Background: an optimization exercise with open tools, aiming at small area, a short achievable clock period and few clock cycles per item. Do not read the settings as production practice. Where RTL was checked, it was by simulation tests only, not by an equivalence proof against the original. Not every run is shown, and edits may drop behaviour that the tests do not exercise. For runs 2 and 4, only the layout was checked, not whether the RTL still works.

File: design/flow/design.v
module fullAdder (a,b,c_in,s,c_out);
  input a;
  input b;
  input c_in;
  output s;
  output c_out;
  assign s=a^b^c_in;
  assign c_out=(a & b)|(c_in & (a^b));
endmodule  
module carrySaveAdder (addendA,addendB,addendC,sum,carry);
  parameter width = 32;
  input [width-1:0] addendA;
  input [width-1:0] addendB;
  input [width-1:0] addendC;
  output [width-1:0] sum;
  output [width-1:0] carry;
  genvar i;
  generate
    for (i=0; i < width; i++) begin
      fullAdder fx(.a(addendA[i]),.b(addendB[i]),.c_in(addendC[i]),.s(sum[i]),.c_out(carry[i]));
    end
  endgenerate
endmodule  
module adder (add1,add0,carry_in,sum);
 parameter parallelism=32;
 input unsigned [parallelism-1:0] add1;
 input unsigned [parallelism-1:0] add0;
 input carry_in;
 output unsigned [parallelism-1:0] sum;
 logic unsigned [parallelism-1:0] temp_sum;
 assign sum = temp_sum;
 always_comb begin
   if (carry_in) begin
     temp_sum=add1+add0+1;
   end else begin
     temp_sum=add1+add0;
   end
 end
endmodule  
module comparator (inA,inB,isEqual);
  parameter width = 32;
  input [width-1:0] inA;
  input [width-1:0] inB;
  output isEqual;
  assign isEqual = (inA==inB) ? 1'b1 : 1'b0;
endmodule  
module mux2to1 (inA,inB,sel,out);
  parameter width = 32;
  input [width-1:0] inA;
  input [width-1:0] inB;
  input sel;
  output [width-1:0] out;
  logic [width-1:0] temp;
  assign out = (temp);
  always_comb begin
    if (sel) begin
      temp=inB;
    end else begin
      temp=inA;
    end
  end
endmodule  
module mux4to1 (inA,inB,inC,inD,sel,out);
  parameter width = 32;
  input [width-1:0] inA;
  input [width-1:0] inB;
  input [width-1:0] inC;
  input [width-1:0] inD;
  input [1:0] sel;
  output [width-1:0] out;
  logic [width-1:0] temp;
  assign out = (temp);
  always_comb begin
    if (sel==2'b00) begin
      temp=inA;
    end else if (sel==2'b01) begin
      temp=inB;
    end else if (sel==2'b10) begin
      temp=inC;
    end else begin
      temp=inD;
    end
  end
endmodule  
module register (parallelIn,parallelOut,clk,rst_n,clear,sample_en);
  parameter width = 32;
  input [width-1:0] parallelIn;      
  output [width-1:0] parallelOut;    
  input clk;
  input rst_n;                       
  input clear;                       
  input sample_en;                   
  logic [width-1:0] temp;
  assign parallelOut = temp;
  always_ff @ (posedge clk, negedge rst_n) begin
    if (~rst_n) begin
      temp<={width{1'b0}};
    end else begin
      if (clear) begin
        temp<={width{1'b0}};
      end else begin
        if (sample_en) begin
          temp<=parallelIn;
        end else begin
          temp<=temp;
        end
      end
    end
  end
endmodule  
module shiftRegister (parallelIn,parallelOut,clk,rst_n,clear,sample_en,shiftLeft,shiftRight,newBit);
  parameter width = 32;
  input [width-1:0] parallelIn;      
  output [width-1:0] parallelOut;    
  input clk;
  input rst_n;                       
  input clear;                       
  input sample_en;                   
  input shiftLeft;                   
  input shiftRight;                  
  input newBit;                      
  logic [width-1:0] temp;
  assign parallelOut = temp;
  always_ff @ (posedge clk, negedge rst_n) begin
    if (~rst_n) begin
      temp<={width{1'b0}};
    end else begin
      if (clear) begin
        temp<={width{1'b0}};
      end else begin
        if      (sample_en) begin
          temp<=parallelIn;
        end else if (shiftLeft) begin
          temp<={temp[width-2:0],newBit};
        end else if (shiftRight) begin
          temp<={newBit,temp[width-1:1]};
        end else begin
          temp<=temp;
        end
      end
    end
  end
endmodule  
module syncCounter (clk,rst_n,clear,parallelLoad,threashold,upDown_n,load_en,cnt_en,terminalCount,parallelOutput);
  parameter WIDTH=16;
  input clk;                             
  input rst_n;                           
  input clear;                           
  input [WIDTH-1:0] parallelLoad;        
  input [WIDTH-1:0] threashold;          
  input upDown_n;                        
  input load_en;                         
  input cnt_en;                          
  output terminalCount;                  
  output [WIDTH-1:0] parallelOutput;     
  logic unsigned [WIDTH-1:0] counter;
  logic tc;
  assign parallelOutput = counter;
  assign terminalCount  = tc;
  always_ff @(posedge clk, negedge rst_n) begin
    if (~rst_n) begin
      counter<={WIDTH{1'b0}};
    end else begin
      if (clear) begin
        counter<={WIDTH{1'b0}};
      end else begin
        if (load_en) begin
          counter<=parallelLoad;
        end else begin
          if (cnt_en) begin
            if (upDown_n) begin
              counter<=counter+1;
            end else begin
              counter<=counter-1;
            end
          end
        end
      end
    end
  end
  always_comb begin
    if (threashold==counter) begin
      tc=1'b1;
    end else begin
      tc=1'b0;
    end
  end
endmodule
module kernelLogic (data,notData,saveReminder,opCode,sumMSBs,carryMSBs,multDecisionBits,SignSel,Non0,outData,d_MSB);
  parameter parallelism=32;
  parameter csaBits=5;
  input [parallelism:0] data;
  input [parallelism:0] notData;
  input saveReminder;
  input [2:0] opCode;
  input [csaBits-1:0] sumMSBs;
  input [csaBits-1:0] carryMSBs;
  input [1:0] multDecisionBits;
  input d_MSB;
  output SignSel;
  output Non0;
  output [parallelism:0] outData;
  logic [1:0] divisionControl;
  logic signD;
  logic unsigned [csaBits-1:0] tempU;
  logic signed [csaBits-1:0] temp;
  always_comb begin
    tempU=($unsigned(sumMSBs))+($unsigned(carryMSBs));
    temp=($signed(tempU));
    if (temp<-2) begin
      divisionControl=2'b00;
    end else if (temp>=0) begin
      divisionControl=2'b01;
    end else begin
      divisionControl=2'b11;
    end
  end
  always_comb begin
    if(opCode[0]) begin                  
      signD=0;
    end else begin
      signD=d_MSB;
    end
  end
  logic SS,N0;
  logic signed [parallelism:0] oData;
  assign SignSel=SS;
  assign Non0=N0;
  assign outData=oData;
  always_comb begin
    if (saveReminder) begin               
      SS=1'b0;
      N0=1'b0;
      oData={parallelism{1'b0}};
    end else begin
      if (opCode[2]==1'b1) begin         
        if (!signD) begin     
          case (divisionControl)
            2'b00: begin
              oData=data;
              SS=1'b1;
              N0=1'b1;
            end
            2'b01: begin
              oData=notData;
              SS=1'b0;
              N0=1'b1;
            end
            default: begin
              oData={parallelism{1'b0}};
              SS=1'b0;
              N0=1'b0;
            end
          endcase
        end else begin                 
          case (divisionControl)
            2'b00: begin
              oData=notData;
              SS=1'b1;
              N0=1'b1;
            end
            2'b01: begin
              oData=data;
              SS=1'b0;
              N0=1'b1;
            end
            default: begin
              oData={parallelism{1'b0}};
              SS=1'b0;
              N0=1'b0;
            end
          endcase
        end
      end else begin                     
        SS=1'b0;
        N0=1'b0;
        case (multDecisionBits)
          2'b10: oData=notData;  
          2'b01: oData=data;  
          default: oData={parallelism{1'b0}};
        endcase
      end
    end
  end
endmodule 
module MultDivUnitDP (clk,rst_n,opCode,lOp,rOp,result,res_ready,div_by_zero,div_overflow,lOp_en,divisor_lShift,notLOp_en,saveReminder,sumMux_sel,carryMux_sel,sum_en,carry_en,leftAddMux_sel,rightAddMux_sel,QCorrectBitMux_sel,rightAddMode,lRes_en,rRes_en,reminder_rShift,counterMux_sel,thrMux_sel,count_upDown,count_load,count_en,counterReg_en,prevReg_en,tc,signS,magnitudeD,csa_clear);
  parameter parallelism=32;
  input clk;
  input rst_n;
  input [2:0] opCode;
  input [parallelism-1:0] lOp;
  input [parallelism-1:0] rOp;
  output [parallelism-1:0] result;
  output res_ready;
  output div_by_zero;
  output div_overflow;
  input lOp_en;
  input divisor_lShift;
  input notLOp_en;
  input saveReminder;
  input [1:0] sumMux_sel;
  input carryMux_sel;
  input sum_en;
  input carry_en;
  input [1:0] leftAddMux_sel;
  input [1:0] rightAddMux_sel;
  input QCorrectBitMux_sel;
  input rightAddMode;
  input lRes_en;
  input rRes_en;
  input reminder_rShift;
  input counterMux_sel;
  input thrMux_sel;
  input count_upDown;
  input count_load;
  input count_en;
  input counterReg_en;
  input prevReg_en;
  input csa_clear;
  output tc;
  output signS;
  output [1:0] magnitudeD;
  logic usignedL,usignedR;
  logic [parallelism:0] signCorrection_to_lOpReg;
  logic [parallelism:0] signCorrection_to_rOpReg;
  logic [parallelism:0] lOp_to_kernelLogic;
  logic [parallelism+2:0] sumHMux_to_sumHReg;
  logic [parallelism+1:0] sumLMux_to_sumLReg;
  logic [parallelism+2:0] carryHMux_to_carryHReg;
  logic [parallelism:0] notLOp_to_kernelLogic;
  logic [parallelism:0] leftAdder_to_outReg;
  logic [parallelism:0] firstPP;
  logic [parallelism+2:0] sumH;
  logic [parallelism+1:0] sumL;
  logic [parallelism+2:0] carryH;
  logic [parallelism-1:0] carryL;
  logic [parallelism-1:0] quotientCorrectBit;
  logic SignSel;
  logic Non0;
  logic newNQ;
  logic newQ;
  logic [parallelism:0] kl_to_csa;
  logic [parallelism+1:0] csaSum_to_outReg;
  logic [parallelism+1:0] csaCarry_to_outReg;
  logic [parallelism:0] leftOpleftAdd;
  logic [parallelism:0] rightOpleftAdd;
  logic [parallelism-1:0] leftOprightAdd;
  logic [parallelism-1:0] rightOprightAdd;
  logic [parallelism:0] sum_to_outAdders;
  logic [parallelism:0] carry_to_outAdders;
  logic [parallelism-1:0] rightAdder_to_outReg;
  logic [parallelism-1:0] rResOutReg;
  logic [parallelism+1:0] lResOutReg;
  logic [parallelism-1:0] res;
  logic [5:0] counterMux_to_counter;
  logic [5:0] thrMux_to_thr;
  logic [5:0] counterOut_to_counterReg;
  logic [5:0] counterRegOut;
  logic [2:0] prevOpCode;
  logic [parallelism-1:0] prevLOp;
  logic [parallelism-1:0] prevROp;
  logic lEquality;
  logic rEquality;
  logic opEquality;
  logic divZero;
  logic min;
  logic maxPos;
  always_comb begin
    case (opCode)
      3'b010:begin
        usignedL=1;
        usignedR=0;
      end
      3'b011:begin
        usignedL=1;
        usignedR=1;
      end
      3'b101:begin
        usignedL=1;
        usignedR=1;
      end
      3'b111:begin
        usignedL=1;
        usignedR=1;
      end
      default: begin
        usignedL=0;
        usignedR=0;
      end
    endcase
  end
  assign signCorrection_to_lOpReg = (usignedL) ? {1'b0,lOp[parallelism-1:0]} : {lOp[parallelism-1],lOp[parallelism-1:0]};
  assign signCorrection_to_rOpReg = (usignedR) ? {1'b0,rOp[parallelism-1:0]} : {rOp[parallelism-1],rOp[parallelism-1:0]};
  shiftRegister #(parallelism+1) lOpRegister (  .parallelIn(signCorrection_to_lOpReg),
                                                .parallelOut(lOp_to_kernelLogic),
                                                .clk(clk),
                                                .rst_n(rst_n),
                                                .clear(csa_clear),
                                                .sample_en(lOp_en),
                                                .shiftLeft(divisor_lShift),
                                                .shiftRight(1'b0),
                                                .newBit(1'b0));
  assign magnitudeD = lOp_to_kernelLogic[parallelism-1:parallelism-2];
  register #(parallelism+1) notLOpRegister (  .parallelIn(leftAdder_to_outReg),
                                              .parallelOut(notLOp_to_kernelLogic),
                                              .clk(clk),
                                              .rst_n(rst_n),
                                              .clear(csa_clear),
                                              .sample_en(notLOp_en));
  kernelLogic #(.parallelism(parallelism)) KL ( .data(lOp_to_kernelLogic),
                                                .notData(notLOp_to_kernelLogic),
                                                .saveReminder(saveReminder),
                                                .opCode(opCode),
                                                .sumMSBs(sumH[parallelism+2:parallelism-2]),  
                                                .carryMSBs(carryH[parallelism+2:parallelism-2]),
                                                .multDecisionBits(sumL[1:0]),
                                                .SignSel(SignSel),
                                                .Non0(Non0),
                                                .outData(kl_to_csa),
                                                .d_MSB(signCorrection_to_lOpReg[parallelism]));
  assign firstPP = (signCorrection_to_rOpReg[0]) ? leftAdder_to_outReg : {parallelism+1{1'b0}};
  mux4to1 #(parallelism+3) sumHMux ( .inA({signCorrection_to_rOpReg[parallelism],signCorrection_to_rOpReg[parallelism],signCorrection_to_rOpReg}),  
                                    .inB({csaSum_to_outReg[parallelism+1:0],1'b0}),
                                    .inC({{2{csaSum_to_outReg[parallelism+1]}},csaSum_to_outReg[parallelism+1:1]}),
                                    .inD({{3{firstPP[parallelism]}},firstPP[parallelism:1]}),
                                    .out(sumHMux_to_sumHReg),
                                    .sel(sumMux_sel));
  register #(parallelism+3) sumHReg (  .parallelIn(sumHMux_to_sumHReg),
                                    .parallelOut(sumH),
                                    .clk(clk),
                                    .rst_n(rst_n),
                                    .clear(csa_clear),
                                    .sample_en(sum_en));
  assign newQ = (Non0 & ~SignSel);
  mux4to1 #(parallelism+2) sumLMux ( .inA({parallelism+2{1'b0}}),
                                    .inB({sumL[parallelism:0],newQ}),
                                    .inC({csaSum_to_outReg[0],sumL[parallelism+1:1]}),
                                    .inD({firstPP[0],signCorrection_to_rOpReg}),
                                    .out(sumLMux_to_sumLReg),
                                    .sel(sumMux_sel));
  register #(parallelism+2) sumLReg (  .parallelIn(sumLMux_to_sumLReg),
                                  .parallelOut(sumL),
                                  .clk(clk),
                                  .rst_n(rst_n),
                                  .clear(csa_clear),
                                  .sample_en(sum_en));
  mux2to1 #(parallelism+3) carryHMux ( .inA({csaCarry_to_outReg[parallelism:0],2'b0}),
                                    .inB({{2{csaCarry_to_outReg[parallelism+1]}},csaCarry_to_outReg[parallelism:0]}),
                                    .out(carryHMux_to_carryHReg),
                                    .sel(carryMux_sel));
  register #(parallelism+3) carryHReg (  .parallelIn(carryHMux_to_carryHReg),
                                    .parallelOut(carryH),
                                    .clk(clk),
                                    .rst_n(rst_n),
                                    .clear(csa_clear),
                                    .sample_en(carry_en));
  assign newNQ = (Non0 & SignSel);
  register #(parallelism) carryLReg (  .parallelIn({carryL[parallelism-2:0],newNQ}),
                                  .parallelOut(carryL),
                                  .clk(clk),
                                  .rst_n(rst_n),
                                  .clear(csa_clear),
                                  .sample_en(carry_en));
  carrySaveAdder #(parallelism+2) csa ( .addendA({kl_to_csa[parallelism],kl_to_csa[parallelism:0]}),
                                      .addendB(sumH[parallelism+1:0]),
                                      .addendC(carryH[parallelism+1:0]),
                                      .sum(csaSum_to_outReg),
                                      .carry(csaCarry_to_outReg));
  assign sum_to_outAdders = (saveReminder) ? {sumH[parallelism+1:1]} : {1'b0,sumH[parallelism-2:0],sumL[parallelism+1]};
  assign carry_to_outAdders = (saveReminder) ? {carryH[parallelism+1:1]} : {1'b0,carryH[parallelism-2:0],1'b0};
  mux4to1 #(parallelism+1) leftOpleftAdd_mux (  .inA(sum_to_outAdders),
                                              .inB(~lOp_to_kernelLogic),
                                              .inC(lOp_to_kernelLogic),
                                              .inD(notLOp_to_kernelLogic),
                                              .out(leftOpleftAdd),
                                              .sel(leftAddMux_sel));
  mux4to1 #(parallelism+1) rightOpleftAdd_mux (  .inA(carry_to_outAdders),
                                              .inB({{parallelism{1'b0}},1'b1}),
                                              .inC(lResOutReg[parallelism+1:1]),
                                              .inD(lResOutReg[parallelism+1:1]),
                                              .out(rightOpleftAdd),
                                              .sel(leftAddMux_sel));
  mux4to1 #(parallelism) leftOprightAdd_mux (  .inA(sumL[parallelism-1:0]),
                                              .inB(rResOutReg),
                                              .inC(~rResOutReg),
                                              .inD(sumL[parallelism:1]),
                                              .sel(rightAddMux_sel),
                                              .out(leftOprightAdd));
  mux2to1 #(parallelism) QCorrectBit_mux (    .inA({{parallelism-1{1'b0}},1'b1}),
                                              .inB({{parallelism{1'b1}}}),
                                              .out(quotientCorrectBit),
                                              .sel(QCorrectBitMux_sel));
  mux4to1 #(parallelism) rightOprightAdd_mux (  .inA(~carryL[parallelism-1:0]),
                                              .inB(quotientCorrectBit),
                                              .inC({parallelism{1'b0}}),
                                              .inD({parallelism{1'b0}}),
                                              .sel(rightAddMux_sel),
                                              .out(rightOprightAdd));
  adder #(parallelism+1) leftAdder (  .add1(leftOpleftAdd),
                                    .add0(rightOpleftAdd),
                                    .carry_in(1'b0),
                                    .sum(leftAdder_to_outReg));
  adder #(parallelism) rightAdder (  .add1(leftOprightAdd),
                                    .add0(rightOprightAdd),
                                    .carry_in(rightAddMode),
                                    .sum(rightAdder_to_outReg));
  shiftRegister #(parallelism+2) remProdHRegister (  .parallelIn({leftAdder_to_outReg,1'b0}),
                                                    .parallelOut(lResOutReg),
                                                    .clk(clk),
                                                    .rst_n(rst_n),
                                                    .clear(1'b0),
                                                    .sample_en(lRes_en),
                                                    .shiftLeft(1'b0),
                                                    .shiftRight(reminder_rShift),
                                                    .newBit(lResOutReg[parallelism+1]));
  assign signS = (lResOutReg[parallelism+1]);
  register #(parallelism) quoProdLReg (  .parallelIn(rightAdder_to_outReg),
                                        .parallelOut(rResOutReg),
                                        .clk(clk),
                                        .rst_n(rst_n),
                                        .clear(1'b0),
                                        .sample_en(rRes_en));
  assign result = res;
  always_comb begin
    case (opCode)
      3'b000: res=rResOutReg;
      3'b001: res=lResOutReg[parallelism:1];
      3'b010: res=lResOutReg[parallelism:1];
      3'b011: res=lResOutReg[parallelism:1];
      3'b100: res=rResOutReg;
      3'b101: res=rResOutReg;
      3'b110: res=lResOutReg[parallelism-1:0];
      3'b111: res=lResOutReg[parallelism-1:0];
      default: res={parallelism{1'b0}};
    endcase
  end
  mux2to1 #(6) counterMux (  .inA(6'b000001),
                              .inB(counterRegOut),  
                              .out(counterMux_to_counter),
                              .sel(counterMux_sel));
  mux2to1 #(6) threasholdMux (  .inA(6'b000001),
                              .inB(6'b011111),  
                              .out(thrMux_to_thr),
                              .sel(thrMux_sel));
  syncCounter #(6) counter ( .clk(clk),
                            .rst_n(rst_n),
                            .clear(csa_clear),
                            .parallelLoad(counterMux_to_counter),
                            .threashold(thrMux_to_thr),
                            .upDown_n(count_upDown),
                            .load_en(count_load),
                            .cnt_en(count_en),
                            .terminalCount(tc),
                            .parallelOutput(counterOut_to_counterReg));
  register #(6) counterReg (  .parallelIn(counterOut_to_counterReg),
                              .parallelOut(counterRegOut),
                              .clk(clk),
                              .rst_n(rst_n),
                              .clear(csa_clear),
                              .sample_en(counterReg_en));
  register #(parallelism) prevLopReg (  .parallelIn(lOp),
                                        .parallelOut(prevLOp),
                                        .clk(clk),
                                        .rst_n(rst_n),
                                        .clear(1'b0),
                                        .sample_en(prevReg_en));
  register #(parallelism) prevRopReg (  .parallelIn(rOp),
                                        .parallelOut(prevROp),
                                        .clk(clk),
                                        .rst_n(rst_n),
                                        .clear(1'b0),
                                        .sample_en(prevReg_en));
  register #(3) prevOpReg (  .parallelIn(opCode),
                              .parallelOut(prevOpCode),
                              .clk(clk),
                              .rst_n(rst_n),
                              .clear(1'b0),
                              .sample_en(prevReg_en));
  comparator #(parallelism) left_comparator ( .inA(lOp),
                                            .inB(prevLOp),
                                            .isEqual(lEquality));
  comparator #(parallelism) right_comparator ( .inA(rOp),
                                            .inB(prevROp),
                                            .isEqual(rEquality));
  always_comb begin
    if ((((prevOpCode==3'b001) || (prevOpCode==3'b010) || (prevOpCode==3'b011)) && (opCode==3'b000)) || (((opCode==3'b100) || (opCode==3'b110)) && ((prevOpCode==3'b100) || (prevOpCode==3'b110))) || (((opCode==3'b101) || (opCode==3'b111)) && ((prevOpCode==3'b101) || (prevOpCode==3'b111))) || (opCode==prevOpCode)) begin
      opEquality=1'b1;
    end else begin
      opEquality=1'b0;
    end
  end
  assign res_ready = (lEquality & rEquality & opEquality);
  comparator #(parallelism) zero_comparator ( .inA(lOp),
                                            .inB({parallelism{1'b0}}),
                                            .isEqual(divZero));
  assign div_by_zero = (divZero & opCode[2]);
  comparator #(parallelism) min_comparator ( .inA(lOp),
                                            .inB({parallelism{1'b1}}),
                                            .isEqual(min));
  comparator #(parallelism) maxPos_comparator ( .inA(rOp),
                                            .inB({1'b0,{parallelism-1{1'b1}}}),
                                            .isEqual(maxPos));
  assign div_overflow = (min & maxPos & opCode[2]);
endmodule
module MultDivUnit (clk,rst_n,opCode,lOp,rOp,result,done,valid,divByZero,divOverflow);
  parameter parallelism=32;
  input clk;
  input rst_n;
  input [2:0] opCode;
  input valid;
  input [parallelism-1:0] lOp; 
  input [parallelism-1:0] rOp; 
  output [parallelism-1:0] result;
  output done;
  output divByZero;
  output divOverflow;
  logic res_ready;
  logic div_by_zero;
  logic div_overflow;
  logic lOp_en;
  logic divisor_lShift;
  logic notLOp_en;
  logic saveReminder;
  logic [1:0] sumMux_sel;
  logic carryMux_sel;
  logic sum_en;
  logic carry_en;
  logic [1:0] leftAddMux_sel;
  logic [1:0] rightAddMux_sel;
  logic QCorrectBitMux_sel;
  logic rightAddMode;
  logic lRes_en;
  logic rRes_en;
  logic reminder_rShift;
  logic counterMux_sel;
  logic thrMux_sel;
  logic count_upDown;
  logic count_load;
  logic count_en;
  logic counterReg_en;
  logic prevReg_en;
  logic csa_clear;
  logic d_o_n_e; 
  logic d_i_v_B_y_Z_e_r_o; 
  logic d_i_v_O_v_e_r_f_l_o_w; 
  logic tc;
  logic signS;
  logic [1:0] magnitudeD;
  logic signD;
  logic signZ;
  logic divisorReady;
  logic load1;
  logic sDiv;
  logic negRes;
  logic [2:0] opCode_eff;
  logic [parallelism-1:0] lOp_eff;
  logic [parallelism-1:0] rOp_eff;
  logic [parallelism-1:0] result_dp;
  logic div_overflow_dp;
  enum bit [4:0]{   idle            =5'b00000,
                    divByZeroState  =5'b00001,
                    divOverflowState=5'b00010,
                    loadData        =5'b00011,
                    divisorLShift   =5'b00100,
                    saveIterLoop    =5'b00101,
                    divKernelStep   =5'b00110,
                    computeQ        =5'b00111,
                    waitSignals     =5'b01000,
                    correctDown     =5'b01001,
                    correctUp       =5'b01010,
                    qInv            =5'b01011,
                    remCorrection   =5'b01100,
                    save_muliplicand=5'b01101,
                    save_mulitplier =5'b01110,
                    multKernelStep  =5'b01111,
                    save_product    =5'b10000,
                    opDone          =5'b10001} present_state, next_state;
  assign sDiv=opCode[2] & ~opCode[0];
  assign opCode_eff={opCode[2:1],opCode[0] | opCode[2]};
  assign lOp_eff=(sDiv & lOp[parallelism-1]) ? -lOp : lOp;
  assign rOp_eff=(sDiv & rOp[parallelism-1]) ? -rOp : rOp;
  assign negRes=sDiv & (opCode[1] ? rOp[parallelism-1] : (rOp[parallelism-1] ^ lOp[parallelism-1]));
  assign result=negRes ? -result_dp : result_dp;
  assign div_overflow=sDiv & (&lOp) & (rOp=={1'b1,{parallelism-1{1'b0}}});
  assign done=d_o_n_e;
  assign divByZero=d_i_v_B_y_Z_e_r_o;
  assign divOverflow=d_i_v_O_v_e_r_f_l_o_w;
  MultDivUnitDP #(parallelism) DP (.*,
                                   .opCode(opCode_eff),
                                   .lOp(lOp_eff),
                                   .rOp(rOp_eff),
                                   .result(result_dp),
                                   .div_overflow(div_overflow_dp));
  always_comb begin
    if (opCode_eff[0]) begin
      signZ=1'b0;
      signD=1'b0;
    end else begin
      signZ=rOp_eff[parallelism-1];
      signD=lOp_eff[parallelism-1];
    end
  end
  always_comb begin
    if (lOp_eff[parallelism-1] & opCode_eff[0]) begin
      load1=1'b1;
    end else begin
      load1=1'b0;
    end
  end
  always_comb begin
    if (magnitudeD[0] ^ magnitudeD[1]) begin
      divisorReady=1'b1;
    end else begin
      divisorReady=1'b0;
    end
  end
  always_ff @ (posedge clk) begin
    if (~rst_n)
      present_state<=idle; 
    else
      present_state<=next_state;
  end
  always_comb begin
    case (present_state)
      idle: if (valid) begin
              if (div_overflow) begin
                next_state=divOverflowState;
              end else if (res_ready) begin
                next_state=opDone;
              end else if (div_by_zero) begin
                next_state=divByZeroState;
              end else if (opCode[2]==1'b0) begin
                next_state=save_muliplicand;
              end else begin
                next_state=loadData;
              end
            end else begin
              next_state=idle;
            end
      divByZeroState: next_state=idle;
      divOverflowState: next_state=idle;
      loadData: if (load1) begin
                  next_state=saveIterLoop;
                end else begin
                  next_state=divisorLShift;
                end
      divisorLShift:  if (divisorReady) begin
                        next_state=saveIterLoop;
                      end else begin
                        next_state=divisorLShift;
                      end
      saveIterLoop: next_state=divKernelStep;
      divKernelStep:  if (tc) begin
                        next_state=computeQ;
                      end else begin
                        next_state=divKernelStep;
                      end
      computeQ: if (signD) begin
                  next_state=qInv;
                end else begin
                  next_state=waitSignals;
                end
      waitSignals:  if (signS ^ signZ) begin
                      if (signS ^ signD) begin
                        next_state=correctDown;
                      end else begin
                        next_state=correctUp;
                      end
                    end else begin
                      next_state=remCorrection;
                    end
      qInv: if (signS ^ signZ) begin
              if (signS ^ signD) begin
                next_state=correctDown;
              end else begin
                next_state=correctUp;
              end
            end else begin
              next_state=remCorrection;
            end
      correctDown: next_state=remCorrection;
      correctUp:  next_state=remCorrection;
      remCorrection: if (tc) begin
                        next_state=opDone;
                      end else begin
                        next_state=remCorrection;
                      end
      save_muliplicand: next_state=save_mulitplier;
      save_mulitplier:  next_state=multKernelStep;
      multKernelStep: if (tc) begin
                        next_state=save_product;
                      end else begin
                        next_state=multKernelStep;
                      end
      save_product: next_state=opDone;
      opDone: next_state=idle;
      default: next_state=idle;
    endcase
  end
  always_comb begin
    case (present_state)
      idle: begin
        lOp_en=1'b0;
        divisor_lShift=1'b0;
        notLOp_en=1'b0;
        saveReminder=1'b0;
        sumMux_sel=2'b0;
        carryMux_sel=1'b0;
        sum_en=1'b0;
        carry_en=1'b0;
        leftAddMux_sel=2'b0;
        rightAddMux_sel=2'b0;
        QCorrectBitMux_sel=1'b0;
        rightAddMode=1'b0;
        lRes_en=1'b0;
        rRes_en=1'b0;
        reminder_rShift=1'b0;
        counterMux_sel=1'b0;
        thrMux_sel=1'b0;
        count_upDown=1'b0;
        count_load=1'b0;
        count_en=1'b0;
        counterReg_en=1'b0;
        prevReg_en=1'b0;
        csa_clear=1'b1;
        d_o_n_e=1'b0;
        d_i_v_B_y_Z_e_r_o=1'b0;
        d_i_v_O_v_e_r_f_l_o_w=1'b0;
      end
      divByZeroState: begin
        lOp_en=1'b0;
        divisor_lShift=1'b0;
        notLOp_en=1'b0;
        saveReminder=1'b0;
        sumMux_sel=2'b0;
        carryMux_sel=1'b0;
        sum_en=1'b0;
        carry_en=1'b0;
        leftAddMux_sel=2'b0;
        rightAddMux_sel=2'b0;
        QCorrectBitMux_sel=1'b0;
        rightAddMode=1'b0;
        lRes_en=1'b0;
        rRes_en=1'b0;
        reminder_rShift=1'b0;
        counterMux_sel=1'b0;
        thrMux_sel=1'b0;
        count_upDown=1'b0;
        count_load=1'b0;
        count_en=1'b0;
        counterReg_en=1'b0;
        prevReg_en=1'b0;
        csa_clear=1'b0;
        d_o_n_e=1'b1;
        d_i_v_B_y_Z_e_r_o=1'b1;
        d_i_v_O_v_e_r_f_l_o_w=1'b0;
      end
      divOverflowState: begin
        lOp_en=1'b0;
        divisor_lShift=1'b0;
        notLOp_en=1'b0;
        saveReminder=1'b0;
        sumMux_sel=2'b0;
        carryMux_sel=1'b0;
        sum_en=1'b0;
        carry_en=1'b0;
        leftAddMux_sel=2'b0;
        rightAddMux_sel=2'b0;
        QCorrectBitMux_sel=1'b0;
        rightAddMode=1'b0;
        lRes_en=1'b0;
        rRes_en=1'b0;
        reminder_rShift=1'b0;
        counterMux_sel=1'b0;
        thrMux_sel=1'b0;
        count_upDown=1'b0;
        count_load=1'b0;
        count_en=1'b0;
        counterReg_en=1'b0;
        prevReg_en=1'b0;
        csa_clear=1'b0;
        d_o_n_e=1'b1;
        d_i_v_B_y_Z_e_r_o=1'b0;
        d_i_v_O_v_e_r_f_l_o_w=1'b1;
      end
      loadData: begin
        lOp_en=1'b1;
        divisor_lShift=1'b0;
        notLOp_en=1'b0;
        saveReminder=1'b0;
        sumMux_sel=2'b00;
        carryMux_sel=1'b0;
        sum_en=1'b1;
        carry_en=1'b0;
        leftAddMux_sel=2'b0;
        rightAddMux_sel=2'b0;
        QCorrectBitMux_sel=1'b0;
        rightAddMode=1'b0;
        lRes_en=1'b0;
        rRes_en=1'b0;
        reminder_rShift=1'b0;
        counterMux_sel=1'b0;
        thrMux_sel=1'b0;
        count_upDown=1'b0;
        count_load=1'b1;
        count_en=1'b0;
        counterReg_en=1'b0;
        prevReg_en=1'b1;
        csa_clear=1'b0;
        d_o_n_e=1'b0;
        d_i_v_B_y_Z_e_r_o=1'b0;
        d_i_v_O_v_e_r_f_l_o_w=1'b0;
      end
      divisorLShift: begin
        lOp_en=1'b0;
        divisor_lShift=1'b1;
        notLOp_en=1'b0;
        saveReminder=1'b0;
        sumMux_sel=2'b0;
        carryMux_sel=1'b0;
        sum_en=1'b0;
        carry_en=1'b0;
        leftAddMux_sel=2'b0;
        rightAddMux_sel=2'b0;
        QCorrectBitMux_sel=1'b0;
        rightAddMode=1'b0;
        lRes_en=1'b0;
        rRes_en=1'b0;
        reminder_rShift=1'b0;
        counterMux_sel=1'b0;
        thrMux_sel=1'b0;
        count_upDown=1'b1;
        count_load=1'b0;
        count_en=1'b1;
        counterReg_en=1'b0;
        prevReg_en=1'b0;
        csa_clear=1'b0;
        d_o_n_e=1'b0;
        d_i_v_B_y_Z_e_r_o=1'b0;
        d_i_v_O_v_e_r_f_l_o_w=1'b0;
      end
      saveIterLoop: begin
        lOp_en=1'b0;
        divisor_lShift=1'b0;
        notLOp_en=1'b1;
        saveReminder=1'b0;
        sumMux_sel=2'b0;
        carryMux_sel=1'b0;
        sum_en=1'b0;
        carry_en=1'b0;
        leftAddMux_sel=2'b01;
        rightAddMux_sel=2'b0;
        QCorrectBitMux_sel=1'b0;
        rightAddMode=1'b0;
        lRes_en=1'b0;
        rRes_en=1'b0;
        reminder_rShift=1'b0;
        counterMux_sel=1'b0;
        thrMux_sel=1'b0;
        count_upDown=1'b0;
        count_load=1'b0;
        count_en=1'b0;
        counterReg_en=1'b1;
        prevReg_en=1'b0;
        csa_clear=1'b0;
        d_o_n_e=1'b0;
        d_i_v_B_y_Z_e_r_o=1'b0;
        d_i_v_O_v_e_r_f_l_o_w=1'b0;
      end
      divKernelStep: begin
        lOp_en=1'b0;
        divisor_lShift=1'b0;
        notLOp_en=1'b0;
        saveReminder=1'b0;
        sumMux_sel=2'b01;
        carryMux_sel=1'b0;
        sum_en=1'b1;
        carry_en=1'b1;
        leftAddMux_sel=2'b0;
        rightAddMux_sel=2'b0;
        QCorrectBitMux_sel=1'b0;
        rightAddMode=1'b0;
        lRes_en=1'b0;
        rRes_en=1'b0;
        reminder_rShift=1'b0;
        counterMux_sel=1'b0;
        thrMux_sel=1'b0;
        count_upDown=1'b0;
        count_load=1'b0;
        count_en=1'b1;
        counterReg_en=1'b0;
        prevReg_en=1'b0;
        csa_clear=1'b0;
        d_o_n_e=1'b0;
        d_i_v_B_y_Z_e_r_o=1'b0;
        d_i_v_O_v_e_r_f_l_o_w=1'b0;
      end
      computeQ: begin
        lOp_en=1'b0;
        divisor_lShift=1'b0;
        notLOp_en=1'b0;
        saveReminder=1'b1;
        sumMux_sel=2'b0;
        carryMux_sel=1'b0;
        sum_en=1'b0;
        carry_en=1'b0;
        leftAddMux_sel=2'b0;
        rightAddMux_sel=2'b0;
        QCorrectBitMux_sel=1'b0;
        rightAddMode=1'b1;
        lRes_en=1'b1;
        rRes_en=1'b1;
        reminder_rShift=1'b0;
        counterMux_sel=1'b1;
        thrMux_sel=1'b0;
        count_upDown=1'b0;
        count_load=1'b1;
        count_en=1'b0;
        counterReg_en=1'b0;
        prevReg_en=1'b0;
        csa_clear=1'b0;
        d_o_n_e=1'b0;
        d_i_v_B_y_Z_e_r_o=1'b0;
        d_i_v_O_v_e_r_f_l_o_w=1'b0;
      end
      waitSignals: begin
        lOp_en=1'b0;
        divisor_lShift=1'b0;
        notLOp_en=1'b0;
        saveReminder=1'b0;
        sumMux_sel=2'b0;
        carryMux_sel=1'b0;
        sum_en=1'b0;
        carry_en=1'b0;
        leftAddMux_sel=2'b0;
        rightAddMux_sel=2'b0;
        QCorrectBitMux_sel=1'b0;
        rightAddMode=1'b0;
        lRes_en=1'b0;
        rRes_en=1'b0;
        reminder_rShift=1'b0;
        counterMux_sel=1'b0;
        thrMux_sel=1'b0;
        count_upDown=1'b0;
        count_load=1'b0;
        count_en=1'b0;
        counterReg_en=1'b0;
        prevReg_en=1'b0;
        csa_clear=1'b0;
        d_o_n_e=1'b0;
        d_i_v_B_y_Z_e_r_o=1'b0;
        d_i_v_O_v_e_r_f_l_o_w=1'b0;
      end
      correctDown: begin
        lOp_en=1'b0;
        divisor_lShift=1'b0;
        notLOp_en=1'b0;
        saveReminder=1'b0;
        sumMux_sel=2'b0;
        carryMux_sel=1'b0;
        sum_en=1'b0;
        carry_en=1'b0;
        leftAddMux_sel=2'b10;
        rightAddMux_sel=2'b01;
        QCorrectBitMux_sel=1'b1;
        rightAddMode=1'b0;
        lRes_en=1'b1;
        rRes_en=1'b1;
        reminder_rShift=1'b0;
        counterMux_sel=1'b0;
        thrMux_sel=1'b0;
        count_upDown=1'b0;
        count_load=1'b0;
        count_en=1'b0;
        counterReg_en=1'b0;
        prevReg_en=1'b0;
        csa_clear=1'b0;
        d_o_n_e=1'b0;
        d_i_v_B_y_Z_e_r_o=1'b0;
        d_i_v_O_v_e_r_f_l_o_w=1'b0;
      end
      correctUp: begin
        lOp_en=1'b0;
        divisor_lShift=1'b0;
        notLOp_en=1'b0;
        saveReminder=1'b0;
        sumMux_sel=2'b0;
        carryMux_sel=1'b0;
        sum_en=1'b0;
        carry_en=1'b0;
        leftAddMux_sel=2'b11;
        rightAddMux_sel=2'b01;
        QCorrectBitMux_sel=1'b0;
        rightAddMode=1'b0;
        lRes_en=1'b1;
        rRes_en=1'b1;
        reminder_rShift=1'b0;
        counterMux_sel=1'b0;
        thrMux_sel=1'b0;
        count_upDown=1'b0;
        count_load=1'b0;
        count_en=1'b0;
        counterReg_en=1'b0;
        prevReg_en=1'b0;
        csa_clear=1'b0;
        d_o_n_e=1'b0;
        d_i_v_B_y_Z_e_r_o=1'b0;
        d_i_v_O_v_e_r_f_l_o_w=1'b0;
      end
      qInv: begin
        lOp_en=1'b0;
        divisor_lShift=1'b0;
        notLOp_en=1'b0;
        saveReminder=1'b0;
        sumMux_sel=2'b0;
        carryMux_sel=1'b0;
        sum_en=1'b0;
        carry_en=1'b0;
        leftAddMux_sel=2'b0;
        rightAddMux_sel=2'b10;
        QCorrectBitMux_sel=1'b0;
        rightAddMode=1'b1;
        lRes_en=1'b0;
        rRes_en=1'b1;
        reminder_rShift=1'b0;
        counterMux_sel=1'b0;
        thrMux_sel=1'b0;
        count_upDown=1'b0;
        count_load=1'b0;
        count_en=1'b0;
        counterReg_en=1'b0;
        prevReg_en=1'b0;
        csa_clear=1'b0;
        d_o_n_e=1'b0;
        d_i_v_B_y_Z_e_r_o=1'b0;
        d_i_v_O_v_e_r_f_l_o_w=1'b0;
      end
      remCorrection: begin
        lOp_en=1'b0;
        divisor_lShift=1'b0;
        notLOp_en=1'b0;
        saveReminder=1'b0;
        sumMux_sel=2'b0;
        carryMux_sel=1'b0;
        sum_en=1'b0;
        carry_en=1'b0;
        leftAddMux_sel=2'b0;
        rightAddMux_sel=2'b0;
        QCorrectBitMux_sel=1'b0;
        rightAddMode=1'b0;
        lRes_en=1'b0;
        rRes_en=1'b0;
        reminder_rShift=1'b1;
        counterMux_sel=1'b0;
        thrMux_sel=1'b0;
        count_upDown=1'b0;
        count_load=1'b0;
        count_en=1'b1;
        counterReg_en=1'b0;
        prevReg_en=1'b0;
        csa_clear=1'b0;
        d_o_n_e=1'b0;
        d_i_v_B_y_Z_e_r_o=1'b0;
        d_i_v_O_v_e_r_f_l_o_w=1'b0;
      end
      save_muliplicand: begin
        lOp_en=1'b1;
        divisor_lShift=1'b0;
        notLOp_en=1'b0;
        saveReminder=1'b0;
        sumMux_sel=2'b0;
        carryMux_sel=1'b1;
        sum_en=1'b0;
        carry_en=1'b0;
        leftAddMux_sel=2'b0;
        rightAddMux_sel=2'b0;
        QCorrectBitMux_sel=1'b0;
        rightAddMode=1'b0;
        lRes_en=1'b0;
        rRes_en=1'b0;
        reminder_rShift=1'b0;
        counterMux_sel=1'b0;
        thrMux_sel=1'b0;
        count_upDown=1'b0;
        count_load=1'b0;
        count_en=1'b0;
        counterReg_en=1'b0;
        prevReg_en=1'b1;
        csa_clear=1'b0;
        d_o_n_e=1'b0;
        d_i_v_B_y_Z_e_r_o=1'b0;
        d_i_v_O_v_e_r_f_l_o_w=1'b0;
      end
      save_mulitplier: begin
        lOp_en=1'b0;
        divisor_lShift=1'b0;
        notLOp_en=1'b1;
        saveReminder=1'b0;
        sumMux_sel=2'b11;
        carryMux_sel=1'b1;
        sum_en=1'b1;
        carry_en=1'b0;
        leftAddMux_sel=2'b01;
        rightAddMux_sel=2'b0;
        QCorrectBitMux_sel=1'b0;
        rightAddMode=1'b0;
        lRes_en=1'b0;
        rRes_en=1'b0;
        reminder_rShift=1'b0;
        counterMux_sel=1'b0;
        thrMux_sel=1'b0;
        count_upDown=1'b0;
        count_load=1'b0;
        count_en=1'b0;
        counterReg_en=1'b0;
        prevReg_en=1'b0;
        csa_clear=1'b0;
        d_o_n_e=1'b0;
        d_i_v_B_y_Z_e_r_o=1'b0;
        d_i_v_O_v_e_r_f_l_o_w=1'b0;
      end
      multKernelStep: begin
        lOp_en=1'b0;
        divisor_lShift=1'b0;
        notLOp_en=1'b0;
        saveReminder=1'b0;
        sumMux_sel=2'b10;
        carryMux_sel=1'b1;
        sum_en=1'b1;
        carry_en=1'b1;
        leftAddMux_sel=2'b0;
        rightAddMux_sel=2'b0;
        QCorrectBitMux_sel=1'b0;
        rightAddMode=1'b0;
        lRes_en=1'b0;
        rRes_en=1'b0;
        reminder_rShift=1'b0;
        counterMux_sel=1'b0;
        thrMux_sel=1'b1;
        count_upDown=1'b1;
        count_load=1'b0;
        count_en=1'b1;
        counterReg_en=1'b0;
        prevReg_en=1'b0;
        csa_clear=1'b0;
        d_o_n_e=1'b0;
        d_i_v_B_y_Z_e_r_o=1'b0;
        d_i_v_O_v_e_r_f_l_o_w=1'b0;
      end
      save_product: begin
        lOp_en=1'b0;
        divisor_lShift=1'b0;
        notLOp_en=1'b0;
        saveReminder=1'b0;
        sumMux_sel=2'b0;
        carryMux_sel=1'b1;
        sum_en=1'b0;
        carry_en=1'b0;
        leftAddMux_sel=2'b0;
        rightAddMux_sel=2'b11;
        QCorrectBitMux_sel=1'b0;
        rightAddMode=1'b0;
        lRes_en=1'b1;
        rRes_en=1'b1;
        reminder_rShift=1'b0;
        counterMux_sel=1'b0;
        thrMux_sel=1'b0;
        count_upDown=1'b0;
        count_load=1'b0;
        count_en=1'b0;
        counterReg_en=1'b0;
        prevReg_en=1'b0;
        csa_clear=1'b0;
        d_o_n_e=1'b0;
        d_i_v_B_y_Z_e_r_o=1'b0;
        d_i_v_O_v_e_r_f_l_o_w=1'b0;
      end
      opDone: begin
        lOp_en=1'b0;
        divisor_lShift=1'b0;
        notLOp_en=1'b0;
        saveReminder=1'b0;
        sumMux_sel=2'b0;
        carryMux_sel=1'b0;
        sum_en=1'b0;
        carry_en=1'b0;
        leftAddMux_sel=2'b0;
        rightAddMux_sel=2'b0;
        QCorrectBitMux_sel=1'b0;
        rightAddMode=1'b0;
        lRes_en=1'b0;
        rRes_en=1'b0;
        reminder_rShift=1'b0;
        counterMux_sel=1'b0;
        thrMux_sel=1'b0;
        count_upDown=1'b0;
        count_load=1'b0;
        count_en=1'b0;
        counterReg_en=1'b0;
        prevReg_en=1'b0;
        csa_clear=1'b0;
        d_o_n_e=1'b1;
        d_i_v_B_y_Z_e_r_o=1'b0;
        d_i_v_O_v_e_r_f_l_o_w=1'b0;
      end
      default: begin
        lOp_en=1'b0;
        divisor_lShift=1'b0;
        notLOp_en=1'b0;
        saveReminder=1'b0;
        sumMux_sel=2'b0;
        carryMux_sel=1'b0;
        sum_en=1'b0;
        carry_en=1'b0;
        leftAddMux_sel=2'b0;
        rightAddMux_sel=2'b0;
        QCorrectBitMux_sel=1'b0;
        rightAddMode=1'b0;
        lRes_en=1'b0;
        rRes_en=1'b0;
        reminder_rShift=1'b0;
        counterMux_sel=1'b0;
        thrMux_sel=1'b0;
        count_upDown=1'b0;
        count_load=1'b0;
        count_en=1'b0;
        counterReg_en=1'b0;
        prevReg_en=1'b0;
        csa_clear=1'b0;
        d_o_n_e=1'b0;
        d_i_v_B_y_Z_e_r_o=1'b0;
        d_i_v_O_v_e_r_f_l_o_w=1'b0;
      end
    endcase
  end
endmodule
File: design/flow/run.sh
#!/bin/bash
# synth_recipe.tcl (not shown) runs the flow's synth.tcl, then flattens the netlist and writes it again
# the make line also repeats each setting of config.mk as NAME=value (left out here)
make -C /OpenROAD-flow-scripts/flow DESIGN_CONFIG=/design/flow/config.mk WORK_HOME=/design/flow/orfs CLKGATE_MAP_FILE= SYNTH_SCRIPT=/design/flow/synth_recipe.tcl finish
File: design/flow/config.mk
export PLATFORM = sky130hd
export DESIGN_NAME = MultDivUnit
export DESIGN_NICKNAME = MultDivUnit
export VERILOG_FILES = /design/flow/design.v
export SDC_FILE = /design/flow/constraint.sdc
export NUM_CORES = 4
export LEC_CHECK = 0
export CAP_MARGIN = 20
export CORE_MARGIN = 2
export CORE_UTILIZATION = 40
export SLEW_MARGIN = 20
File: design/flow/constraint.sdc
create_clock -name core_clock -period 9.5 [get_ports {clk}]
set_input_delay 1.9000 -clock core_clock [delete_from_list [all_inputs] [get_ports {clk}]]
set_output_delay 1.9000 -clock core_clock [all_outputs]
set_load 0.01 [all_outputs]
==> impl_metrics.ini, run 1 <==
[yosys]
syn_area_mm2 = 0.03205
synth_top_cell_area_share_pct = 27.09
synthesis.nets = 4154
synthFlopType = dfrtp_1
ys_seq_area_share_pct = 29.09
synth_area_leaders = dfrtp_1, mux2i_1, nor2_1, a21oi_1, a211oi_1
synth_edf_count = 0

[setup_path]
crit_path_start_kind = input port
path_cells = clkdlybuf4s50_1 -> nand2b_1 -> buf_4 -> nand2b_1 -> buf_4 -> o221ai_1 -> nand3_1 -> nor3b_1 -> and3_1 -> nand2b_1 -> o21ai_0 -> o21ai_0 -> xor2_1 -> clkdlybuf4s50_1

[cells_and_area]
largest_class = multi-input gates
design_area_mm2 = 0.03527
multi_input_area_mm2 = 0.02115
final_nets = 4036
design.seq.count = 379

[sta]
maxSlewViolCount = 0
rsz0062_at_grt = false
skew_ns = 0.02598
clock.fmax_ghz = 0.1186

[die]
rows = 103
die-area_mm2 = 0.08240

[routing]
drtPass1Iterations = 7
vias_per_cell = 6.277

[clock_tree]
clockBufferDepth = 3
cts_root_buf = clkbuf_16
clkTransAtPathRegs_ns = 0.06
htreeDepth = 2

[placed_design]
gp_congestion = 0.9904

[run_status]
status = complete, no violations
Testbench counts for the RTL of run 1, summed over its fixed seeds: cycles 80,647, ops 3,200.
==> run 1: path summary, 6_finish.rpt <==
path	from	to	slack, ns	cells past startpoint
max in group asynchronous	rst_n	DP.carryLReg.temp[10]$_DFFE_PN0P_	6.21	3
min	DP.counterReg.temp[4]$_DFFE_PN0P_	DP.counterReg.temp[4]$_DFFE_PN0P_	0.52	2
max reg2reg	DP.leftOprightAdd_mux.sel[0]$_DFF_P_	DP.quoProdLReg.temp[31]$_DFFE_PN0P_	2.86	16
min in group asynchronous	rst_n	DP.notLOpRegister.temp[21]$_DFFE_PN0P_	1.28	1
min reg2reg	DP.counterReg.temp[4]$_DFFE_PN0P_	DP.counterReg.temp[4]$_DFFE_PN0P_	0.52	2
max	opCode[0]	result[31]	1.07	14
==> run 1: layer usage <==
metal | GRT usage [%] | part of all wire (%)
met5 | 0 | 0
met4 | 12.21 | 4.6
met3 | 4.865 | 8.0
met2 | 43.58 | 44
met1 | 40.34 | 44
==> run 1: worst min-delay path, delay by kind of cell, from the launching register on <==
family	cells	cell delay, ns
mux	1	0.07
simple gates	1	0.08
flops	1	0.34
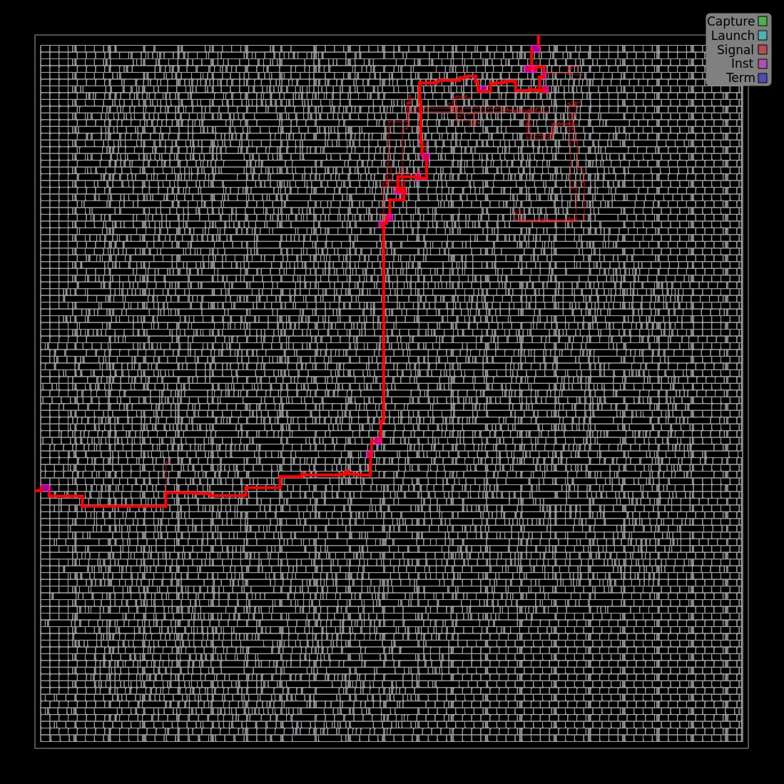
Figure 1: run 1, critical path on the layout.
setup slack after layout: 1.066 ns
Finished Layout Cells: 4931
Tmin final: 8.434 ns

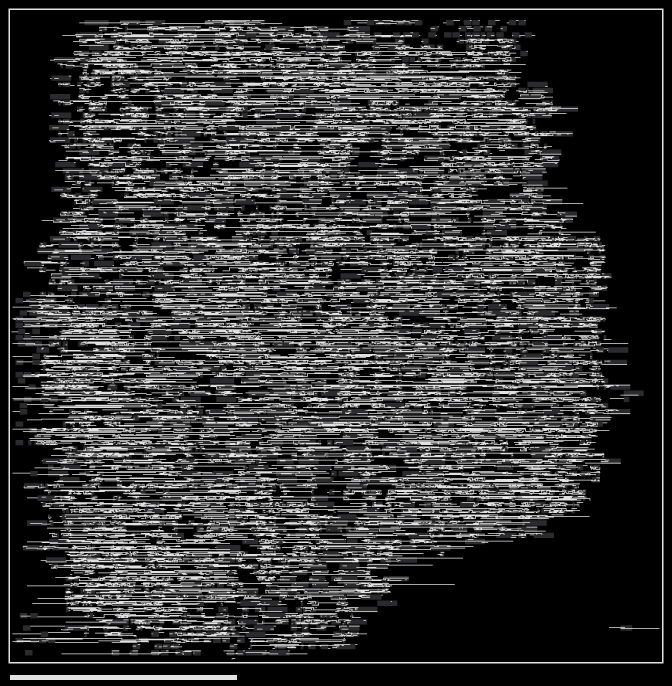
Figure 2: run 1, M1 wires.
The bar under the picture is 100 µm long.
share of all routed wire	44%
wire length on this layer	52.6 mm
Post-Route WL: 120600 µm
vias post-DR: 30.95k
met1 GRT Util: 40.34%

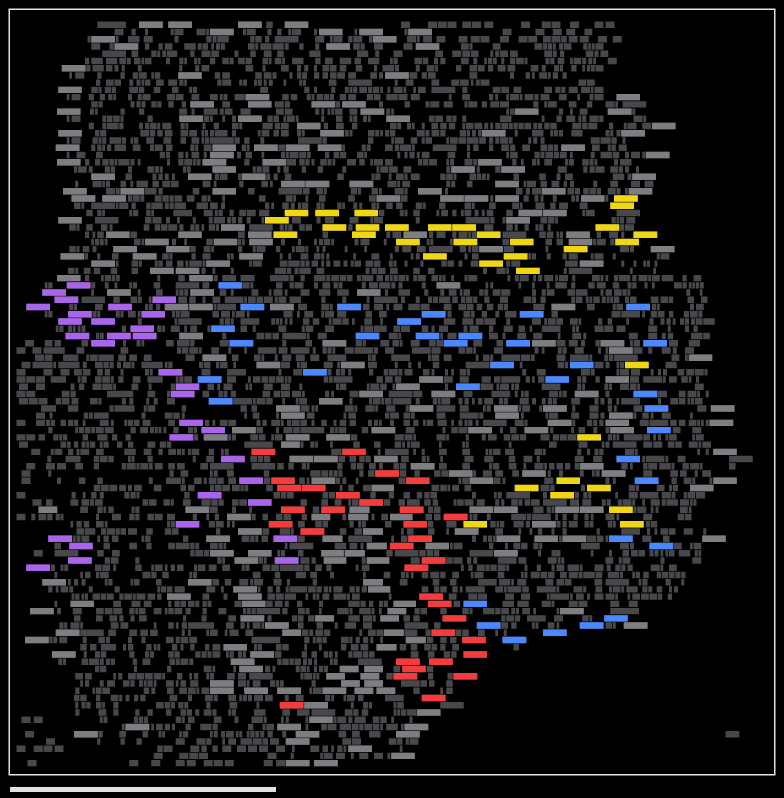
Figure 3: run 1, sequential cells grouped by signal name.
The bar under the picture is 100 µm long.
color	netlist name	flops
yellow	DP.remProdHRegister.temp	34
blue	DP.carryHReg.temp	35
red	DP.lOpRegister.temp	33
purple	DP.prevRopReg.temp	32
not colored	245
register area: 0.009363 mm²
Seq/total area: 26.54%
fin util: 44.58%

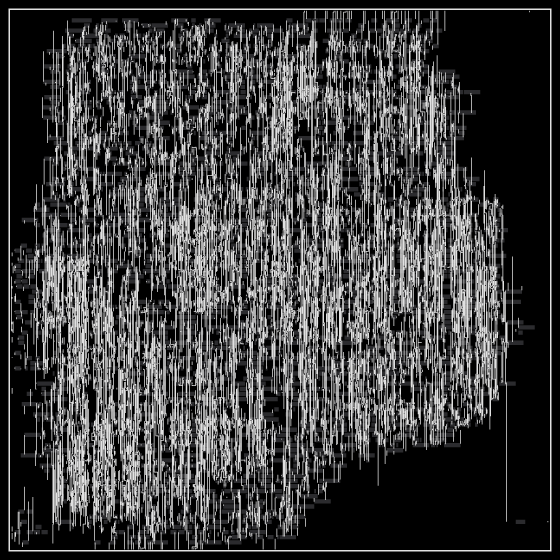
Figure 4: run 1, the metal 2 layer.
longest straight run	119 µm
share of all routed wire	44%
nets with wire on the layer	3214
wire length on this layer	52.8 mm
met2 Use GR: 43.58%

Figure 5. Cell density map (run 1).
29 x 29 tiles, from dark blue (low) to red (high), 0 to 100% covered.
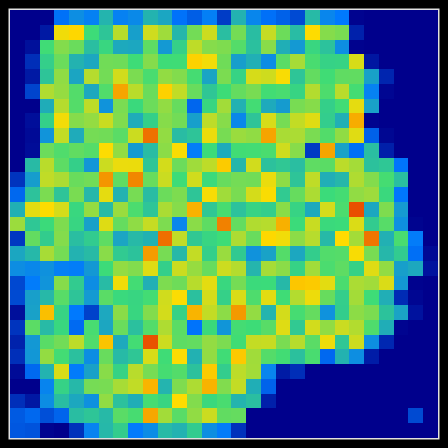

--- run 2 (changed files replaced; the others as in run 1) ---
==> design/flow/design.v <==
module MultDivUnit (clk,rst_n,opCode,lOp,rOp,result,done,valid,divByZero,divOverflow);
  input clk;
  input rst_n;
  input [2:0] opCode;
  input valid;
  input [31:0] lOp; 
  input [31:0] rOp; 
  output [31:0] result;
  output done;
  output divByZero;
  output divOverflow;
  localparam W = 35;
  localparam [2:0] S_IDLE   = 3'd0,
                   S_MUL    = 3'd1,
                   S_MFIX   = 3'd2,
                   S_DPREP  = 3'd3,
                   S_DSHIFT = 3'd4,
                   S_DITER  = 3'd5,
                   S_DFIX   = 3'd6,
                   S_DONE   = 3'd7;
  logic [2:0]   state;
  logic [2:0]   op;
  logic [5:0]   cnt;
  logic [W-1:0] X;      
  logic [32:0]  PH;     
  logic [31:0]  PL;     
  logic         bprev;  
  logic         negA;   
  logic         negB;   
  logic         dz;
  logic         ovf;
  logic         resPH;  
  function automatic [5:0] bitlen32(input [31:0] v);
    integer i;
    bitlen32 = 6'd0;
    for (i = 0; i < 32; i = i + 1)
      if (v[i]) bitlen32 = i + 1;
  endfunction
  wire in_signedA = (opCode == 3'b001) | (opCode == 3'b010) | (opCode == 3'b100) | (opCode == 3'b110);
  wire in_signedB = (opCode == 3'b001) | (opCode == 3'b100) | (opCode == 3'b110);
  wire in_dz  = opCode[2] & (lOp == 32'd0);
  wire in_ovf = opCode[2] & ~opCode[0] & (rOp == 32'h80000000) & (&lOp);
  logic         enA, invA, selX, sel2X, selPL, invB, cin;
  logic [W-1:0] opA, mag, sum;
  always_comb begin
    enA = 1'b1; invA = 1'b0; selX = 1'b0; sel2X = 1'b0; selPL = 1'b0; invB = 1'b0; cin = 1'b0;
    case (state)
      S_MUL: begin
        selX  = PL[0] ^ bprev;
        sel2X = (PL[1] & ~PL[0] & ~bprev) | (~PL[1] & PL[0] & bprev);
        invB  = PL[1] & ~(PL[0] & bprev);
        cin   = invB;
      end
      S_MFIX: begin
        selX = 1'b1;
      end
      S_DPREP: begin
        invA = negA; cin = negA;
      end
      S_DITER: begin
        selX = 1'b1; invB = ~X[W-1]; cin = ~X[W-1];
      end
      S_DFIX: begin
        if (op[1]) begin  
          invA = 1'b1; cin = 1'b1;
        end else begin    
          enA = 1'b0; selPL = 1'b1; invB = 1'b1; cin = 1'b1;
        end
      end
      default: ;
    endcase
  end
  assign opA = ({{(W-33){PH[32]}}, PH} & {W{enA}}) ^ {W{invA}};
  assign mag = ({W{selX}} & X) | ({W{sel2X}} & {X[W-2:0], 1'b0}) | ({W{selPL}} & {{(W-32){1'b0}}, PL});
  assign sum = opA + (mag ^ {W{invB}}) + {{(W-1){1'b0}}, cin};
  wire [5:0] nA = bitlen32(PH[31:0] ^ {32{PH[32]}}) + {5'd0, PH[32]};
  wire [5:0] nB = bitlen32(X[31:0] ^ {32{X[W-1]}});
  wire [6:0] dd = {1'b0, nA} - {1'b0, nB};
  wire       qbit = ~sum[W-1];
  always_ff @(posedge clk or negedge rst_n) begin
    if (~rst_n) state <= S_IDLE;
    else begin
      case (state)
        S_IDLE:   if (valid) state <= (in_dz | in_ovf) ? S_DONE : (opCode[2] ? S_DPREP : S_MUL);
        S_MUL:    if (cnt == 6'd0) state <= (op[1] & negB) ? S_MFIX : S_DONE;
        S_MFIX:   state <= S_DONE;
        S_DPREP:  state <= dd[6] ? S_DONE : S_DSHIFT;
        S_DSHIFT: state <= S_DITER;
        S_DITER:  if (cnt == 6'd0) state <= ((op[1] ? negA : (negA ^ negB)) & ~op[0]) ? S_DFIX : S_DONE;
        S_DFIX:   state <= S_DONE;
        default:  state <= S_IDLE;
      endcase
    end
  end
  always_ff @(posedge clk) begin
    case (state)
      S_IDLE: if (valid) begin
        op    <= opCode;
        dz    <= in_dz;
        ovf   <= in_ovf;
        resPH <= 1'b0;
        bprev <= 1'b0;
        cnt   <= 6'd15;
        if (opCode[2]) begin
          X    <= {{(W-32){in_signedB & lOp[31]}}, lOp};
          PH   <= {in_signedA & rOp[31], rOp};
          PL   <= 32'd0;
          negA <= in_signedA & rOp[31];
          negB <= in_signedB & lOp[31];
        end else begin
          X    <= {{(W-32){in_signedA & rOp[31]}}, rOp};
          PH   <= 33'd0;
          PL   <= lOp;
          negB <= lOp[31];
        end
      end
      S_MUL: begin
        PH    <= sum[W-1:2];
        PL    <= {sum[1:0], PL[31:2]};
        bprev <= PL[1];
        cnt   <= cnt - 6'd1;
      end
      S_MFIX: PH <= sum[32:0];
      S_DPREP: begin
        if (~dd[6]) begin
          PH  <= sum[32:0];
          cnt <= dd[5:0];
        end
      end
      S_DSHIFT: X <= X << cnt;
      S_DITER: begin
        if (qbit) PH <= sum[32:0];
        PL  <= {PL[30:0], qbit};
        X   <= {X[W-1], X[W-1:1]};
        cnt <= cnt - 6'd1;
      end
      S_DFIX: begin
        PH    <= sum[32:0];
        resPH <= 1'b1;
      end
      default: ;
    endcase
  end
  wire selLow = (op == 3'b000) | ((op[2:1] == 2'b10) & ~resPH);
  assign result      = selLow ? PL : PH[31:0];
  assign done        = (state == S_DONE);
  assign divByZero   = dz;
  assign divOverflow = ovf;
endmodule
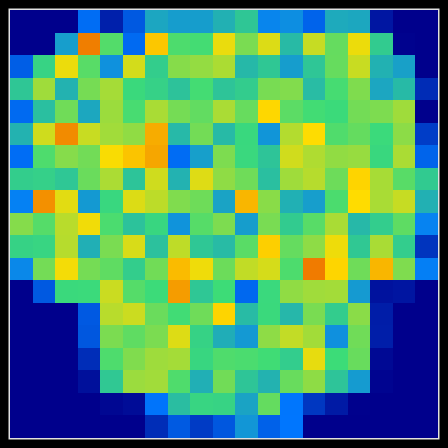
Figure 6: run 2, cell density map.
19 x 19 tiles, from dark blue (low) to red (high), 0 to 100% covered.
nearly empty tiles	16%
mean over tiles	42%
fullest tile	86%
emptiest ninth of the die	south-west
tiles over 75% full	5.0%
Core Area: 0.03254 mm²
fin util: 46.41%
Initial Util: 40.70%

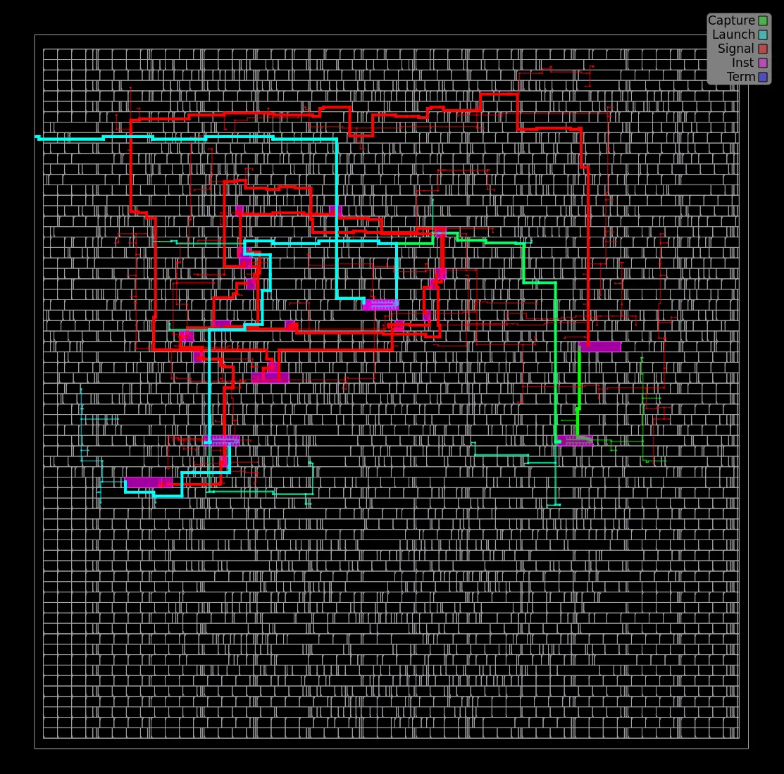
Figure 7: run 2, critical path on the layout.
Tmin final: 6.688 ns
setup slack after layout: 2.812 ns
Finished Layout Cells: 2036
setup_tns: 0 ns

==> run 2 against run 1 <==
Net effect: critical path type is now reg -> reg; critical path depth is 5 higher; sequential share of layout area shrank 3.2 points; highest routed layer unchanged.
==> impl_metrics.ini, run 2 <==
[cells_and_area]
largest_class = multi-input gates
multi_input_area_mm2 = 0.009080
sh_seq_area_pct = 23.38
design.seq.count = 118
seq_area_mm2 = 0.003530
final_nets = 1697

[setup_path]
cp_num_cells = 19
critPathMaxFanout = 45
rr_endpoint = PH[26]$_DFFE_PP_
reg2reg_depth = 19
crit_end = PH[26]$_DFFE_PP_
crit_path_start_kind = register
endpoint_kind = register
r2r_start = state[2]$_DFFE_PN0P_

[yosys]
synth_edf_count = 115
synth_top_cell_area_share_pct = 26.08
synthesis.nets = 1683
synthFlopType = edfxtp_1

[sta]
clock.fmax_ghz = 0.1495
rsz0062_at_grt = false
maxSlewViolCount = 0
skew_ns = 0.01058

[routing]
vias_per_cell = 6.533
drtPass1Iterations = 10
drt-met1-wl_um = 22450
wl_met2_um = 23130
top_layer = met4
vias = 13300

[run_status]
status = complete, no violations

[clock_tree]
cts_root_buf = clkbuf_16
clkTransAtPathRegs_ns = 0.06
cts_made_buffers = 17
htreeDepth = 4
clkLatencyLatePin_ns = 0.43

[die]
num_io_pins = 105
rows = 66
die-area_mm2 = 0.03458

[hold_path]
hold_path.startpoint = negB$_DFFE_PP_
hold_end = state[2]$_DFFE_PN0P_

[global_route]
antenna_found_initial = 0
use_met2_pct = 46.68
met3_usage_pct = 5.244
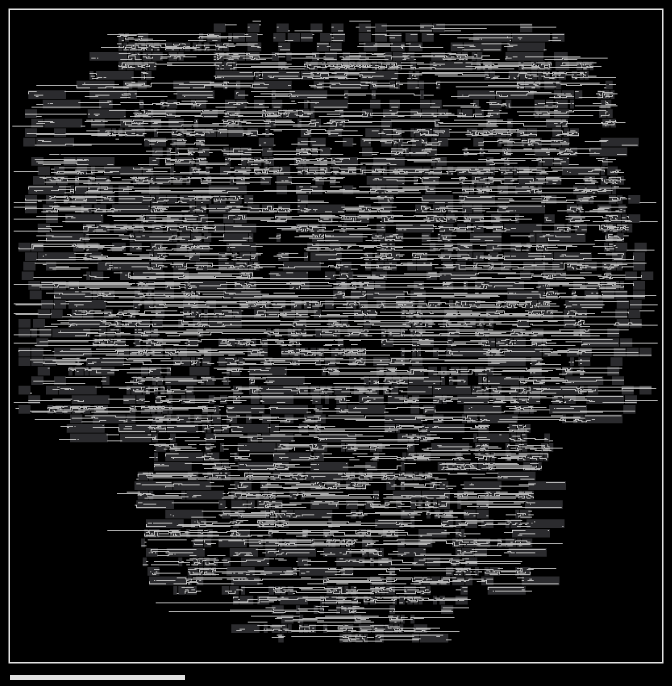
Figure 8: run 2, M1 wires.
The bar under the picture is 50 µm long.
wire length on this layer	22.4 mm
share of all routed wire	43%
Post-Route WL: 52410 µm
met1 GRT Util: 42.26%

-- run 2: cell count changes in the layout (fill, tap and decap cells not counted), sizes merged, moves of 60 or more --
| cell | change |
|---|---|
| nor2b | -69 |
| a211oi | -175 |
| o21ai | -195 |
| a21oi | -259 |
| dfrtp | -344 |
| nor2 | -345 |
| mux2i | -181 |
| edfxtp | +115 |
| nand2 | -108 |
| xor2 | -72 |
| a22oi | -87 |
| inv | -60 |
-- run 2: per-stage QoR --
| stage | hold WS (ns) | instance area, µm² | instances |
|---|---|---|---|
| global route | 0.7614 | 15100 | 2036 |
| detailed placement | 0.7083 | 14530 | 2004 |
| CTS | 0.7164 | 15100 | 2036 |
| finish | 0.7272 | 15100 | 2036 |
| global placement | 0.7129 | 14530 | 2004 |
| floorplan | 0.5859 | 13240 | 1567 |
-- run 2: cells by family (layout without fill, tap and decap cells) --
logic type	Yosys count	in the layout	synth area share, %
DFF	118	118	26.64
buffers and inverters	173	200	5.197
muxes	157	157	13.89
AOI/OAI and AO/OA	424	424	23.52
adders and majority gates	46	46	4.516
xor gates and xnor gates	108	108	7.143
and+or+nand+nor	541	541	19.09
Figure 9. The metal 2 layer (run 2).
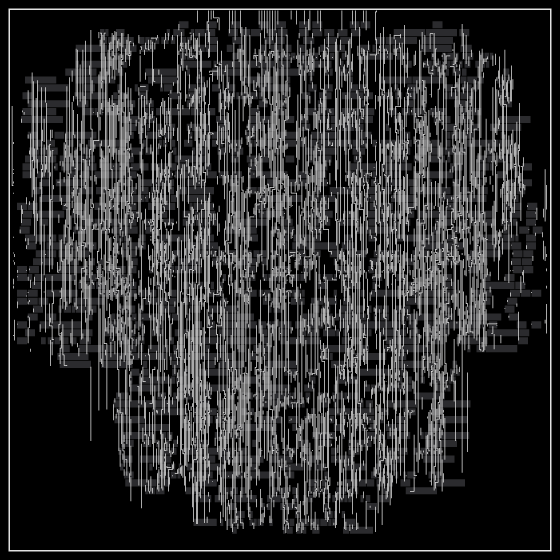

==> run 3: a larger rewrite; changed files in full <==
==> design/flow/design.v <==
module MultDivUnit (clk,rst_n,opCode,lOp,rOp,result,done,valid,divByZero,divOverflow);
  input clk;
  input rst_n;
  input [2:0] opCode;
  input valid;
  input [31:0] lOp; 
  input [31:0] rOp; 
  output [31:0] result;
  output done;
  output divByZero;
  output divOverflow;
  localparam W = 34;
  localparam AW = 37;
  logic sIDLE, sMUL, sMFIX, sDPREP, sDNORM, sDITER, sDCORR, sDFIX, sDONE;
  logic [2:0]   op;
  logic [5:0]   cnt;
  logic [W-1:0] X;      
  logic [W-1:0] PH;     
  logic [31:0]  PL;     
  logic         negA;   
  logic         negB;   
  logic         mfix;   
  logic         dz;
  logic         ovf;
  logic         oselPL, oselPH;
  logic [31:0]  prevA;     
  logic         lastDone;  
  logic [1:0]   lastKind;  
  logic [1:0]   pk;        
  logic         remFinal;  
  logic         plFinal;   
  localparam [1:0] K_NONE = 2'd0, K_MUL = 2'd1, K_DIVS = 2'd2, K_DIVU = 2'd3;
  localparam [1:0] P_SU = 2'd0, P_SS = 2'd1, P_UU = 2'd2;
  logic         c_enA, c_invA, c_selX, c_sel2X, c_selPL, c_invB, c_cin;
  logic         c_selX1, c_sel2X1, c_neg1;  
  function automatic [2:0] booth(input hi, input mid, input lo);
    booth = {mid ^ lo, (hi & ~mid & ~lo) | (~hi & mid & lo), hi & ~(mid & lo)};
  endfunction
  function automatic [32:0] below_msb(input [32:0] v);
    integer i;
    below_msb[32] = v[32];
    for (i = 31; i >= 0; i = i - 1)
      below_msb[i] = below_msb[i+1] | v[i];
  endfunction
  wire [2:0] bd_in0 = booth(rOp[1], rOp[0], 1'b0);
  wire [2:0] bd_in1 = booth(rOp[3], rOp[2], rOp[1]);
  wire [2:0] bd_pl0 = booth(PL[5], PL[4], PL[3]);
  wire [2:0] bd_pl1 = booth(PL[7], PL[6], PL[5]);
  wire in_signedA = (opCode == 3'b001) | (opCode == 3'b010) | (opCode == 3'b100) | (opCode == 3'b110);
  wire in_signedB = (opCode == 3'b001) | (opCode == 3'b100) | (opCode == 3'b110);
  wire in_dz  = opCode[2] & (lOp == 32'd0);
  wire in_ovf = opCode[2] & ~opCode[0] & (rOp == 32'h80000000) & (&lOp);
  wire in_negA = in_signedA & rOp[31];
  wire in_negB = in_signedB & lOp[31];
  wire sameOps = lastDone & (rOp == prevA) & (lOp == X[31:0]);
  wire in_fixDiv = ~opCode[0] & (in_negA ^ in_negB);
  wire in_fixRem = ~opCode[0] & in_negA;
  wire mulOk = ~opCode[2] & (lastKind == K_MUL) &
               ((opCode == 3'b000) | ((opCode == 3'b001) & (pk == P_SS)) |
                ((opCode == 3'b010) & (pk == P_SU)) | ((opCode == 3'b011) & ((pk == P_UU) | (pk == P_SU))));
  wire divOk = opCode[2] & (lastKind == (opCode[0] ? K_DIVU : K_DIVS));
  wire reuse = sameOps & (mulOk | divOk);
  wire ruMFIX  = ~opCode[2] & (opCode[1:0] == 2'b11) & (pk == P_SU) & rOp[31];
  wire ruDCORR = opCode[2] & opCode[1] & ~remFinal & PH[W-1];
  wire ruDFIX  = opCode[2] & (opCode[1] ? (~remFinal & ~PH[W-1] & in_fixRem) : (~plFinal & in_fixDiv));
  wire [AW-1:0] Xe  = {{(AW-W){X[W-1]}}, X};
  wire [AW-1:0] opA = ({{(AW-W){PH[W-1]}}, PH} & {AW{c_enA}}) ^ {AW{c_invA}};
  wire [AW-1:0] mag = ({AW{c_selX}} & Xe) | ({AW{c_sel2X}} & {Xe[AW-2:0], 1'b0}) | ({AW{c_selPL}} & {{(AW-32){1'b0}}, PL});
  wire [AW-1:0] mag1 = ({AW{c_selX1}} & Xe) | ({AW{c_sel2X1}} & {Xe[AW-2:0], 1'b0});
  wire [AW-1:0] t1 = mag ^ {AW{c_invB}};
  wire [AW-1:0] t2 = {mag1[AW-3:0], 2'b00} ^ {AW{c_neg1}};
  wire [AW-1:0] cs_s = opA ^ t1 ^ t2;
  wire [AW-1:0] cs_c = {(opA[AW-2:0] & t1[AW-2:0]) | (opA[AW-2:0] & t2[AW-2:0]) | (t1[AW-2:0] & t2[AW-2:0]), c_neg1};
  wire [AW-1:0] sumf = cs_s + cs_c + {{(AW-1){1'b0}}, c_cin};
  wire [W-1:0]  sum = sumf[W-1:0];
  wire [32:0] Xm  = X[32:0] ^ {33{X[W-1]}};
  wire [32:0] Am  = PH[32:0] ^ {33{PH[W-1]}};
  wire [32:0] MA  = below_msb(Am);
  wire [32:0] MAp = PH[W-1] ? {MA[31:0], 1'b1} : MA;
  wire        qz  = |(Xm & ~MAp);                       
  wire        ok4 = ~|Xm[32:29] & ~|({Xm[28:0], 4'b0} & ~MA);         
  wire        ok1 = ~Xm[32] & ~|({Xm[31:0], 1'b0} & ~MA);
  wire        dIter = sDITER | (sDNORM & ~ok1);         
  wire cntz    = (cnt == 6'd0);
  wire isRem   = op[1];
  wire needFix = ~op[0] & (isRem ? negA : (negA ^ negB));
  logic nIDLE, nMUL, nMFIX, nDPREP, nDNORM, nDITER, nDCORR, nDFIX, nDONE;
  always_comb begin
    nIDLE = 1'b0; nMUL = 1'b0; nMFIX = 1'b0; nDPREP = 1'b0; nDNORM = 1'b0;
    nDITER = 1'b0; nDCORR = 1'b0; nDFIX = 1'b0; nDONE = 1'b0;
    if (sIDLE) begin
      if (valid) begin
        if (reuse) begin
          if (ruMFIX) nMFIX = 1'b1;
          else if (ruDCORR) nDCORR = 1'b1;
          else if (ruDFIX) nDFIX = 1'b1;
          else nDONE = 1'b1;
        end
        else if (opCode[2]) nDPREP = 1'b1; else nMUL = 1'b1;
      end else nIDLE = 1'b1;
    end
    if (sMUL) begin
      if (cntz) begin
        if (mfix) nMFIX = 1'b1; else nDONE = 1'b1;
      end else nMUL = 1'b1;
    end
    if (sMFIX) nDONE = 1'b1;
    if (sDPREP) begin
      if (dz | ovf | qz) nDONE = 1'b1; else nDNORM = 1'b1;
    end
    if (sDNORM & ok1) nDNORM = 1'b1;
    if (dIter) begin
      if (cntz) begin
        if (isRem & sum[W-1]) nDCORR = 1'b1;
        else if (needFix) nDFIX = 1'b1;
        else nDONE = 1'b1;
      end else nDITER = 1'b1;
    end
    if (sDCORR) begin
      if (needFix) nDFIX = 1'b1; else nDONE = 1'b1;
    end
    if (sDFIX) nDONE = 1'b1;
    if (sDONE) nIDLE = 1'b1;
  end
  always_ff @(posedge clk or negedge rst_n) begin
    if (~rst_n) begin
      sIDLE <= 1'b1; sMUL <= 1'b0; sMFIX <= 1'b0; sDPREP <= 1'b0; sDNORM <= 1'b0;
      sDITER <= 1'b0; sDCORR <= 1'b0; sDFIX <= 1'b0; sDONE <= 1'b0;
      lastDone <= 1'b0;
    end else begin
      lastDone <= sDONE;
      sIDLE <= nIDLE; sMUL <= nMUL; sMFIX <= nMFIX; sDPREP <= nDPREP; sDNORM <= nDNORM;
      sDITER <= nDITER; sDCORR <= nDCORR; sDFIX <= nDFIX; sDONE <= nDONE;
    end
  end
  always_ff @(posedge clk) begin
    c_enA <= 1'b1; c_invA <= 1'b0; c_selX <= 1'b0; c_sel2X <= 1'b0; c_selPL <= 1'b0;
    c_invB <= 1'b0; c_cin <= 1'b0;
    c_selX1 <= 1'b0; c_sel2X1 <= 1'b0; c_neg1 <= 1'b0;
    if (sIDLE) begin
      if (reuse) begin
        if (ruMFIX | ruDCORR) begin
          c_selX <= 1'b1; c_invB <= ruDCORR & in_negB; c_cin <= ruDCORR & in_negB;
        end else if (opCode[1]) begin  
          c_invA <= 1'b1; c_cin <= 1'b1;
        end else begin                 
          c_enA <= 1'b0; c_selPL <= 1'b1; c_invB <= 1'b1; c_cin <= 1'b1;
        end
      end else if (opCode[2]) begin
        c_cin  <= in_negA;
        c_invA <= in_negA;
      end else begin
        {c_selX, c_sel2X, c_invB} <= bd_in0;
        c_cin <= bd_in0[0];
        {c_selX1, c_sel2X1, c_neg1} <= bd_in1;
      end
    end
    if (sMUL) begin
      if (cntz) c_selX <= 1'b1;  
      else begin
        {c_selX, c_sel2X, c_invB} <= bd_pl0;
        c_cin <= bd_pl0[0];
        {c_selX1, c_sel2X1, c_neg1} <= bd_pl1;
      end
    end
    if (sDPREP | (sDNORM & ok1)) begin
      c_selX <= 1'b1; c_invB <= ~X[W-1]; c_cin <= ~X[W-1];
    end
    if (dIter | sDCORR) begin
      if (nDITER) begin
        c_selX <= 1'b1;
        c_invB <= X[W-1] ^ ~sum[W-1];
        c_cin  <= X[W-1] ^ ~sum[W-1];
      end else if (nDCORR) begin
        c_selX <= 1'b1; c_invB <= X[W-1]; c_cin <= X[W-1];
      end else begin  
        if (isRem) begin
          c_invA <= 1'b1; c_cin <= 1'b1;
        end else begin
          c_enA <= 1'b0; c_selPL <= 1'b1; c_invB <= 1'b1; c_cin <= 1'b1;
        end
      end
    end
  end
  always_ff @(posedge clk) begin
    if (sIDLE) begin
      op   <= opCode;
      dz   <= in_dz;
      ovf  <= in_ovf;
      cnt  <= opCode[2] ? 6'd0 : 6'd7;
      negA <= in_negA;
      negB <= in_negB;
      mfix <= (opCode == 3'b011) & rOp[31];
      oselPL <= (opCode == 3'b000) | (opCode[2:1] == 2'b10);
      oselPH <= ~((opCode == 3'b000) | (opCode[2:1] == 2'b10));
      X  <= {{(W-32){in_signedB & lOp[31]}}, lOp};
      if (~reuse) begin
        PH <= {{(W-32){in_negA & opCode[2]}}, rOp & {32{opCode[2]}}};
        PL <= rOp;
        lastKind <= opCode[2] ? (opCode[0] ? K_DIVU : K_DIVS) : K_MUL;
        pk       <= (opCode == 3'b001) ? P_SS : ((opCode == 3'b011) ? P_UU : P_SU);
        remFinal <= 1'b0;
        plFinal  <= 1'b0;
      end
    end
    if (sMFIX) pk <= P_UU;
    if (sDONE & op[2]) begin
      if (op[1]) remFinal <= 1'b1;
      else plFinal <= 1'b1;
    end
    if (sMUL) begin
      PH  <= {sumf[AW-1], sumf[AW-1:4]};
      PL  <= {sumf[3:0], PL[31:4]};
      cnt <= cnt - 6'd1;
    end
    if (sMFIX | sDCORR | (sDFIX & isRem)) PH <= sum;
    if (sDFIX & ~isRem) PL <= sum[31:0];
    if (sDPREP) begin
      PH <= sum;
      if (qz) begin  
        oselPL   <= isRem;
        oselPH   <= 1'b0;
        lastKind <= K_NONE;
      end
      if (dz | ovf) lastKind <= K_NONE;
    end
    if (sDNORM) begin
      if (ok4) begin
        X   <= {X[W-5:0], 4'b0};
        cnt <= cnt + 6'd4;
      end else if (ok1) begin
        X   <= {X[W-2:0], 1'b0};
        cnt <= cnt + 6'd1;
      end
    end
    if (dIter) begin
      PH  <= sum;
      PL  <= {PL[30:0] & {31{~sDNORM}}, ~sum[W-1]};  
      if (~cntz) X <= {X[W-1], X[W-1:1]};
      cnt <= cnt - 6'd1;
    end
  end
  always_ff @(posedge clk) prevA <= rOp;
  assign result      = ({32{oselPL}} & PL) | ({32{oselPH}} & PH[31:0]);
  assign done        = sDONE;
  assign divByZero   = dz;
  assign divOverflow = ovf;
endmodule
==> design/flow/config.mk <==
export PLATFORM = sky130hd
export DESIGN_NAME = MultDivUnit
export DESIGN_NICKNAME = MultDivUnit
export VERILOG_FILES = /design/flow/design.v
export SDC_FILE = /design/flow/constraint.sdc
export NUM_CORES = 4
export LEC_CHECK = 0
export CAP_MARGIN = 20
export CORE_MARGIN = 2
export CORE_UTILIZATION = 60
export SETUP_SLACK_MARGIN = 5
export SLEW_MARGIN = 20
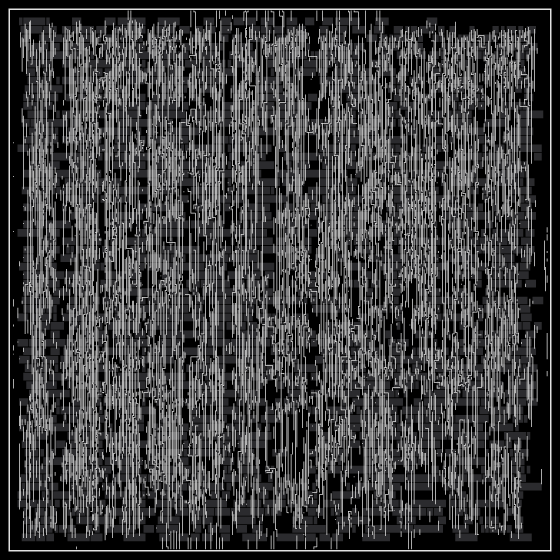
Figure 10: run 3, the metal 2 layer.
share of all routed wire	42%
main direction	vertical
nets with wire on the layer	1904
vias post-DR: 18.09k
met2 Use GR: 63.13%

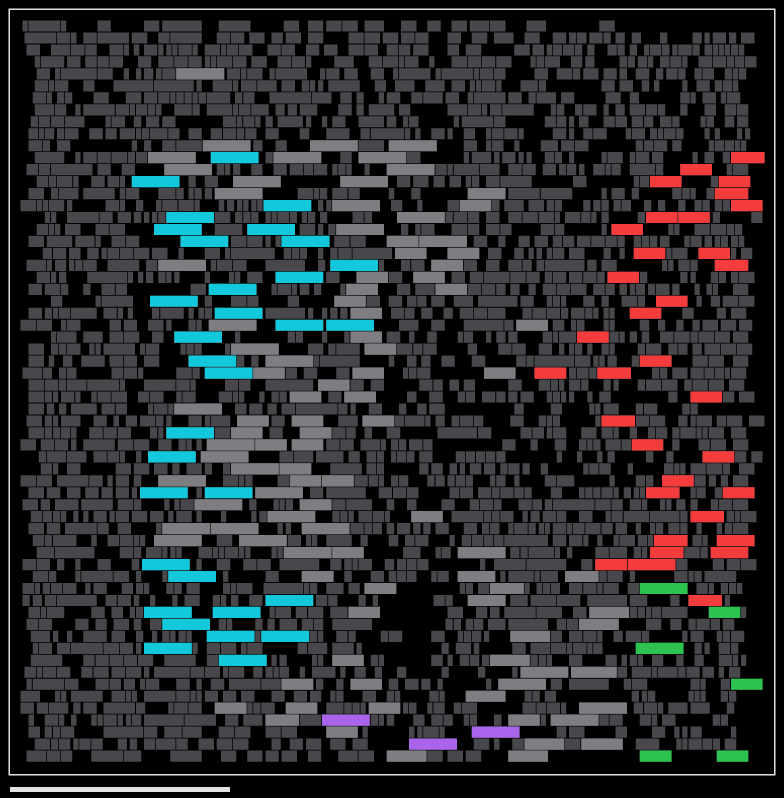
Figure 11: run 3, sequential cells grouped by signal name.
The bar under the picture is 50 µm long.
color	netlist name	flops
cyan	PL	32
purple	op	3
green	cnt	6
red	X	34
not colored	99
fin util: 69.33%
register area: 0.004344 mm²

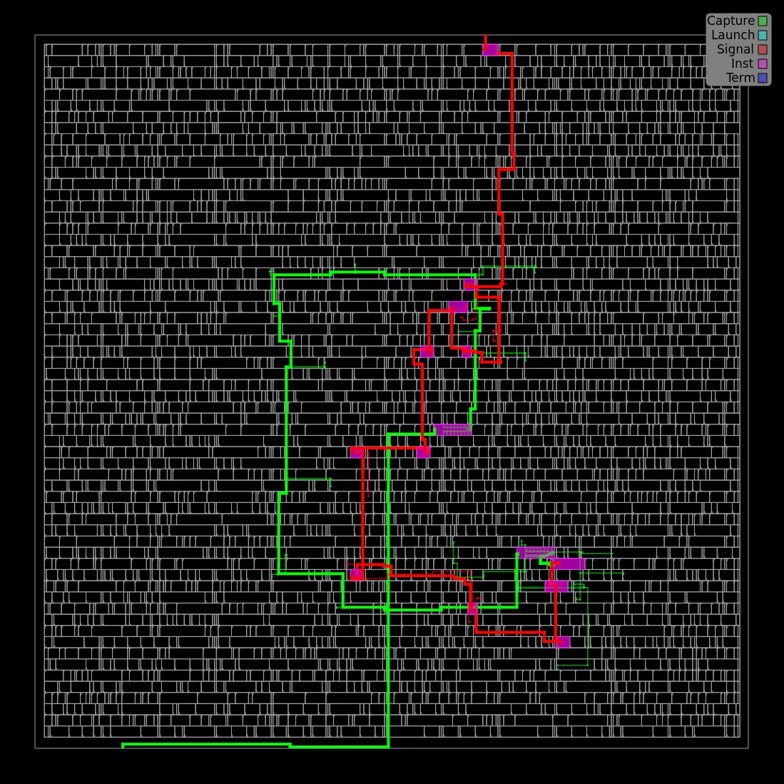
Figure 12: run 3, critical path on the layout.
setup slack after layout: 4.813 ns
Tmin final: 4.687 ns
Finished Layout Cells: 2567

==> run 3 against run 2 <==
Net effect: critical path type is now in -> reg; critical endpoint is now c_invB$_DFF_P_; non-clock buffer count is 47 higher; largest cell class unchanged; register-to-register slack better by 2.1 ns; worst hold slack worse by 0.25 ns; synthesized cell count up 38%; maximum frequency up 43%; synthesized area grew 30%; global-route usage rose by 13 points; still clean on timing, DRC and antenna; clock-buffer cell count shrank 2.
==> impl_metrics.ini, run 3 <==
[setup_path]
crit_path_start_kind = input port

[die]
initial_utilization_pct = 60.49
coreArea_mm2 = 0.02855

[clock_tree]
clkLatencyLatePin_ns = 0.46
htreeDepth = 4
cts_root_buf = clkbuf_16
clkTransAtPathRegs_ns = 0.08
clockBufferDepth = 2

[routing]
wl_met2_um = 28460
drt-met1-wl_um = 26030
routed_wl_um = 67180

[yosys]
synth_edf_count = 77
synth_area_leaders = edfxtp_1, dfxtp_1, xor2_1, a21oi_1, nand2_1
synth_fa_ha_area_share_pct = 7.478
ys_seq_area_share_pct = 24.93
synth_top_family_by_area = compound AO/OA/AOI/OAI gates
synth_top_cell_area_share_pct = 13.39
synth-compound-area-share_pct = 26.18

[sta]
setup_tns_ns = 0
maxSlewViolCount = 0

[placed_design]
dp_cells = 2498

[global_route]
antenna_found_initial = 1
met3_usage_pct = 12.04

[run_status]
status = complete, no violations
Testbench counts for the RTL of run 3, summed over its fixed seeds: cycles 25,188, ops 3,200.
[run 3: cell count changes in the layout (fill, tap and decap cells not counted), sizes merged, moves of 45 or more]
cell	previous run	this run
o21ai	67	138
xor2	18	156
a21oi	80	154
buf	26	71
inv	38	144
dfxtp	0	87
[run 3: final cells by class]
class	instances	area (µm²)	area share (%)
clock inverters	15	192.7	0.9736
clock buffers	17	425.4	2.149
inverters	138	523.0	2.643
repair buffers	176	1753	8.857
well taps	384	480.5	2.428
multi-input cells	1661	12070	60.97
diodes	2	5.005	0.02529
flip-flops and latches	174	4344	21.95
[run 3: worst paths after layout]
kind / startpoint / to / slack, ns / cells past startpoint
max: lOp[30] / c_invB$_DFF_P_ / 4.81 / 11
min: sDONE$_DFF_PN0_ / lastDone$_DFF_PN0_ / 0.47 / 0
max reg2reg: c_selPL$_DFF_P_ / c_cin$_DFF_P_ / 4.94 / 17
min reg2reg: sDONE$_DFF_PN0_ / lastDone$_DFF_PN0_ / 0.47 / 0
max in group asynchronous: rst_n / sMUL$_DFF_PN0_ / 7.32 / 1
min in group asynchronous: rst_n / sDONE$_DFF_PN0_ / 1.79 / 1
Figure 13. M1 wires (run 3).
The bar under the picture is 50 µm long.
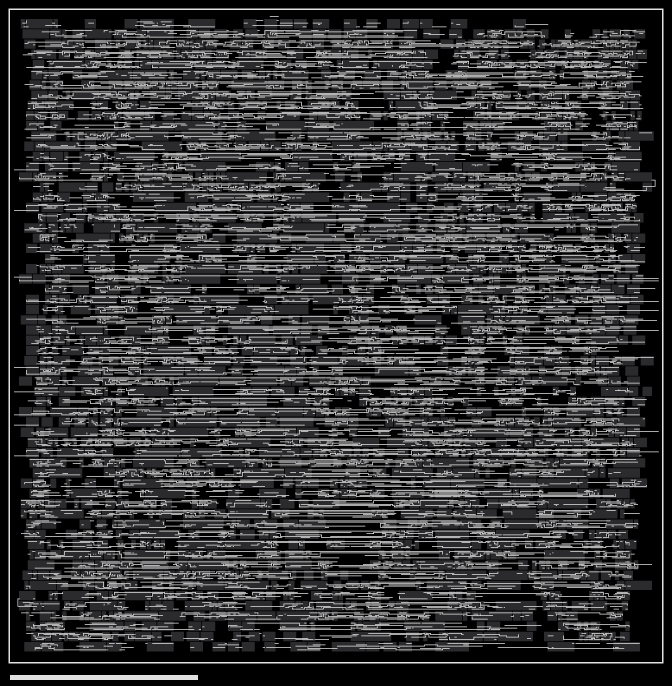

==> run 4: changes to the inputs <==
--- a/design/flow/design.v
+++ b/design/flow/design.v
@@ -13,3 +13,3 @@
   localparam AW = 37;
-  logic sIDLE, sMUL, sMFIX, sDPREP, sDNORM, sDITER, sDCORR, sDFIX, sDONE;
+  logic sIDLE, sMUL, sMFIX, sDNORM, sDITER, sDCORR, sDFIX, sDONE;
   logic [2:0]   op;
@@ -35,2 +35,3 @@
   logic         c_selX1, c_sel2X1, c_neg1;  
+  logic         c_one;   
   function automatic [2:0] booth(input hi, input mid, input lo);
@@ -54,2 +55,8 @@
   wire in_negB = in_signedB & lOp[31];
+  wire [32:0] in_Am   = {1'b0, rOp ^ {32{in_negA}}};
+  wire [32:0] in_Xm   = {1'b0, lOp ^ {32{in_negB}}};
+  wire [32:0] in_MA   = below_msb(in_Am);
+  wire [32:0] in_MAp  = in_negA ? {in_MA[31:0], 1'b1} : in_MA;
+  wire        in_qz   = |(in_Xm & ~in_MAp);
+  wire        in_dshort = in_dz | in_ovf | in_qz;    
   wire sameOps = lastDone & (rOp == prevA) & (lOp == X[31:0]);
@@ -72,3 +79,3 @@
   wire [AW-1:0] cs_s = opA ^ t1 ^ t2;
-  wire [AW-1:0] cs_c = {(opA[AW-2:0] & t1[AW-2:0]) | (opA[AW-2:0] & t2[AW-2:0]) | (t1[AW-2:0] & t2[AW-2:0]), c_neg1};
+  wire [AW-1:0] cs_c = {(opA[AW-2:0] & t1[AW-2:0]) | (opA[AW-2:0] & t2[AW-2:0]) | (t1[AW-2:0] & t2[AW-2:0]), c_neg1 | c_one};
   wire [AW-1:0] sumf = cs_s + cs_c + {{(AW-1){1'b0}}, c_cin};
@@ -76,6 +83,4 @@
   wire [32:0] Xm  = X[32:0] ^ {33{X[W-1]}};
-  wire [32:0] Am  = PH[32:0] ^ {33{PH[W-1]}};
-  wire [32:0] MA  = below_msb(Am);
-  wire [32:0] MAp = PH[W-1] ? {MA[31:0], 1'b1} : MA;
-  wire        qz  = |(Xm & ~MAp);                       
+  wire [32:0] MA0 = below_msb(PH[32:0]);
+  wire [32:0] MA  = negA ? {MA0[31:0], 1'b1} : MA0;
   wire        ok4 = ~|Xm[32:29] & ~|({Xm[28:0], 4'b0} & ~MA);         
@@ -86,5 +91,5 @@
   wire needFix = ~op[0] & (isRem ? negA : (negA ^ negB));
-  logic nIDLE, nMUL, nMFIX, nDPREP, nDNORM, nDITER, nDCORR, nDFIX, nDONE;
+  logic nIDLE, nMUL, nMFIX, nDNORM, nDITER, nDCORR, nDFIX, nDONE;
   always_comb begin
-    nIDLE = 1'b0; nMUL = 1'b0; nMFIX = 1'b0; nDPREP = 1'b0; nDNORM = 1'b0;
+    nIDLE = 1'b0; nMUL = 1'b0; nMFIX = 1'b0; nDNORM = 1'b0;
     nDITER = 1'b0; nDCORR = 1'b0; nDFIX = 1'b0; nDONE = 1'b0;
@@ -98,3 +103,5 @@
         end
-        else if (opCode[2]) nDPREP = 1'b1; else nMUL = 1'b1;
+        else if (opCode[2]) begin
+          if (in_dshort) nDONE = 1'b1; else nDNORM = 1'b1;
+        end else nMUL = 1'b1;
       end else nIDLE = 1'b1;
@@ -107,5 +114,2 @@
     if (sMFIX) nDONE = 1'b1;
-    if (sDPREP) begin
-      if (dz | ovf | qz) nDONE = 1'b1; else nDNORM = 1'b1;
-    end
     if (sDNORM & ok1) nDNORM = 1'b1;
@@ -126,3 +130,3 @@
     if (~rst_n) begin
-      sIDLE <= 1'b1; sMUL <= 1'b0; sMFIX <= 1'b0; sDPREP <= 1'b0; sDNORM <= 1'b0;
+      sIDLE <= 1'b1; sMUL <= 1'b0; sMFIX <= 1'b0; sDNORM <= 1'b0;
       sDITER <= 1'b0; sDCORR <= 1'b0; sDFIX <= 1'b0; sDONE <= 1'b0;
@@ -131,3 +135,3 @@
       lastDone <= sDONE;
-      sIDLE <= nIDLE; sMUL <= nMUL; sMFIX <= nMFIX; sDPREP <= nDPREP; sDNORM <= nDNORM;
+      sIDLE <= nIDLE; sMUL <= nMUL; sMFIX <= nMFIX; sDNORM <= nDNORM;
       sDITER <= nDITER; sDCORR <= nDCORR; sDFIX <= nDFIX; sDONE <= nDONE;
@@ -138,3 +142,3 @@
     c_invB <= 1'b0; c_cin <= 1'b0;
-    c_selX1 <= 1'b0; c_sel2X1 <= 1'b0; c_neg1 <= 1'b0;
+    c_selX1 <= 1'b0; c_sel2X1 <= 1'b0; c_neg1 <= 1'b0; c_one <= 1'b0;
     if (sIDLE) begin
@@ -149,4 +153,3 @@
       end else if (opCode[2]) begin
-        c_cin  <= in_negA;
-        c_invA <= in_negA;
+        c_selX <= 1'b1; c_invB <= ~in_negB; c_cin <= ~in_negB; c_one <= in_negA;
       end else begin
@@ -165,4 +168,4 @@
     end
-    if (sDPREP | (sDNORM & ok1)) begin
-      c_selX <= 1'b1; c_invB <= ~X[W-1]; c_cin <= ~X[W-1];
+    if (sDNORM & ok1) begin
+      c_selX <= 1'b1; c_invB <= ~X[W-1]; c_cin <= ~X[W-1]; c_one <= negA;
     end
@@ -197,5 +200,9 @@
       if (~reuse) begin
-        PH <= {{(W-32){in_negA & opCode[2]}}, rOp & {32{opCode[2]}}};
+        PH <= {{(W-32){1'b0}}, (rOp ^ {32{in_negA}}) & {32{opCode[2]}}};  
         PL <= rOp;
-        lastKind <= opCode[2] ? (opCode[0] ? K_DIVU : K_DIVS) : K_MUL;
+        lastKind <= opCode[2] ? (in_dshort ? K_NONE : (opCode[0] ? K_DIVU : K_DIVS)) : K_MUL;
+        if (opCode[2] & in_qz) begin  
+          oselPL <= opCode[1];
+          oselPH <= 1'b0;
+        end
         pk       <= (opCode == 3'b001) ? P_SS : ((opCode == 3'b011) ? P_UU : P_SU);
@@ -217,11 +224,2 @@
     if (sDFIX & ~isRem) PL <= sum[31:0];
-    if (sDPREP) begin
-      PH <= sum;
-      if (qz) begin  
-        oselPL   <= isRem;
-        oselPH   <= 1'b0;
-        lastKind <= K_NONE;
-      end
-      if (dz | ovf) lastKind <= K_NONE;
-    end
     if (sDNORM) begin
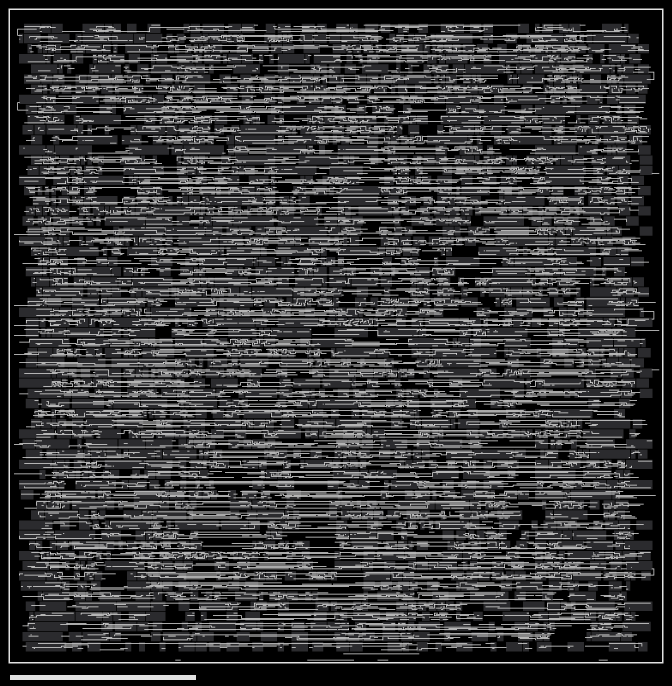
Figure 14: run 4, M1 wires.
The bar under the picture is 50 µm long.
main direction	horizontal
longest straight run	100 µm
share of all routed wire	36%
wire length on this layer	27.7 mm
met1 GRT Util: 63.05%
vias post-DR: 19.16k
Post-Route WL: 75940 µm

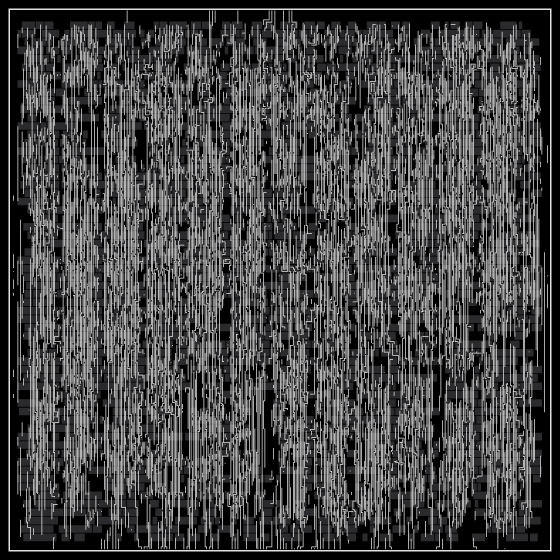
Figure 15: run 4, the metal 2 layer.
wire length on this layer	31.4 mm
main direction	vertical
nets with wire on the layer	1966
share of all routed wire	41%
met2 Use GR: 69.65%

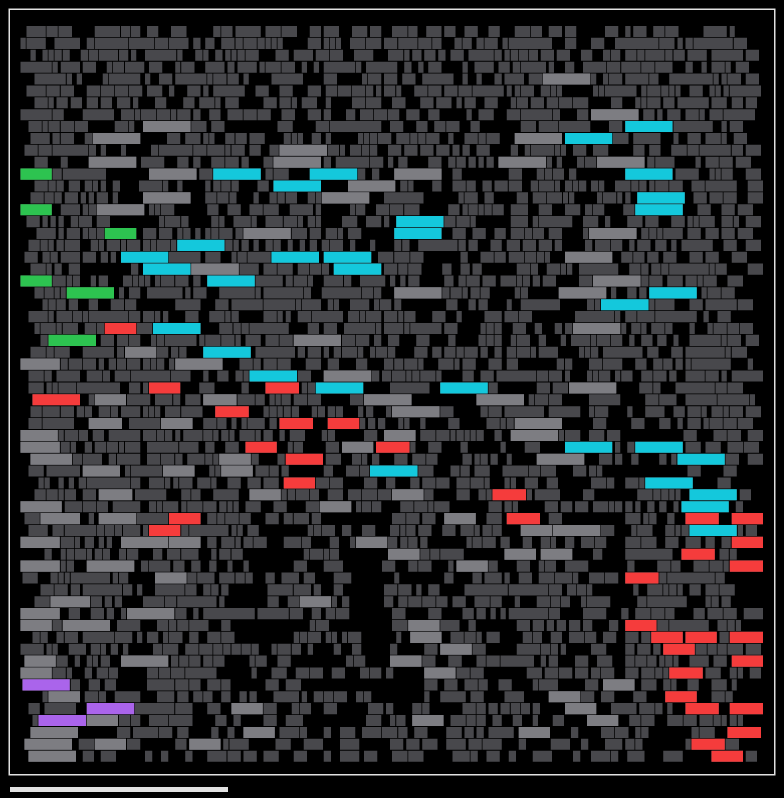
Figure 16: run 4, sequential cells grouped by signal name.
The bar under the picture is 50 µm long.
color	netlist name	flops
green	cnt	6
red	X	34
purple	op	3
cyan	PL	32
not colored	99
fin util: 72.00%
Seq/total area: 21.20%
register area: 0.004380 mm²

==> run 4 against run 3 <==
Net effect: die area increased by 1.5%; synthesized cell count hardly changed; clock skew is 0.013 ns lower; largest cell class unchanged; highest routed layer unchanged.
==> impl_metrics.ini, run 4 <==
[yosys]
synthFlopType = dfxtp_1
synth_xor_xnor_area_share_pct = 12.37
synth_top_cell_area_share_pct = 13.87
syn_area_mm2 = 0.01753
synth_fa_ha_area_share_pct = 7.408
ys_seq_area_share_pct = 24.76
synth_edf_count = 81
synth-seq-cells = 174
synthMuxAreaShare_pct = 3.840
synth_top_family_by_area = compound AO/OA/AOI/OAI gates
synth-compound-area-share_pct = 27.95
synthesis.nets = 2316
synth-simple-area-share_pct = 15.68

[placed_design]
gp_congestion = 1.034
dp_cells = 2482
placed_area_mm2 = 0.01857

[clock_tree]
clockBufferDepth = 2
htreeDepth = 4
cts_made_buffers = 17
clkLatencyLatePin_ns = 0.45
cts_root_buf = clkbuf_16

[sta]
rsz0062_at_grt = true
fin_ws_ns = 4.866
maxSlewViolCount = 0
setup_tns_ns = 0
clock.fmax_ghz = 0.2158

[routing]
drtPass1Iterations = 7
top_layer = met4
wl_met2_um = 31430
wl_met3_um = 11200
drt-met1-wl_um = 27700
vias_per_cell = 7.433

[die]
num_io_pins = 105
initial_utilization_pct = 61.08
die-area_mm2 = 0.03060
rows = 62
coreArea_mm2 = 0.02870

[setup_path]
path_cells = buf_12 -> a222oi_1 -> xor2_1 -> fa_1 -> inv_1 -> ha_4 -> and3_4 -> and2_4 -> nand4_1 -> o211a_4 -> o21ai_4 -> o211ai_4 -> xnor2_4 -> a41oi_4 -> a211o_1 -> a22o_1
critPathMaxFanout = 18
rr_endpoint = c_cin$_DFF_P_
endpoint_kind = register
cp_num_cells = 16
crit_path_start_kind = register
crit_end = c_cin$_DFF_P_
startpoint = c_selX$_DFF_P_
reg2reg_depth = 16

[cells_and_area]
final_nets = 2330
design_area_mm2 = 0.02066

[run_status]
status = complete, no violations

[global_route]
met3_usage_pct = 12.86
grt_busiest_layer = met2
antenna_found_initial = 1
run 4: changes by cell type after synthesis, sizes merged, moves of 15 or more:
cell    delta
o22ai     +31
xnor2     +19
a22o      +38
a31oi     -15
nor2      -50
clkbuf    +27
a21oi     -36
nor3      -19
run 4: cell type report:
cell class              count  area [µm²]  area share, %
multi-input cells        1646       12580          60.88
flip-flops and latches    174        4380          21.20
repair buffers            200        2026          9.803
inverters                 137       546.8          2.646
clock buffers              21       483.0          2.337
well taps                 384       480.5          2.325
clock inverters            11       141.4         0.6842
repair inverters            3       23.77         0.1150
diodes                      1       2.502        0.01211
run 4: worst min-delay path by stage:
stage                                     to  slack [ns]             from
final                     lastDone$_DFF_PN0_        0.47  sDONE$_DFF_PN0_
after global routing      lastDone$_DFF_PN0_        0.48  sDONE$_DFF_PN0_
after CTS                 lastDone$_DFF_PN0_        0.47  sDONE$_DFF_PN0_
after detailed placement  lastDone$_DFF_PN0_        0.45  sDONE$_DFF_PN0_
after global placement    lastDone$_DFF_PN0_        0.44  sDONE$_DFF_PN0_
after floorplan              plFinal$_DFF_P_        0.43  plFinal$_DFF_P_
Figure 17. Cell density map (run 4).
17 x 17 tiles, from dark blue (low) to red (high), 0 to 100% covered.
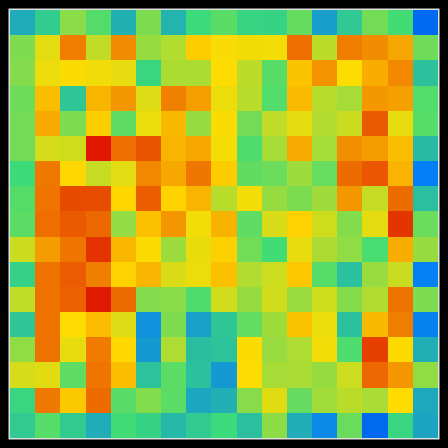

==> run 5: changes to the inputs <==
--- a/design/flow/design.v
+++ b/design/flow/design.v
@@ -38,2 +38,21 @@
     booth = {mid ^ lo, (hi & ~mid & ~lo) | (~hi & mid & lo), hi & ~(mid & lo)};
+  endfunction
+  function automatic [AW-1:0] addf(input [AW-1:0] x, input [AW-1:0] y, input ci);
+    logic [AW:0] g, p, gn, pn;
+    integer i, l;
+    g[0] = ci; p[0] = 1'b0;
+    for (i = 0; i < AW; i = i + 1) begin
+      g[i+1] = x[i] & y[i];
+      p[i+1] = x[i] ^ y[i];
+    end
+    for (l = 0; (1 << l) <= AW; l = l + 1) begin
+      gn = g; pn = p;
+      for (i = 0; i <= AW; i = i + 1)
+        if ((i >> l) & 1) begin
+          gn[i] = g[i] | (p[i] & g[((i >> l) << l) - 1]);
+          pn[i] = p[i] & p[((i >> l) << l) - 1];
+        end
+      g = gn; p = pn;
+    end
+    for (i = 0; i < AW; i = i + 1) addf[i] = x[i] ^ y[i] ^ g[i];
   endfunction
@@ -80,3 +99,3 @@
   wire [AW-1:0] cs_c = {(opA[AW-2:0] & t1[AW-2:0]) | (opA[AW-2:0] & t2[AW-2:0]) | (t1[AW-2:0] & t2[AW-2:0]), c_neg1 | c_one};
-  wire [AW-1:0] sumf = cs_s + cs_c + {{(AW-1){1'b0}}, c_cin};
+  wire [AW-1:0] sumf = addf(cs_s, cs_c, c_cin);
   wire [W-1:0]  sum = sumf[W-1:0];
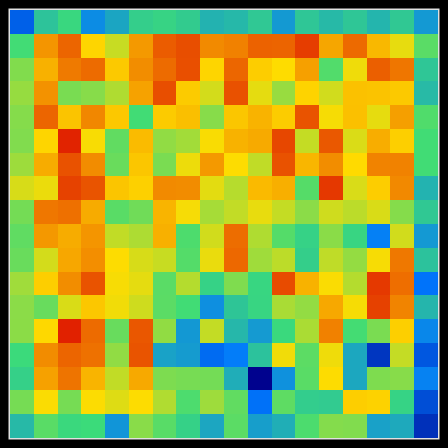
Figure 18: run 5, cell density map.
18 x 18 tiles, from dark blue (low) to red (high), 0 to 100% covered.
fullest tile	96%
emptiest ninth of the die	south
nearly empty tiles	0.30%
Core Area: 0.02894 mm²
Initial Util: 61.35%
fin util: 71.30%

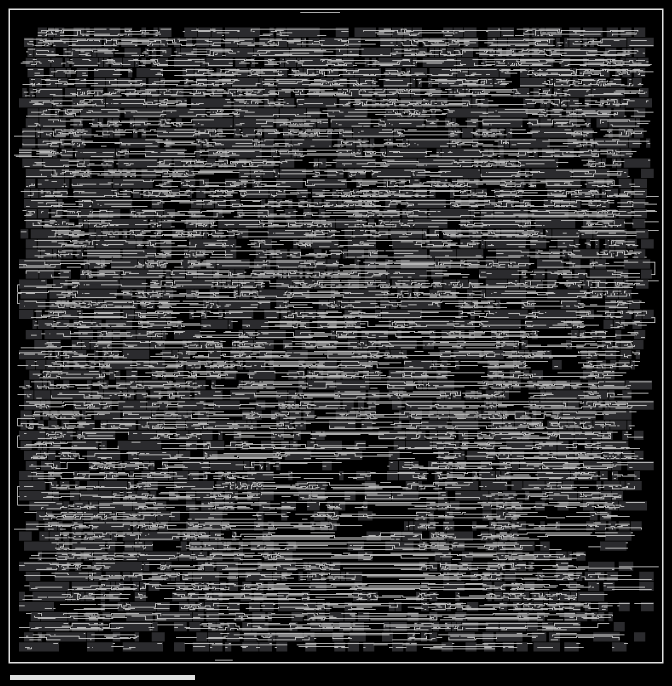
Figure 19: run 5, M1 wires.
The bar under the picture is 50 µm long.
nets with wire on the layer	2169
wire length on this layer	27.3 mm
main direction	horizontal
share of all routed wire	36%
longest straight run	61.6 µm
Post-Route WL: 75920 µm
met1 GRT Util: 62.08%
vias post-DR: 19.39k

==> run 5 against run 4 <==
Net effect: still clean on timing, DRC and antenna; worst hold slack better by 0.0073 ns; sequential share of layout area about the same; via count up 1.2%; routed wire length is essentially flat; non-clock buffer count is 14 lower; synthesized area up 1.3%; first-iteration DRC count shrank 5.3%.
==> impl_metrics.ini, run 5 <==
[setup_path]
critPathMaxFanout = 14
path_cells = clkdlybuf4s15_2 -> buf_12 -> and3b_1 -> buf_4 -> nor2_4 -> clkinvlp_4 -> o31ai_1 -> o221ai_1 -> a311o_1 -> a211oi_2 -> o31ai_4 -> a21boi_2 -> o31ai_1
rr_endpoint = PH[28]$_DFFE_PP_
crit_end = oselPL$_DFFE_PP_
endpoint_kind = register
r2r_setup_slack_ns = 5.04
cp_num_cells = 13
reg2reg_depth = 16
r2r_start = c_selX$_DFF_P_

[cells_and_area]
finalNonFillerCells = 2574
antenna_cells = 0

[routing]
wl_met3_um = 10740
top_layer = met4
drt-met1-wl_um = 27290

[hold_path]
hold_end = plFinal$_DFF_P_
min_delay_path_depth = 2

[yosys]
synth_xor_xnor_area_share_pct = 11.74
synth_area_leaders = edfxtp_1, dfxtp_1, xor2_1, fa_1, xnor2_1
synthMuxAreaShare_pct = 2.678
synth_top_family_by_area = compound AO/OA/AOI/OAI gates
synthFlopType = dfxtp_1
synth_edf_count = 81
synthesis.nets = 2343
synth_top_cell_area_share_pct = 13.70
synth-simple-area-share_pct = 17.92
synth_fa_ha_area_share_pct = 7.767
ys_seq_area_share_pct = 24.45

[clock_tree]
clkTransAtPathRegs_ns = 0.08
clockBufferDepth = 2
cts_root_buf = clkbuf_16

[die]
num_io_pins = 105
die-area_mm2 = 0.03098
rows = 62

[sta]
skew_ns = 0.02062
min_period_ns = 4.582
rsz0062_at_grt = true
clock.fmax_ghz = 0.2182

[run_status]
status = complete, no violations

[placed_design]
dp_cells = 2494

[global_route]
grt_busiest_layer = met2
Testbench counts for the RTL of run 5, summed over its fixed seeds: cycles 24,081, ops 3,200.
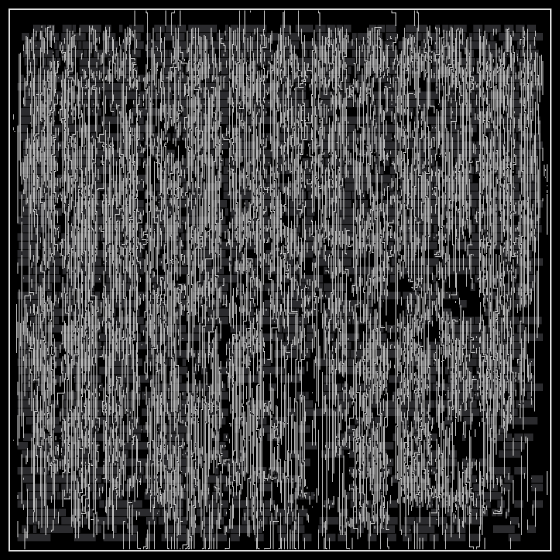
Figure 20: run 5, the metal 2 layer.
share of all routed wire	42%
wire length on this layer	31.7 mm
longest straight run	79.9 µm
nets with wire on the layer	2015
main direction	vertical
met2 Use GR: 70.88%

[run 5: cell types whose count changed in the layout (fill, tap and decap cells not counted), moves of 16 or more]
cell / delta
o21ai_0: +24
dlygate4sd2_1: +22
mux2i_1: -22
o22ai_1: -25
a22o_1: -35
o21ai_1: -31
or4_1: +28
nor2_1: +21
clkbuf_2: -16
a221oi_1: +22
[run 5: final cells by class]
type | instances | area, µm² | area share (%)
flip-flops and latches | 174 | 4374 | 21.20
repair buffers | 186 | 1882 | 9.121
inverters | 143 | 571.8 | 2.772
clock buffers | 18 | 450.4 | 2.183
clock inverters | 14 | 152.6 | 0.7399
well taps | 384 | 480.5 | 2.329
multi-input cells | 1655 | 12720 | 61.65
[run 5: stage by stage]
step                      hold slack, ns  cell area (µm²)  util (%)  worst slack (ns)
final                             0.4786            20630     71.30             4.918
after global placement            0.4833            18710     64.66             3.235
after detailed placement          0.4675            18710     64.66             3.051
after floorplan                   0.4258            17780         -             5.013
after CTS                         0.4806            20010     69.15             4.989
after global routing              0.5125            20630     71.30             4.861
[run 5: what timing repair did]
item	in CTS	in global routing
gates cloned	4	1
endpoints found under the setup margin	132	151
pin swaps	26	41
resized for setup	174	111
buffers inserted	26	16
Figure 21. Sequential cells grouped by signal name (run 5).
The bar under the picture is 50 µm long.
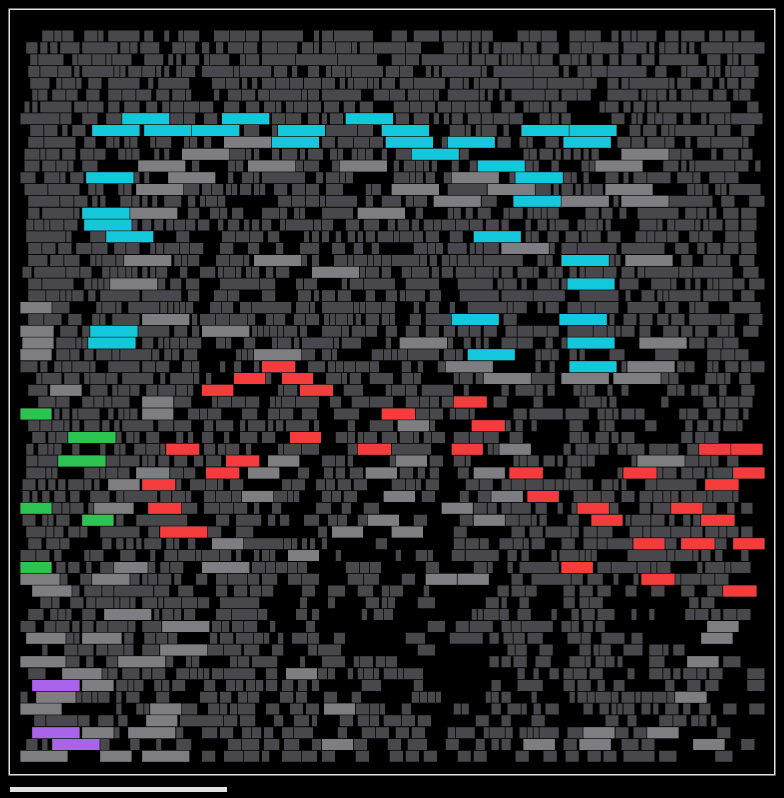

==> run 6: changes to the inputs <==
--- a/design/flow/design.v
+++ b/design/flow/design.v
@@ -104,3 +104,3 @@
   wire [32:0] MA  = negA ? {MA0[31:0], 1'b1} : MA0;
-  wire        ok4 = ~|Xm[32:29] & ~|({Xm[28:0], 4'b0} & ~MA);         
+  wire        ok5 = ~|Xm[32:28] & ~|({Xm[27:0], 5'b0} & ~MA);         
   wire        ok1 = ~Xm[32] & ~|({Xm[31:0], 1'b0} & ~MA);
@@ -244,5 +244,5 @@
     if (sDNORM) begin
-      if (ok4) begin
-        X   <= {X[W-5:0], 4'b0};
-        cnt <= cnt + 6'd4;
+      if (ok5) begin
+        X   <= {X[W-6:0], 5'b0};
+        cnt <= cnt + 6'd5;
       end else if (ok1) begin
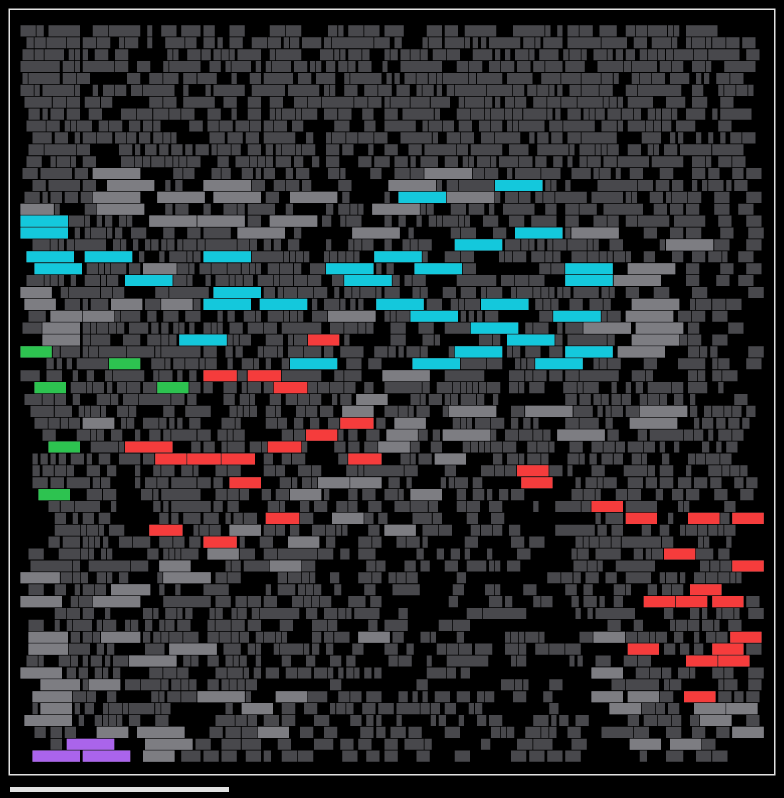
Figure 22: run 6, sequential cells grouped by signal name.
The bar under the picture is 50 µm long.
color	netlist name	flops
cyan	PL	32
red	X	34
purple	op	3
green	cnt	6
not colored	99
register area: 0.004345 mm²
Seq/total area: 21.58%

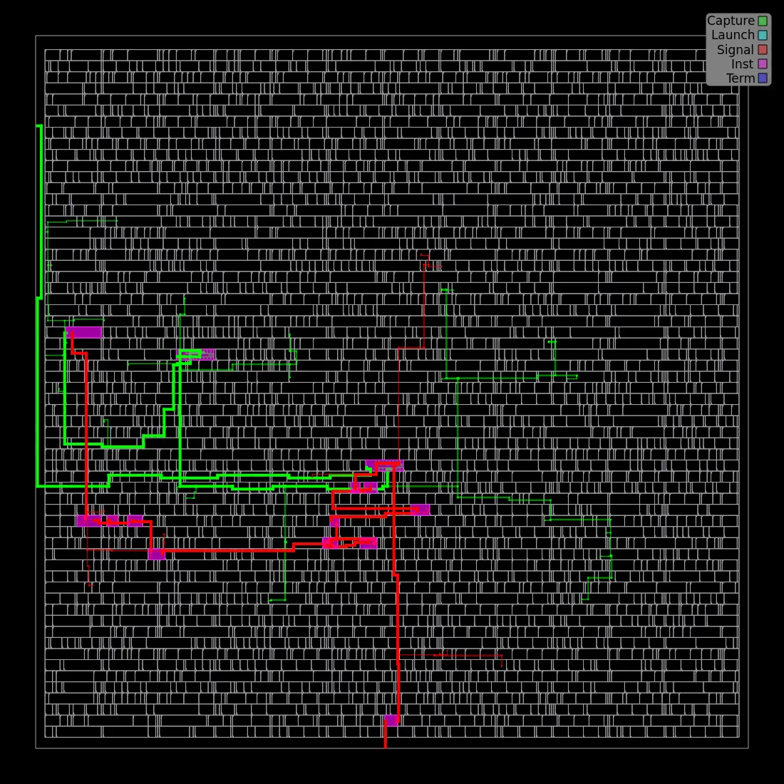
Figure 23: run 6, critical path on the layout.
setup slack after layout: 4.898 ns
Finished Layout Cells: 2545
fin util: 70.14%
Tmin final: 4.602 ns

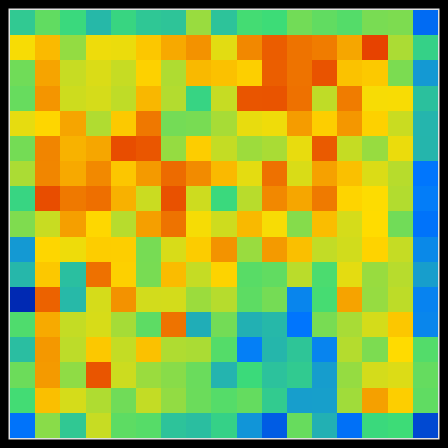
Figure 24: run 6, cell density map.
17 x 17 tiles, from dark blue (low) to red (high), 0 to 100% covered.
tiles over 75% full	33%
mean over tiles	64%
fullest tile	93%
Initial Util: 60.97%
Core Area: 0.02870 mm²

==> run 6 against run 5 <==
Net effect: worst hold slack improved by 0.013 ns; die area decreased by 1.4%; via count down 4.4%; worst setup slack got worse by 0.020 ns.
==> impl_metrics.ini, run 6 <==
[run_status]
status = complete, no violations

[yosys]
synth_edf_count = 79
synth_top_cell_area_share_pct = 13.56
synth_area_leaders = edfxtp_1, dfxtp_1, xor2_1, xnor2_1, fa_1
synth-simple-area-share_pct = 17.14
synth_xor_xnor_area_share_pct = 12.11
synthFlopType = dfxtp_1

[clock_tree]
cts_setup_buffers = 27
clockBufferDepth = 2
cts_made_buffers = 17
clkTransAtPathRegs_ns = 0.09

[sta]
rsz0062_at_grt = true
whs_ns = 0.4921
clock.fmax_ghz = 0.2173

[global_route]
use_met2_pct = 72.23

[routing]
wl_met3_um = 9510
vias = 18530
drtPass1Iterations = 10

[placed_design]
gp_congestion = 1.025
pre_cts_ws_ns = 2.794

[setup_path]
path_cells = dlygate4sd2_1 -> nand2b_1 -> o2111ai_1 -> nor4_2 -> nand4_1 -> a2111oi_1 -> and4_4 -> mux2_2 -> a311o_1 -> a22oi_1 -> a32oi_2

[cells_and_area]
design_area_mm2 = 0.02013
antenna_cells = 0

[die]
rows = 62
Testbench counts for the RTL of run 6, summed over its fixed seeds: cycles 24,022, ops 3,200.
run 6: final cells by class:
| cell class | count | area (µm²) | area share [%] |
|---|---|---|---|
| clock inverters | 15 | 217.7 | 1.081 |
| repair inverters | 1 | 7.507 | 0.03729 |
| repair buffers | 190 | 1798 | 8.931 |
| inverters | 135 | 523.0 | 2.598 |
| clock buffers | 17 | 425.4 | 2.113 |
| well taps | 384 | 480.5 | 2.387 |
| multi-input cells | 1629 | 12330 | 61.27 |
| flip-flops and latches | 174 | 4345 | 21.58 |
run 6: final timing paths:
path	slack [ns]	cells past startpoint	end	startpoint
setup / recovery	4.90	11	c_invB$_DFF_P_	rOp[16]
hold reg to reg	0.49	0	lastDone$_DFF_PN0_	sDONE$_DFF_PN0_
max in group asynchronous	7.45	1	sIDLE$_DFF_PN1_	rst_n
min in group asynchronous	1.73	1	sDITER$_DFF_PN0_	rst_n
setup reg to reg	4.93	17	PH[33]$_DFFE_PP_	c_selX$_DFF_P_
hold / removal	0.49	0	lastDone$_DFF_PN0_	sDONE$_DFF_PN0_

-- static timing again, ports no longer ideal --
The flow's constraints put no driver on any port. The routed layouts listed below were extracted and timed again, unchanged, in two steps. Step 1 (the two cells are an assumption about what drives the block):
set clk [get_ports {clk}]
set_driving_cell -lib_cell sky130_fd_sc_hd__clkbuf_16 $clk
set_driving_cell -lib_cell sky130_fd_sc_hd__buf_2 [delete_from_list [all_inputs] $clk]
Step 2 times the ports against the registers' clock, not the clock port: input delays grow and output delays shrink by t, the midpoint of the rising clock arrivals with the driver on. Slacks: ideal / step 1 / step 2; pairs: ideal / step 1.
| run | t, ns | setup WS [ns] | worst setup path at the end | slew at the worst register clock pin (ns) |
|---|---|---|---|---|
| run 1 | 0.665 | 1.066 / 1.045 / 1.045 | input to output | 0.07 / 0.07 |
| run 2 | 0.475 | 2.812 / 2.812 / 2.812 | register to register | 0.06 / 0.06 |
| run 3 | 0.493 | 4.813 / 4.841 / 4.348 | input to register | 0.09 / 0.09 |
| run 4 | 0.497 | 4.866 / 4.866 / 4.466 | input to register | 0.08 / 0.08 |
| run 5 | 0.510 | 4.918 / 4.950 / 4.440 | input to register | 0.09 / 0.09 |
| run 6 | 0.509 | 4.898 / 4.927 / 4.424 | input to register | 0.09 / 0.09 |
After both steps every run listed still meets setup and hold. The setup slack of run 5, which loses most, moves by +0.032 ns with the drivers and by -0.478 ns with both steps.
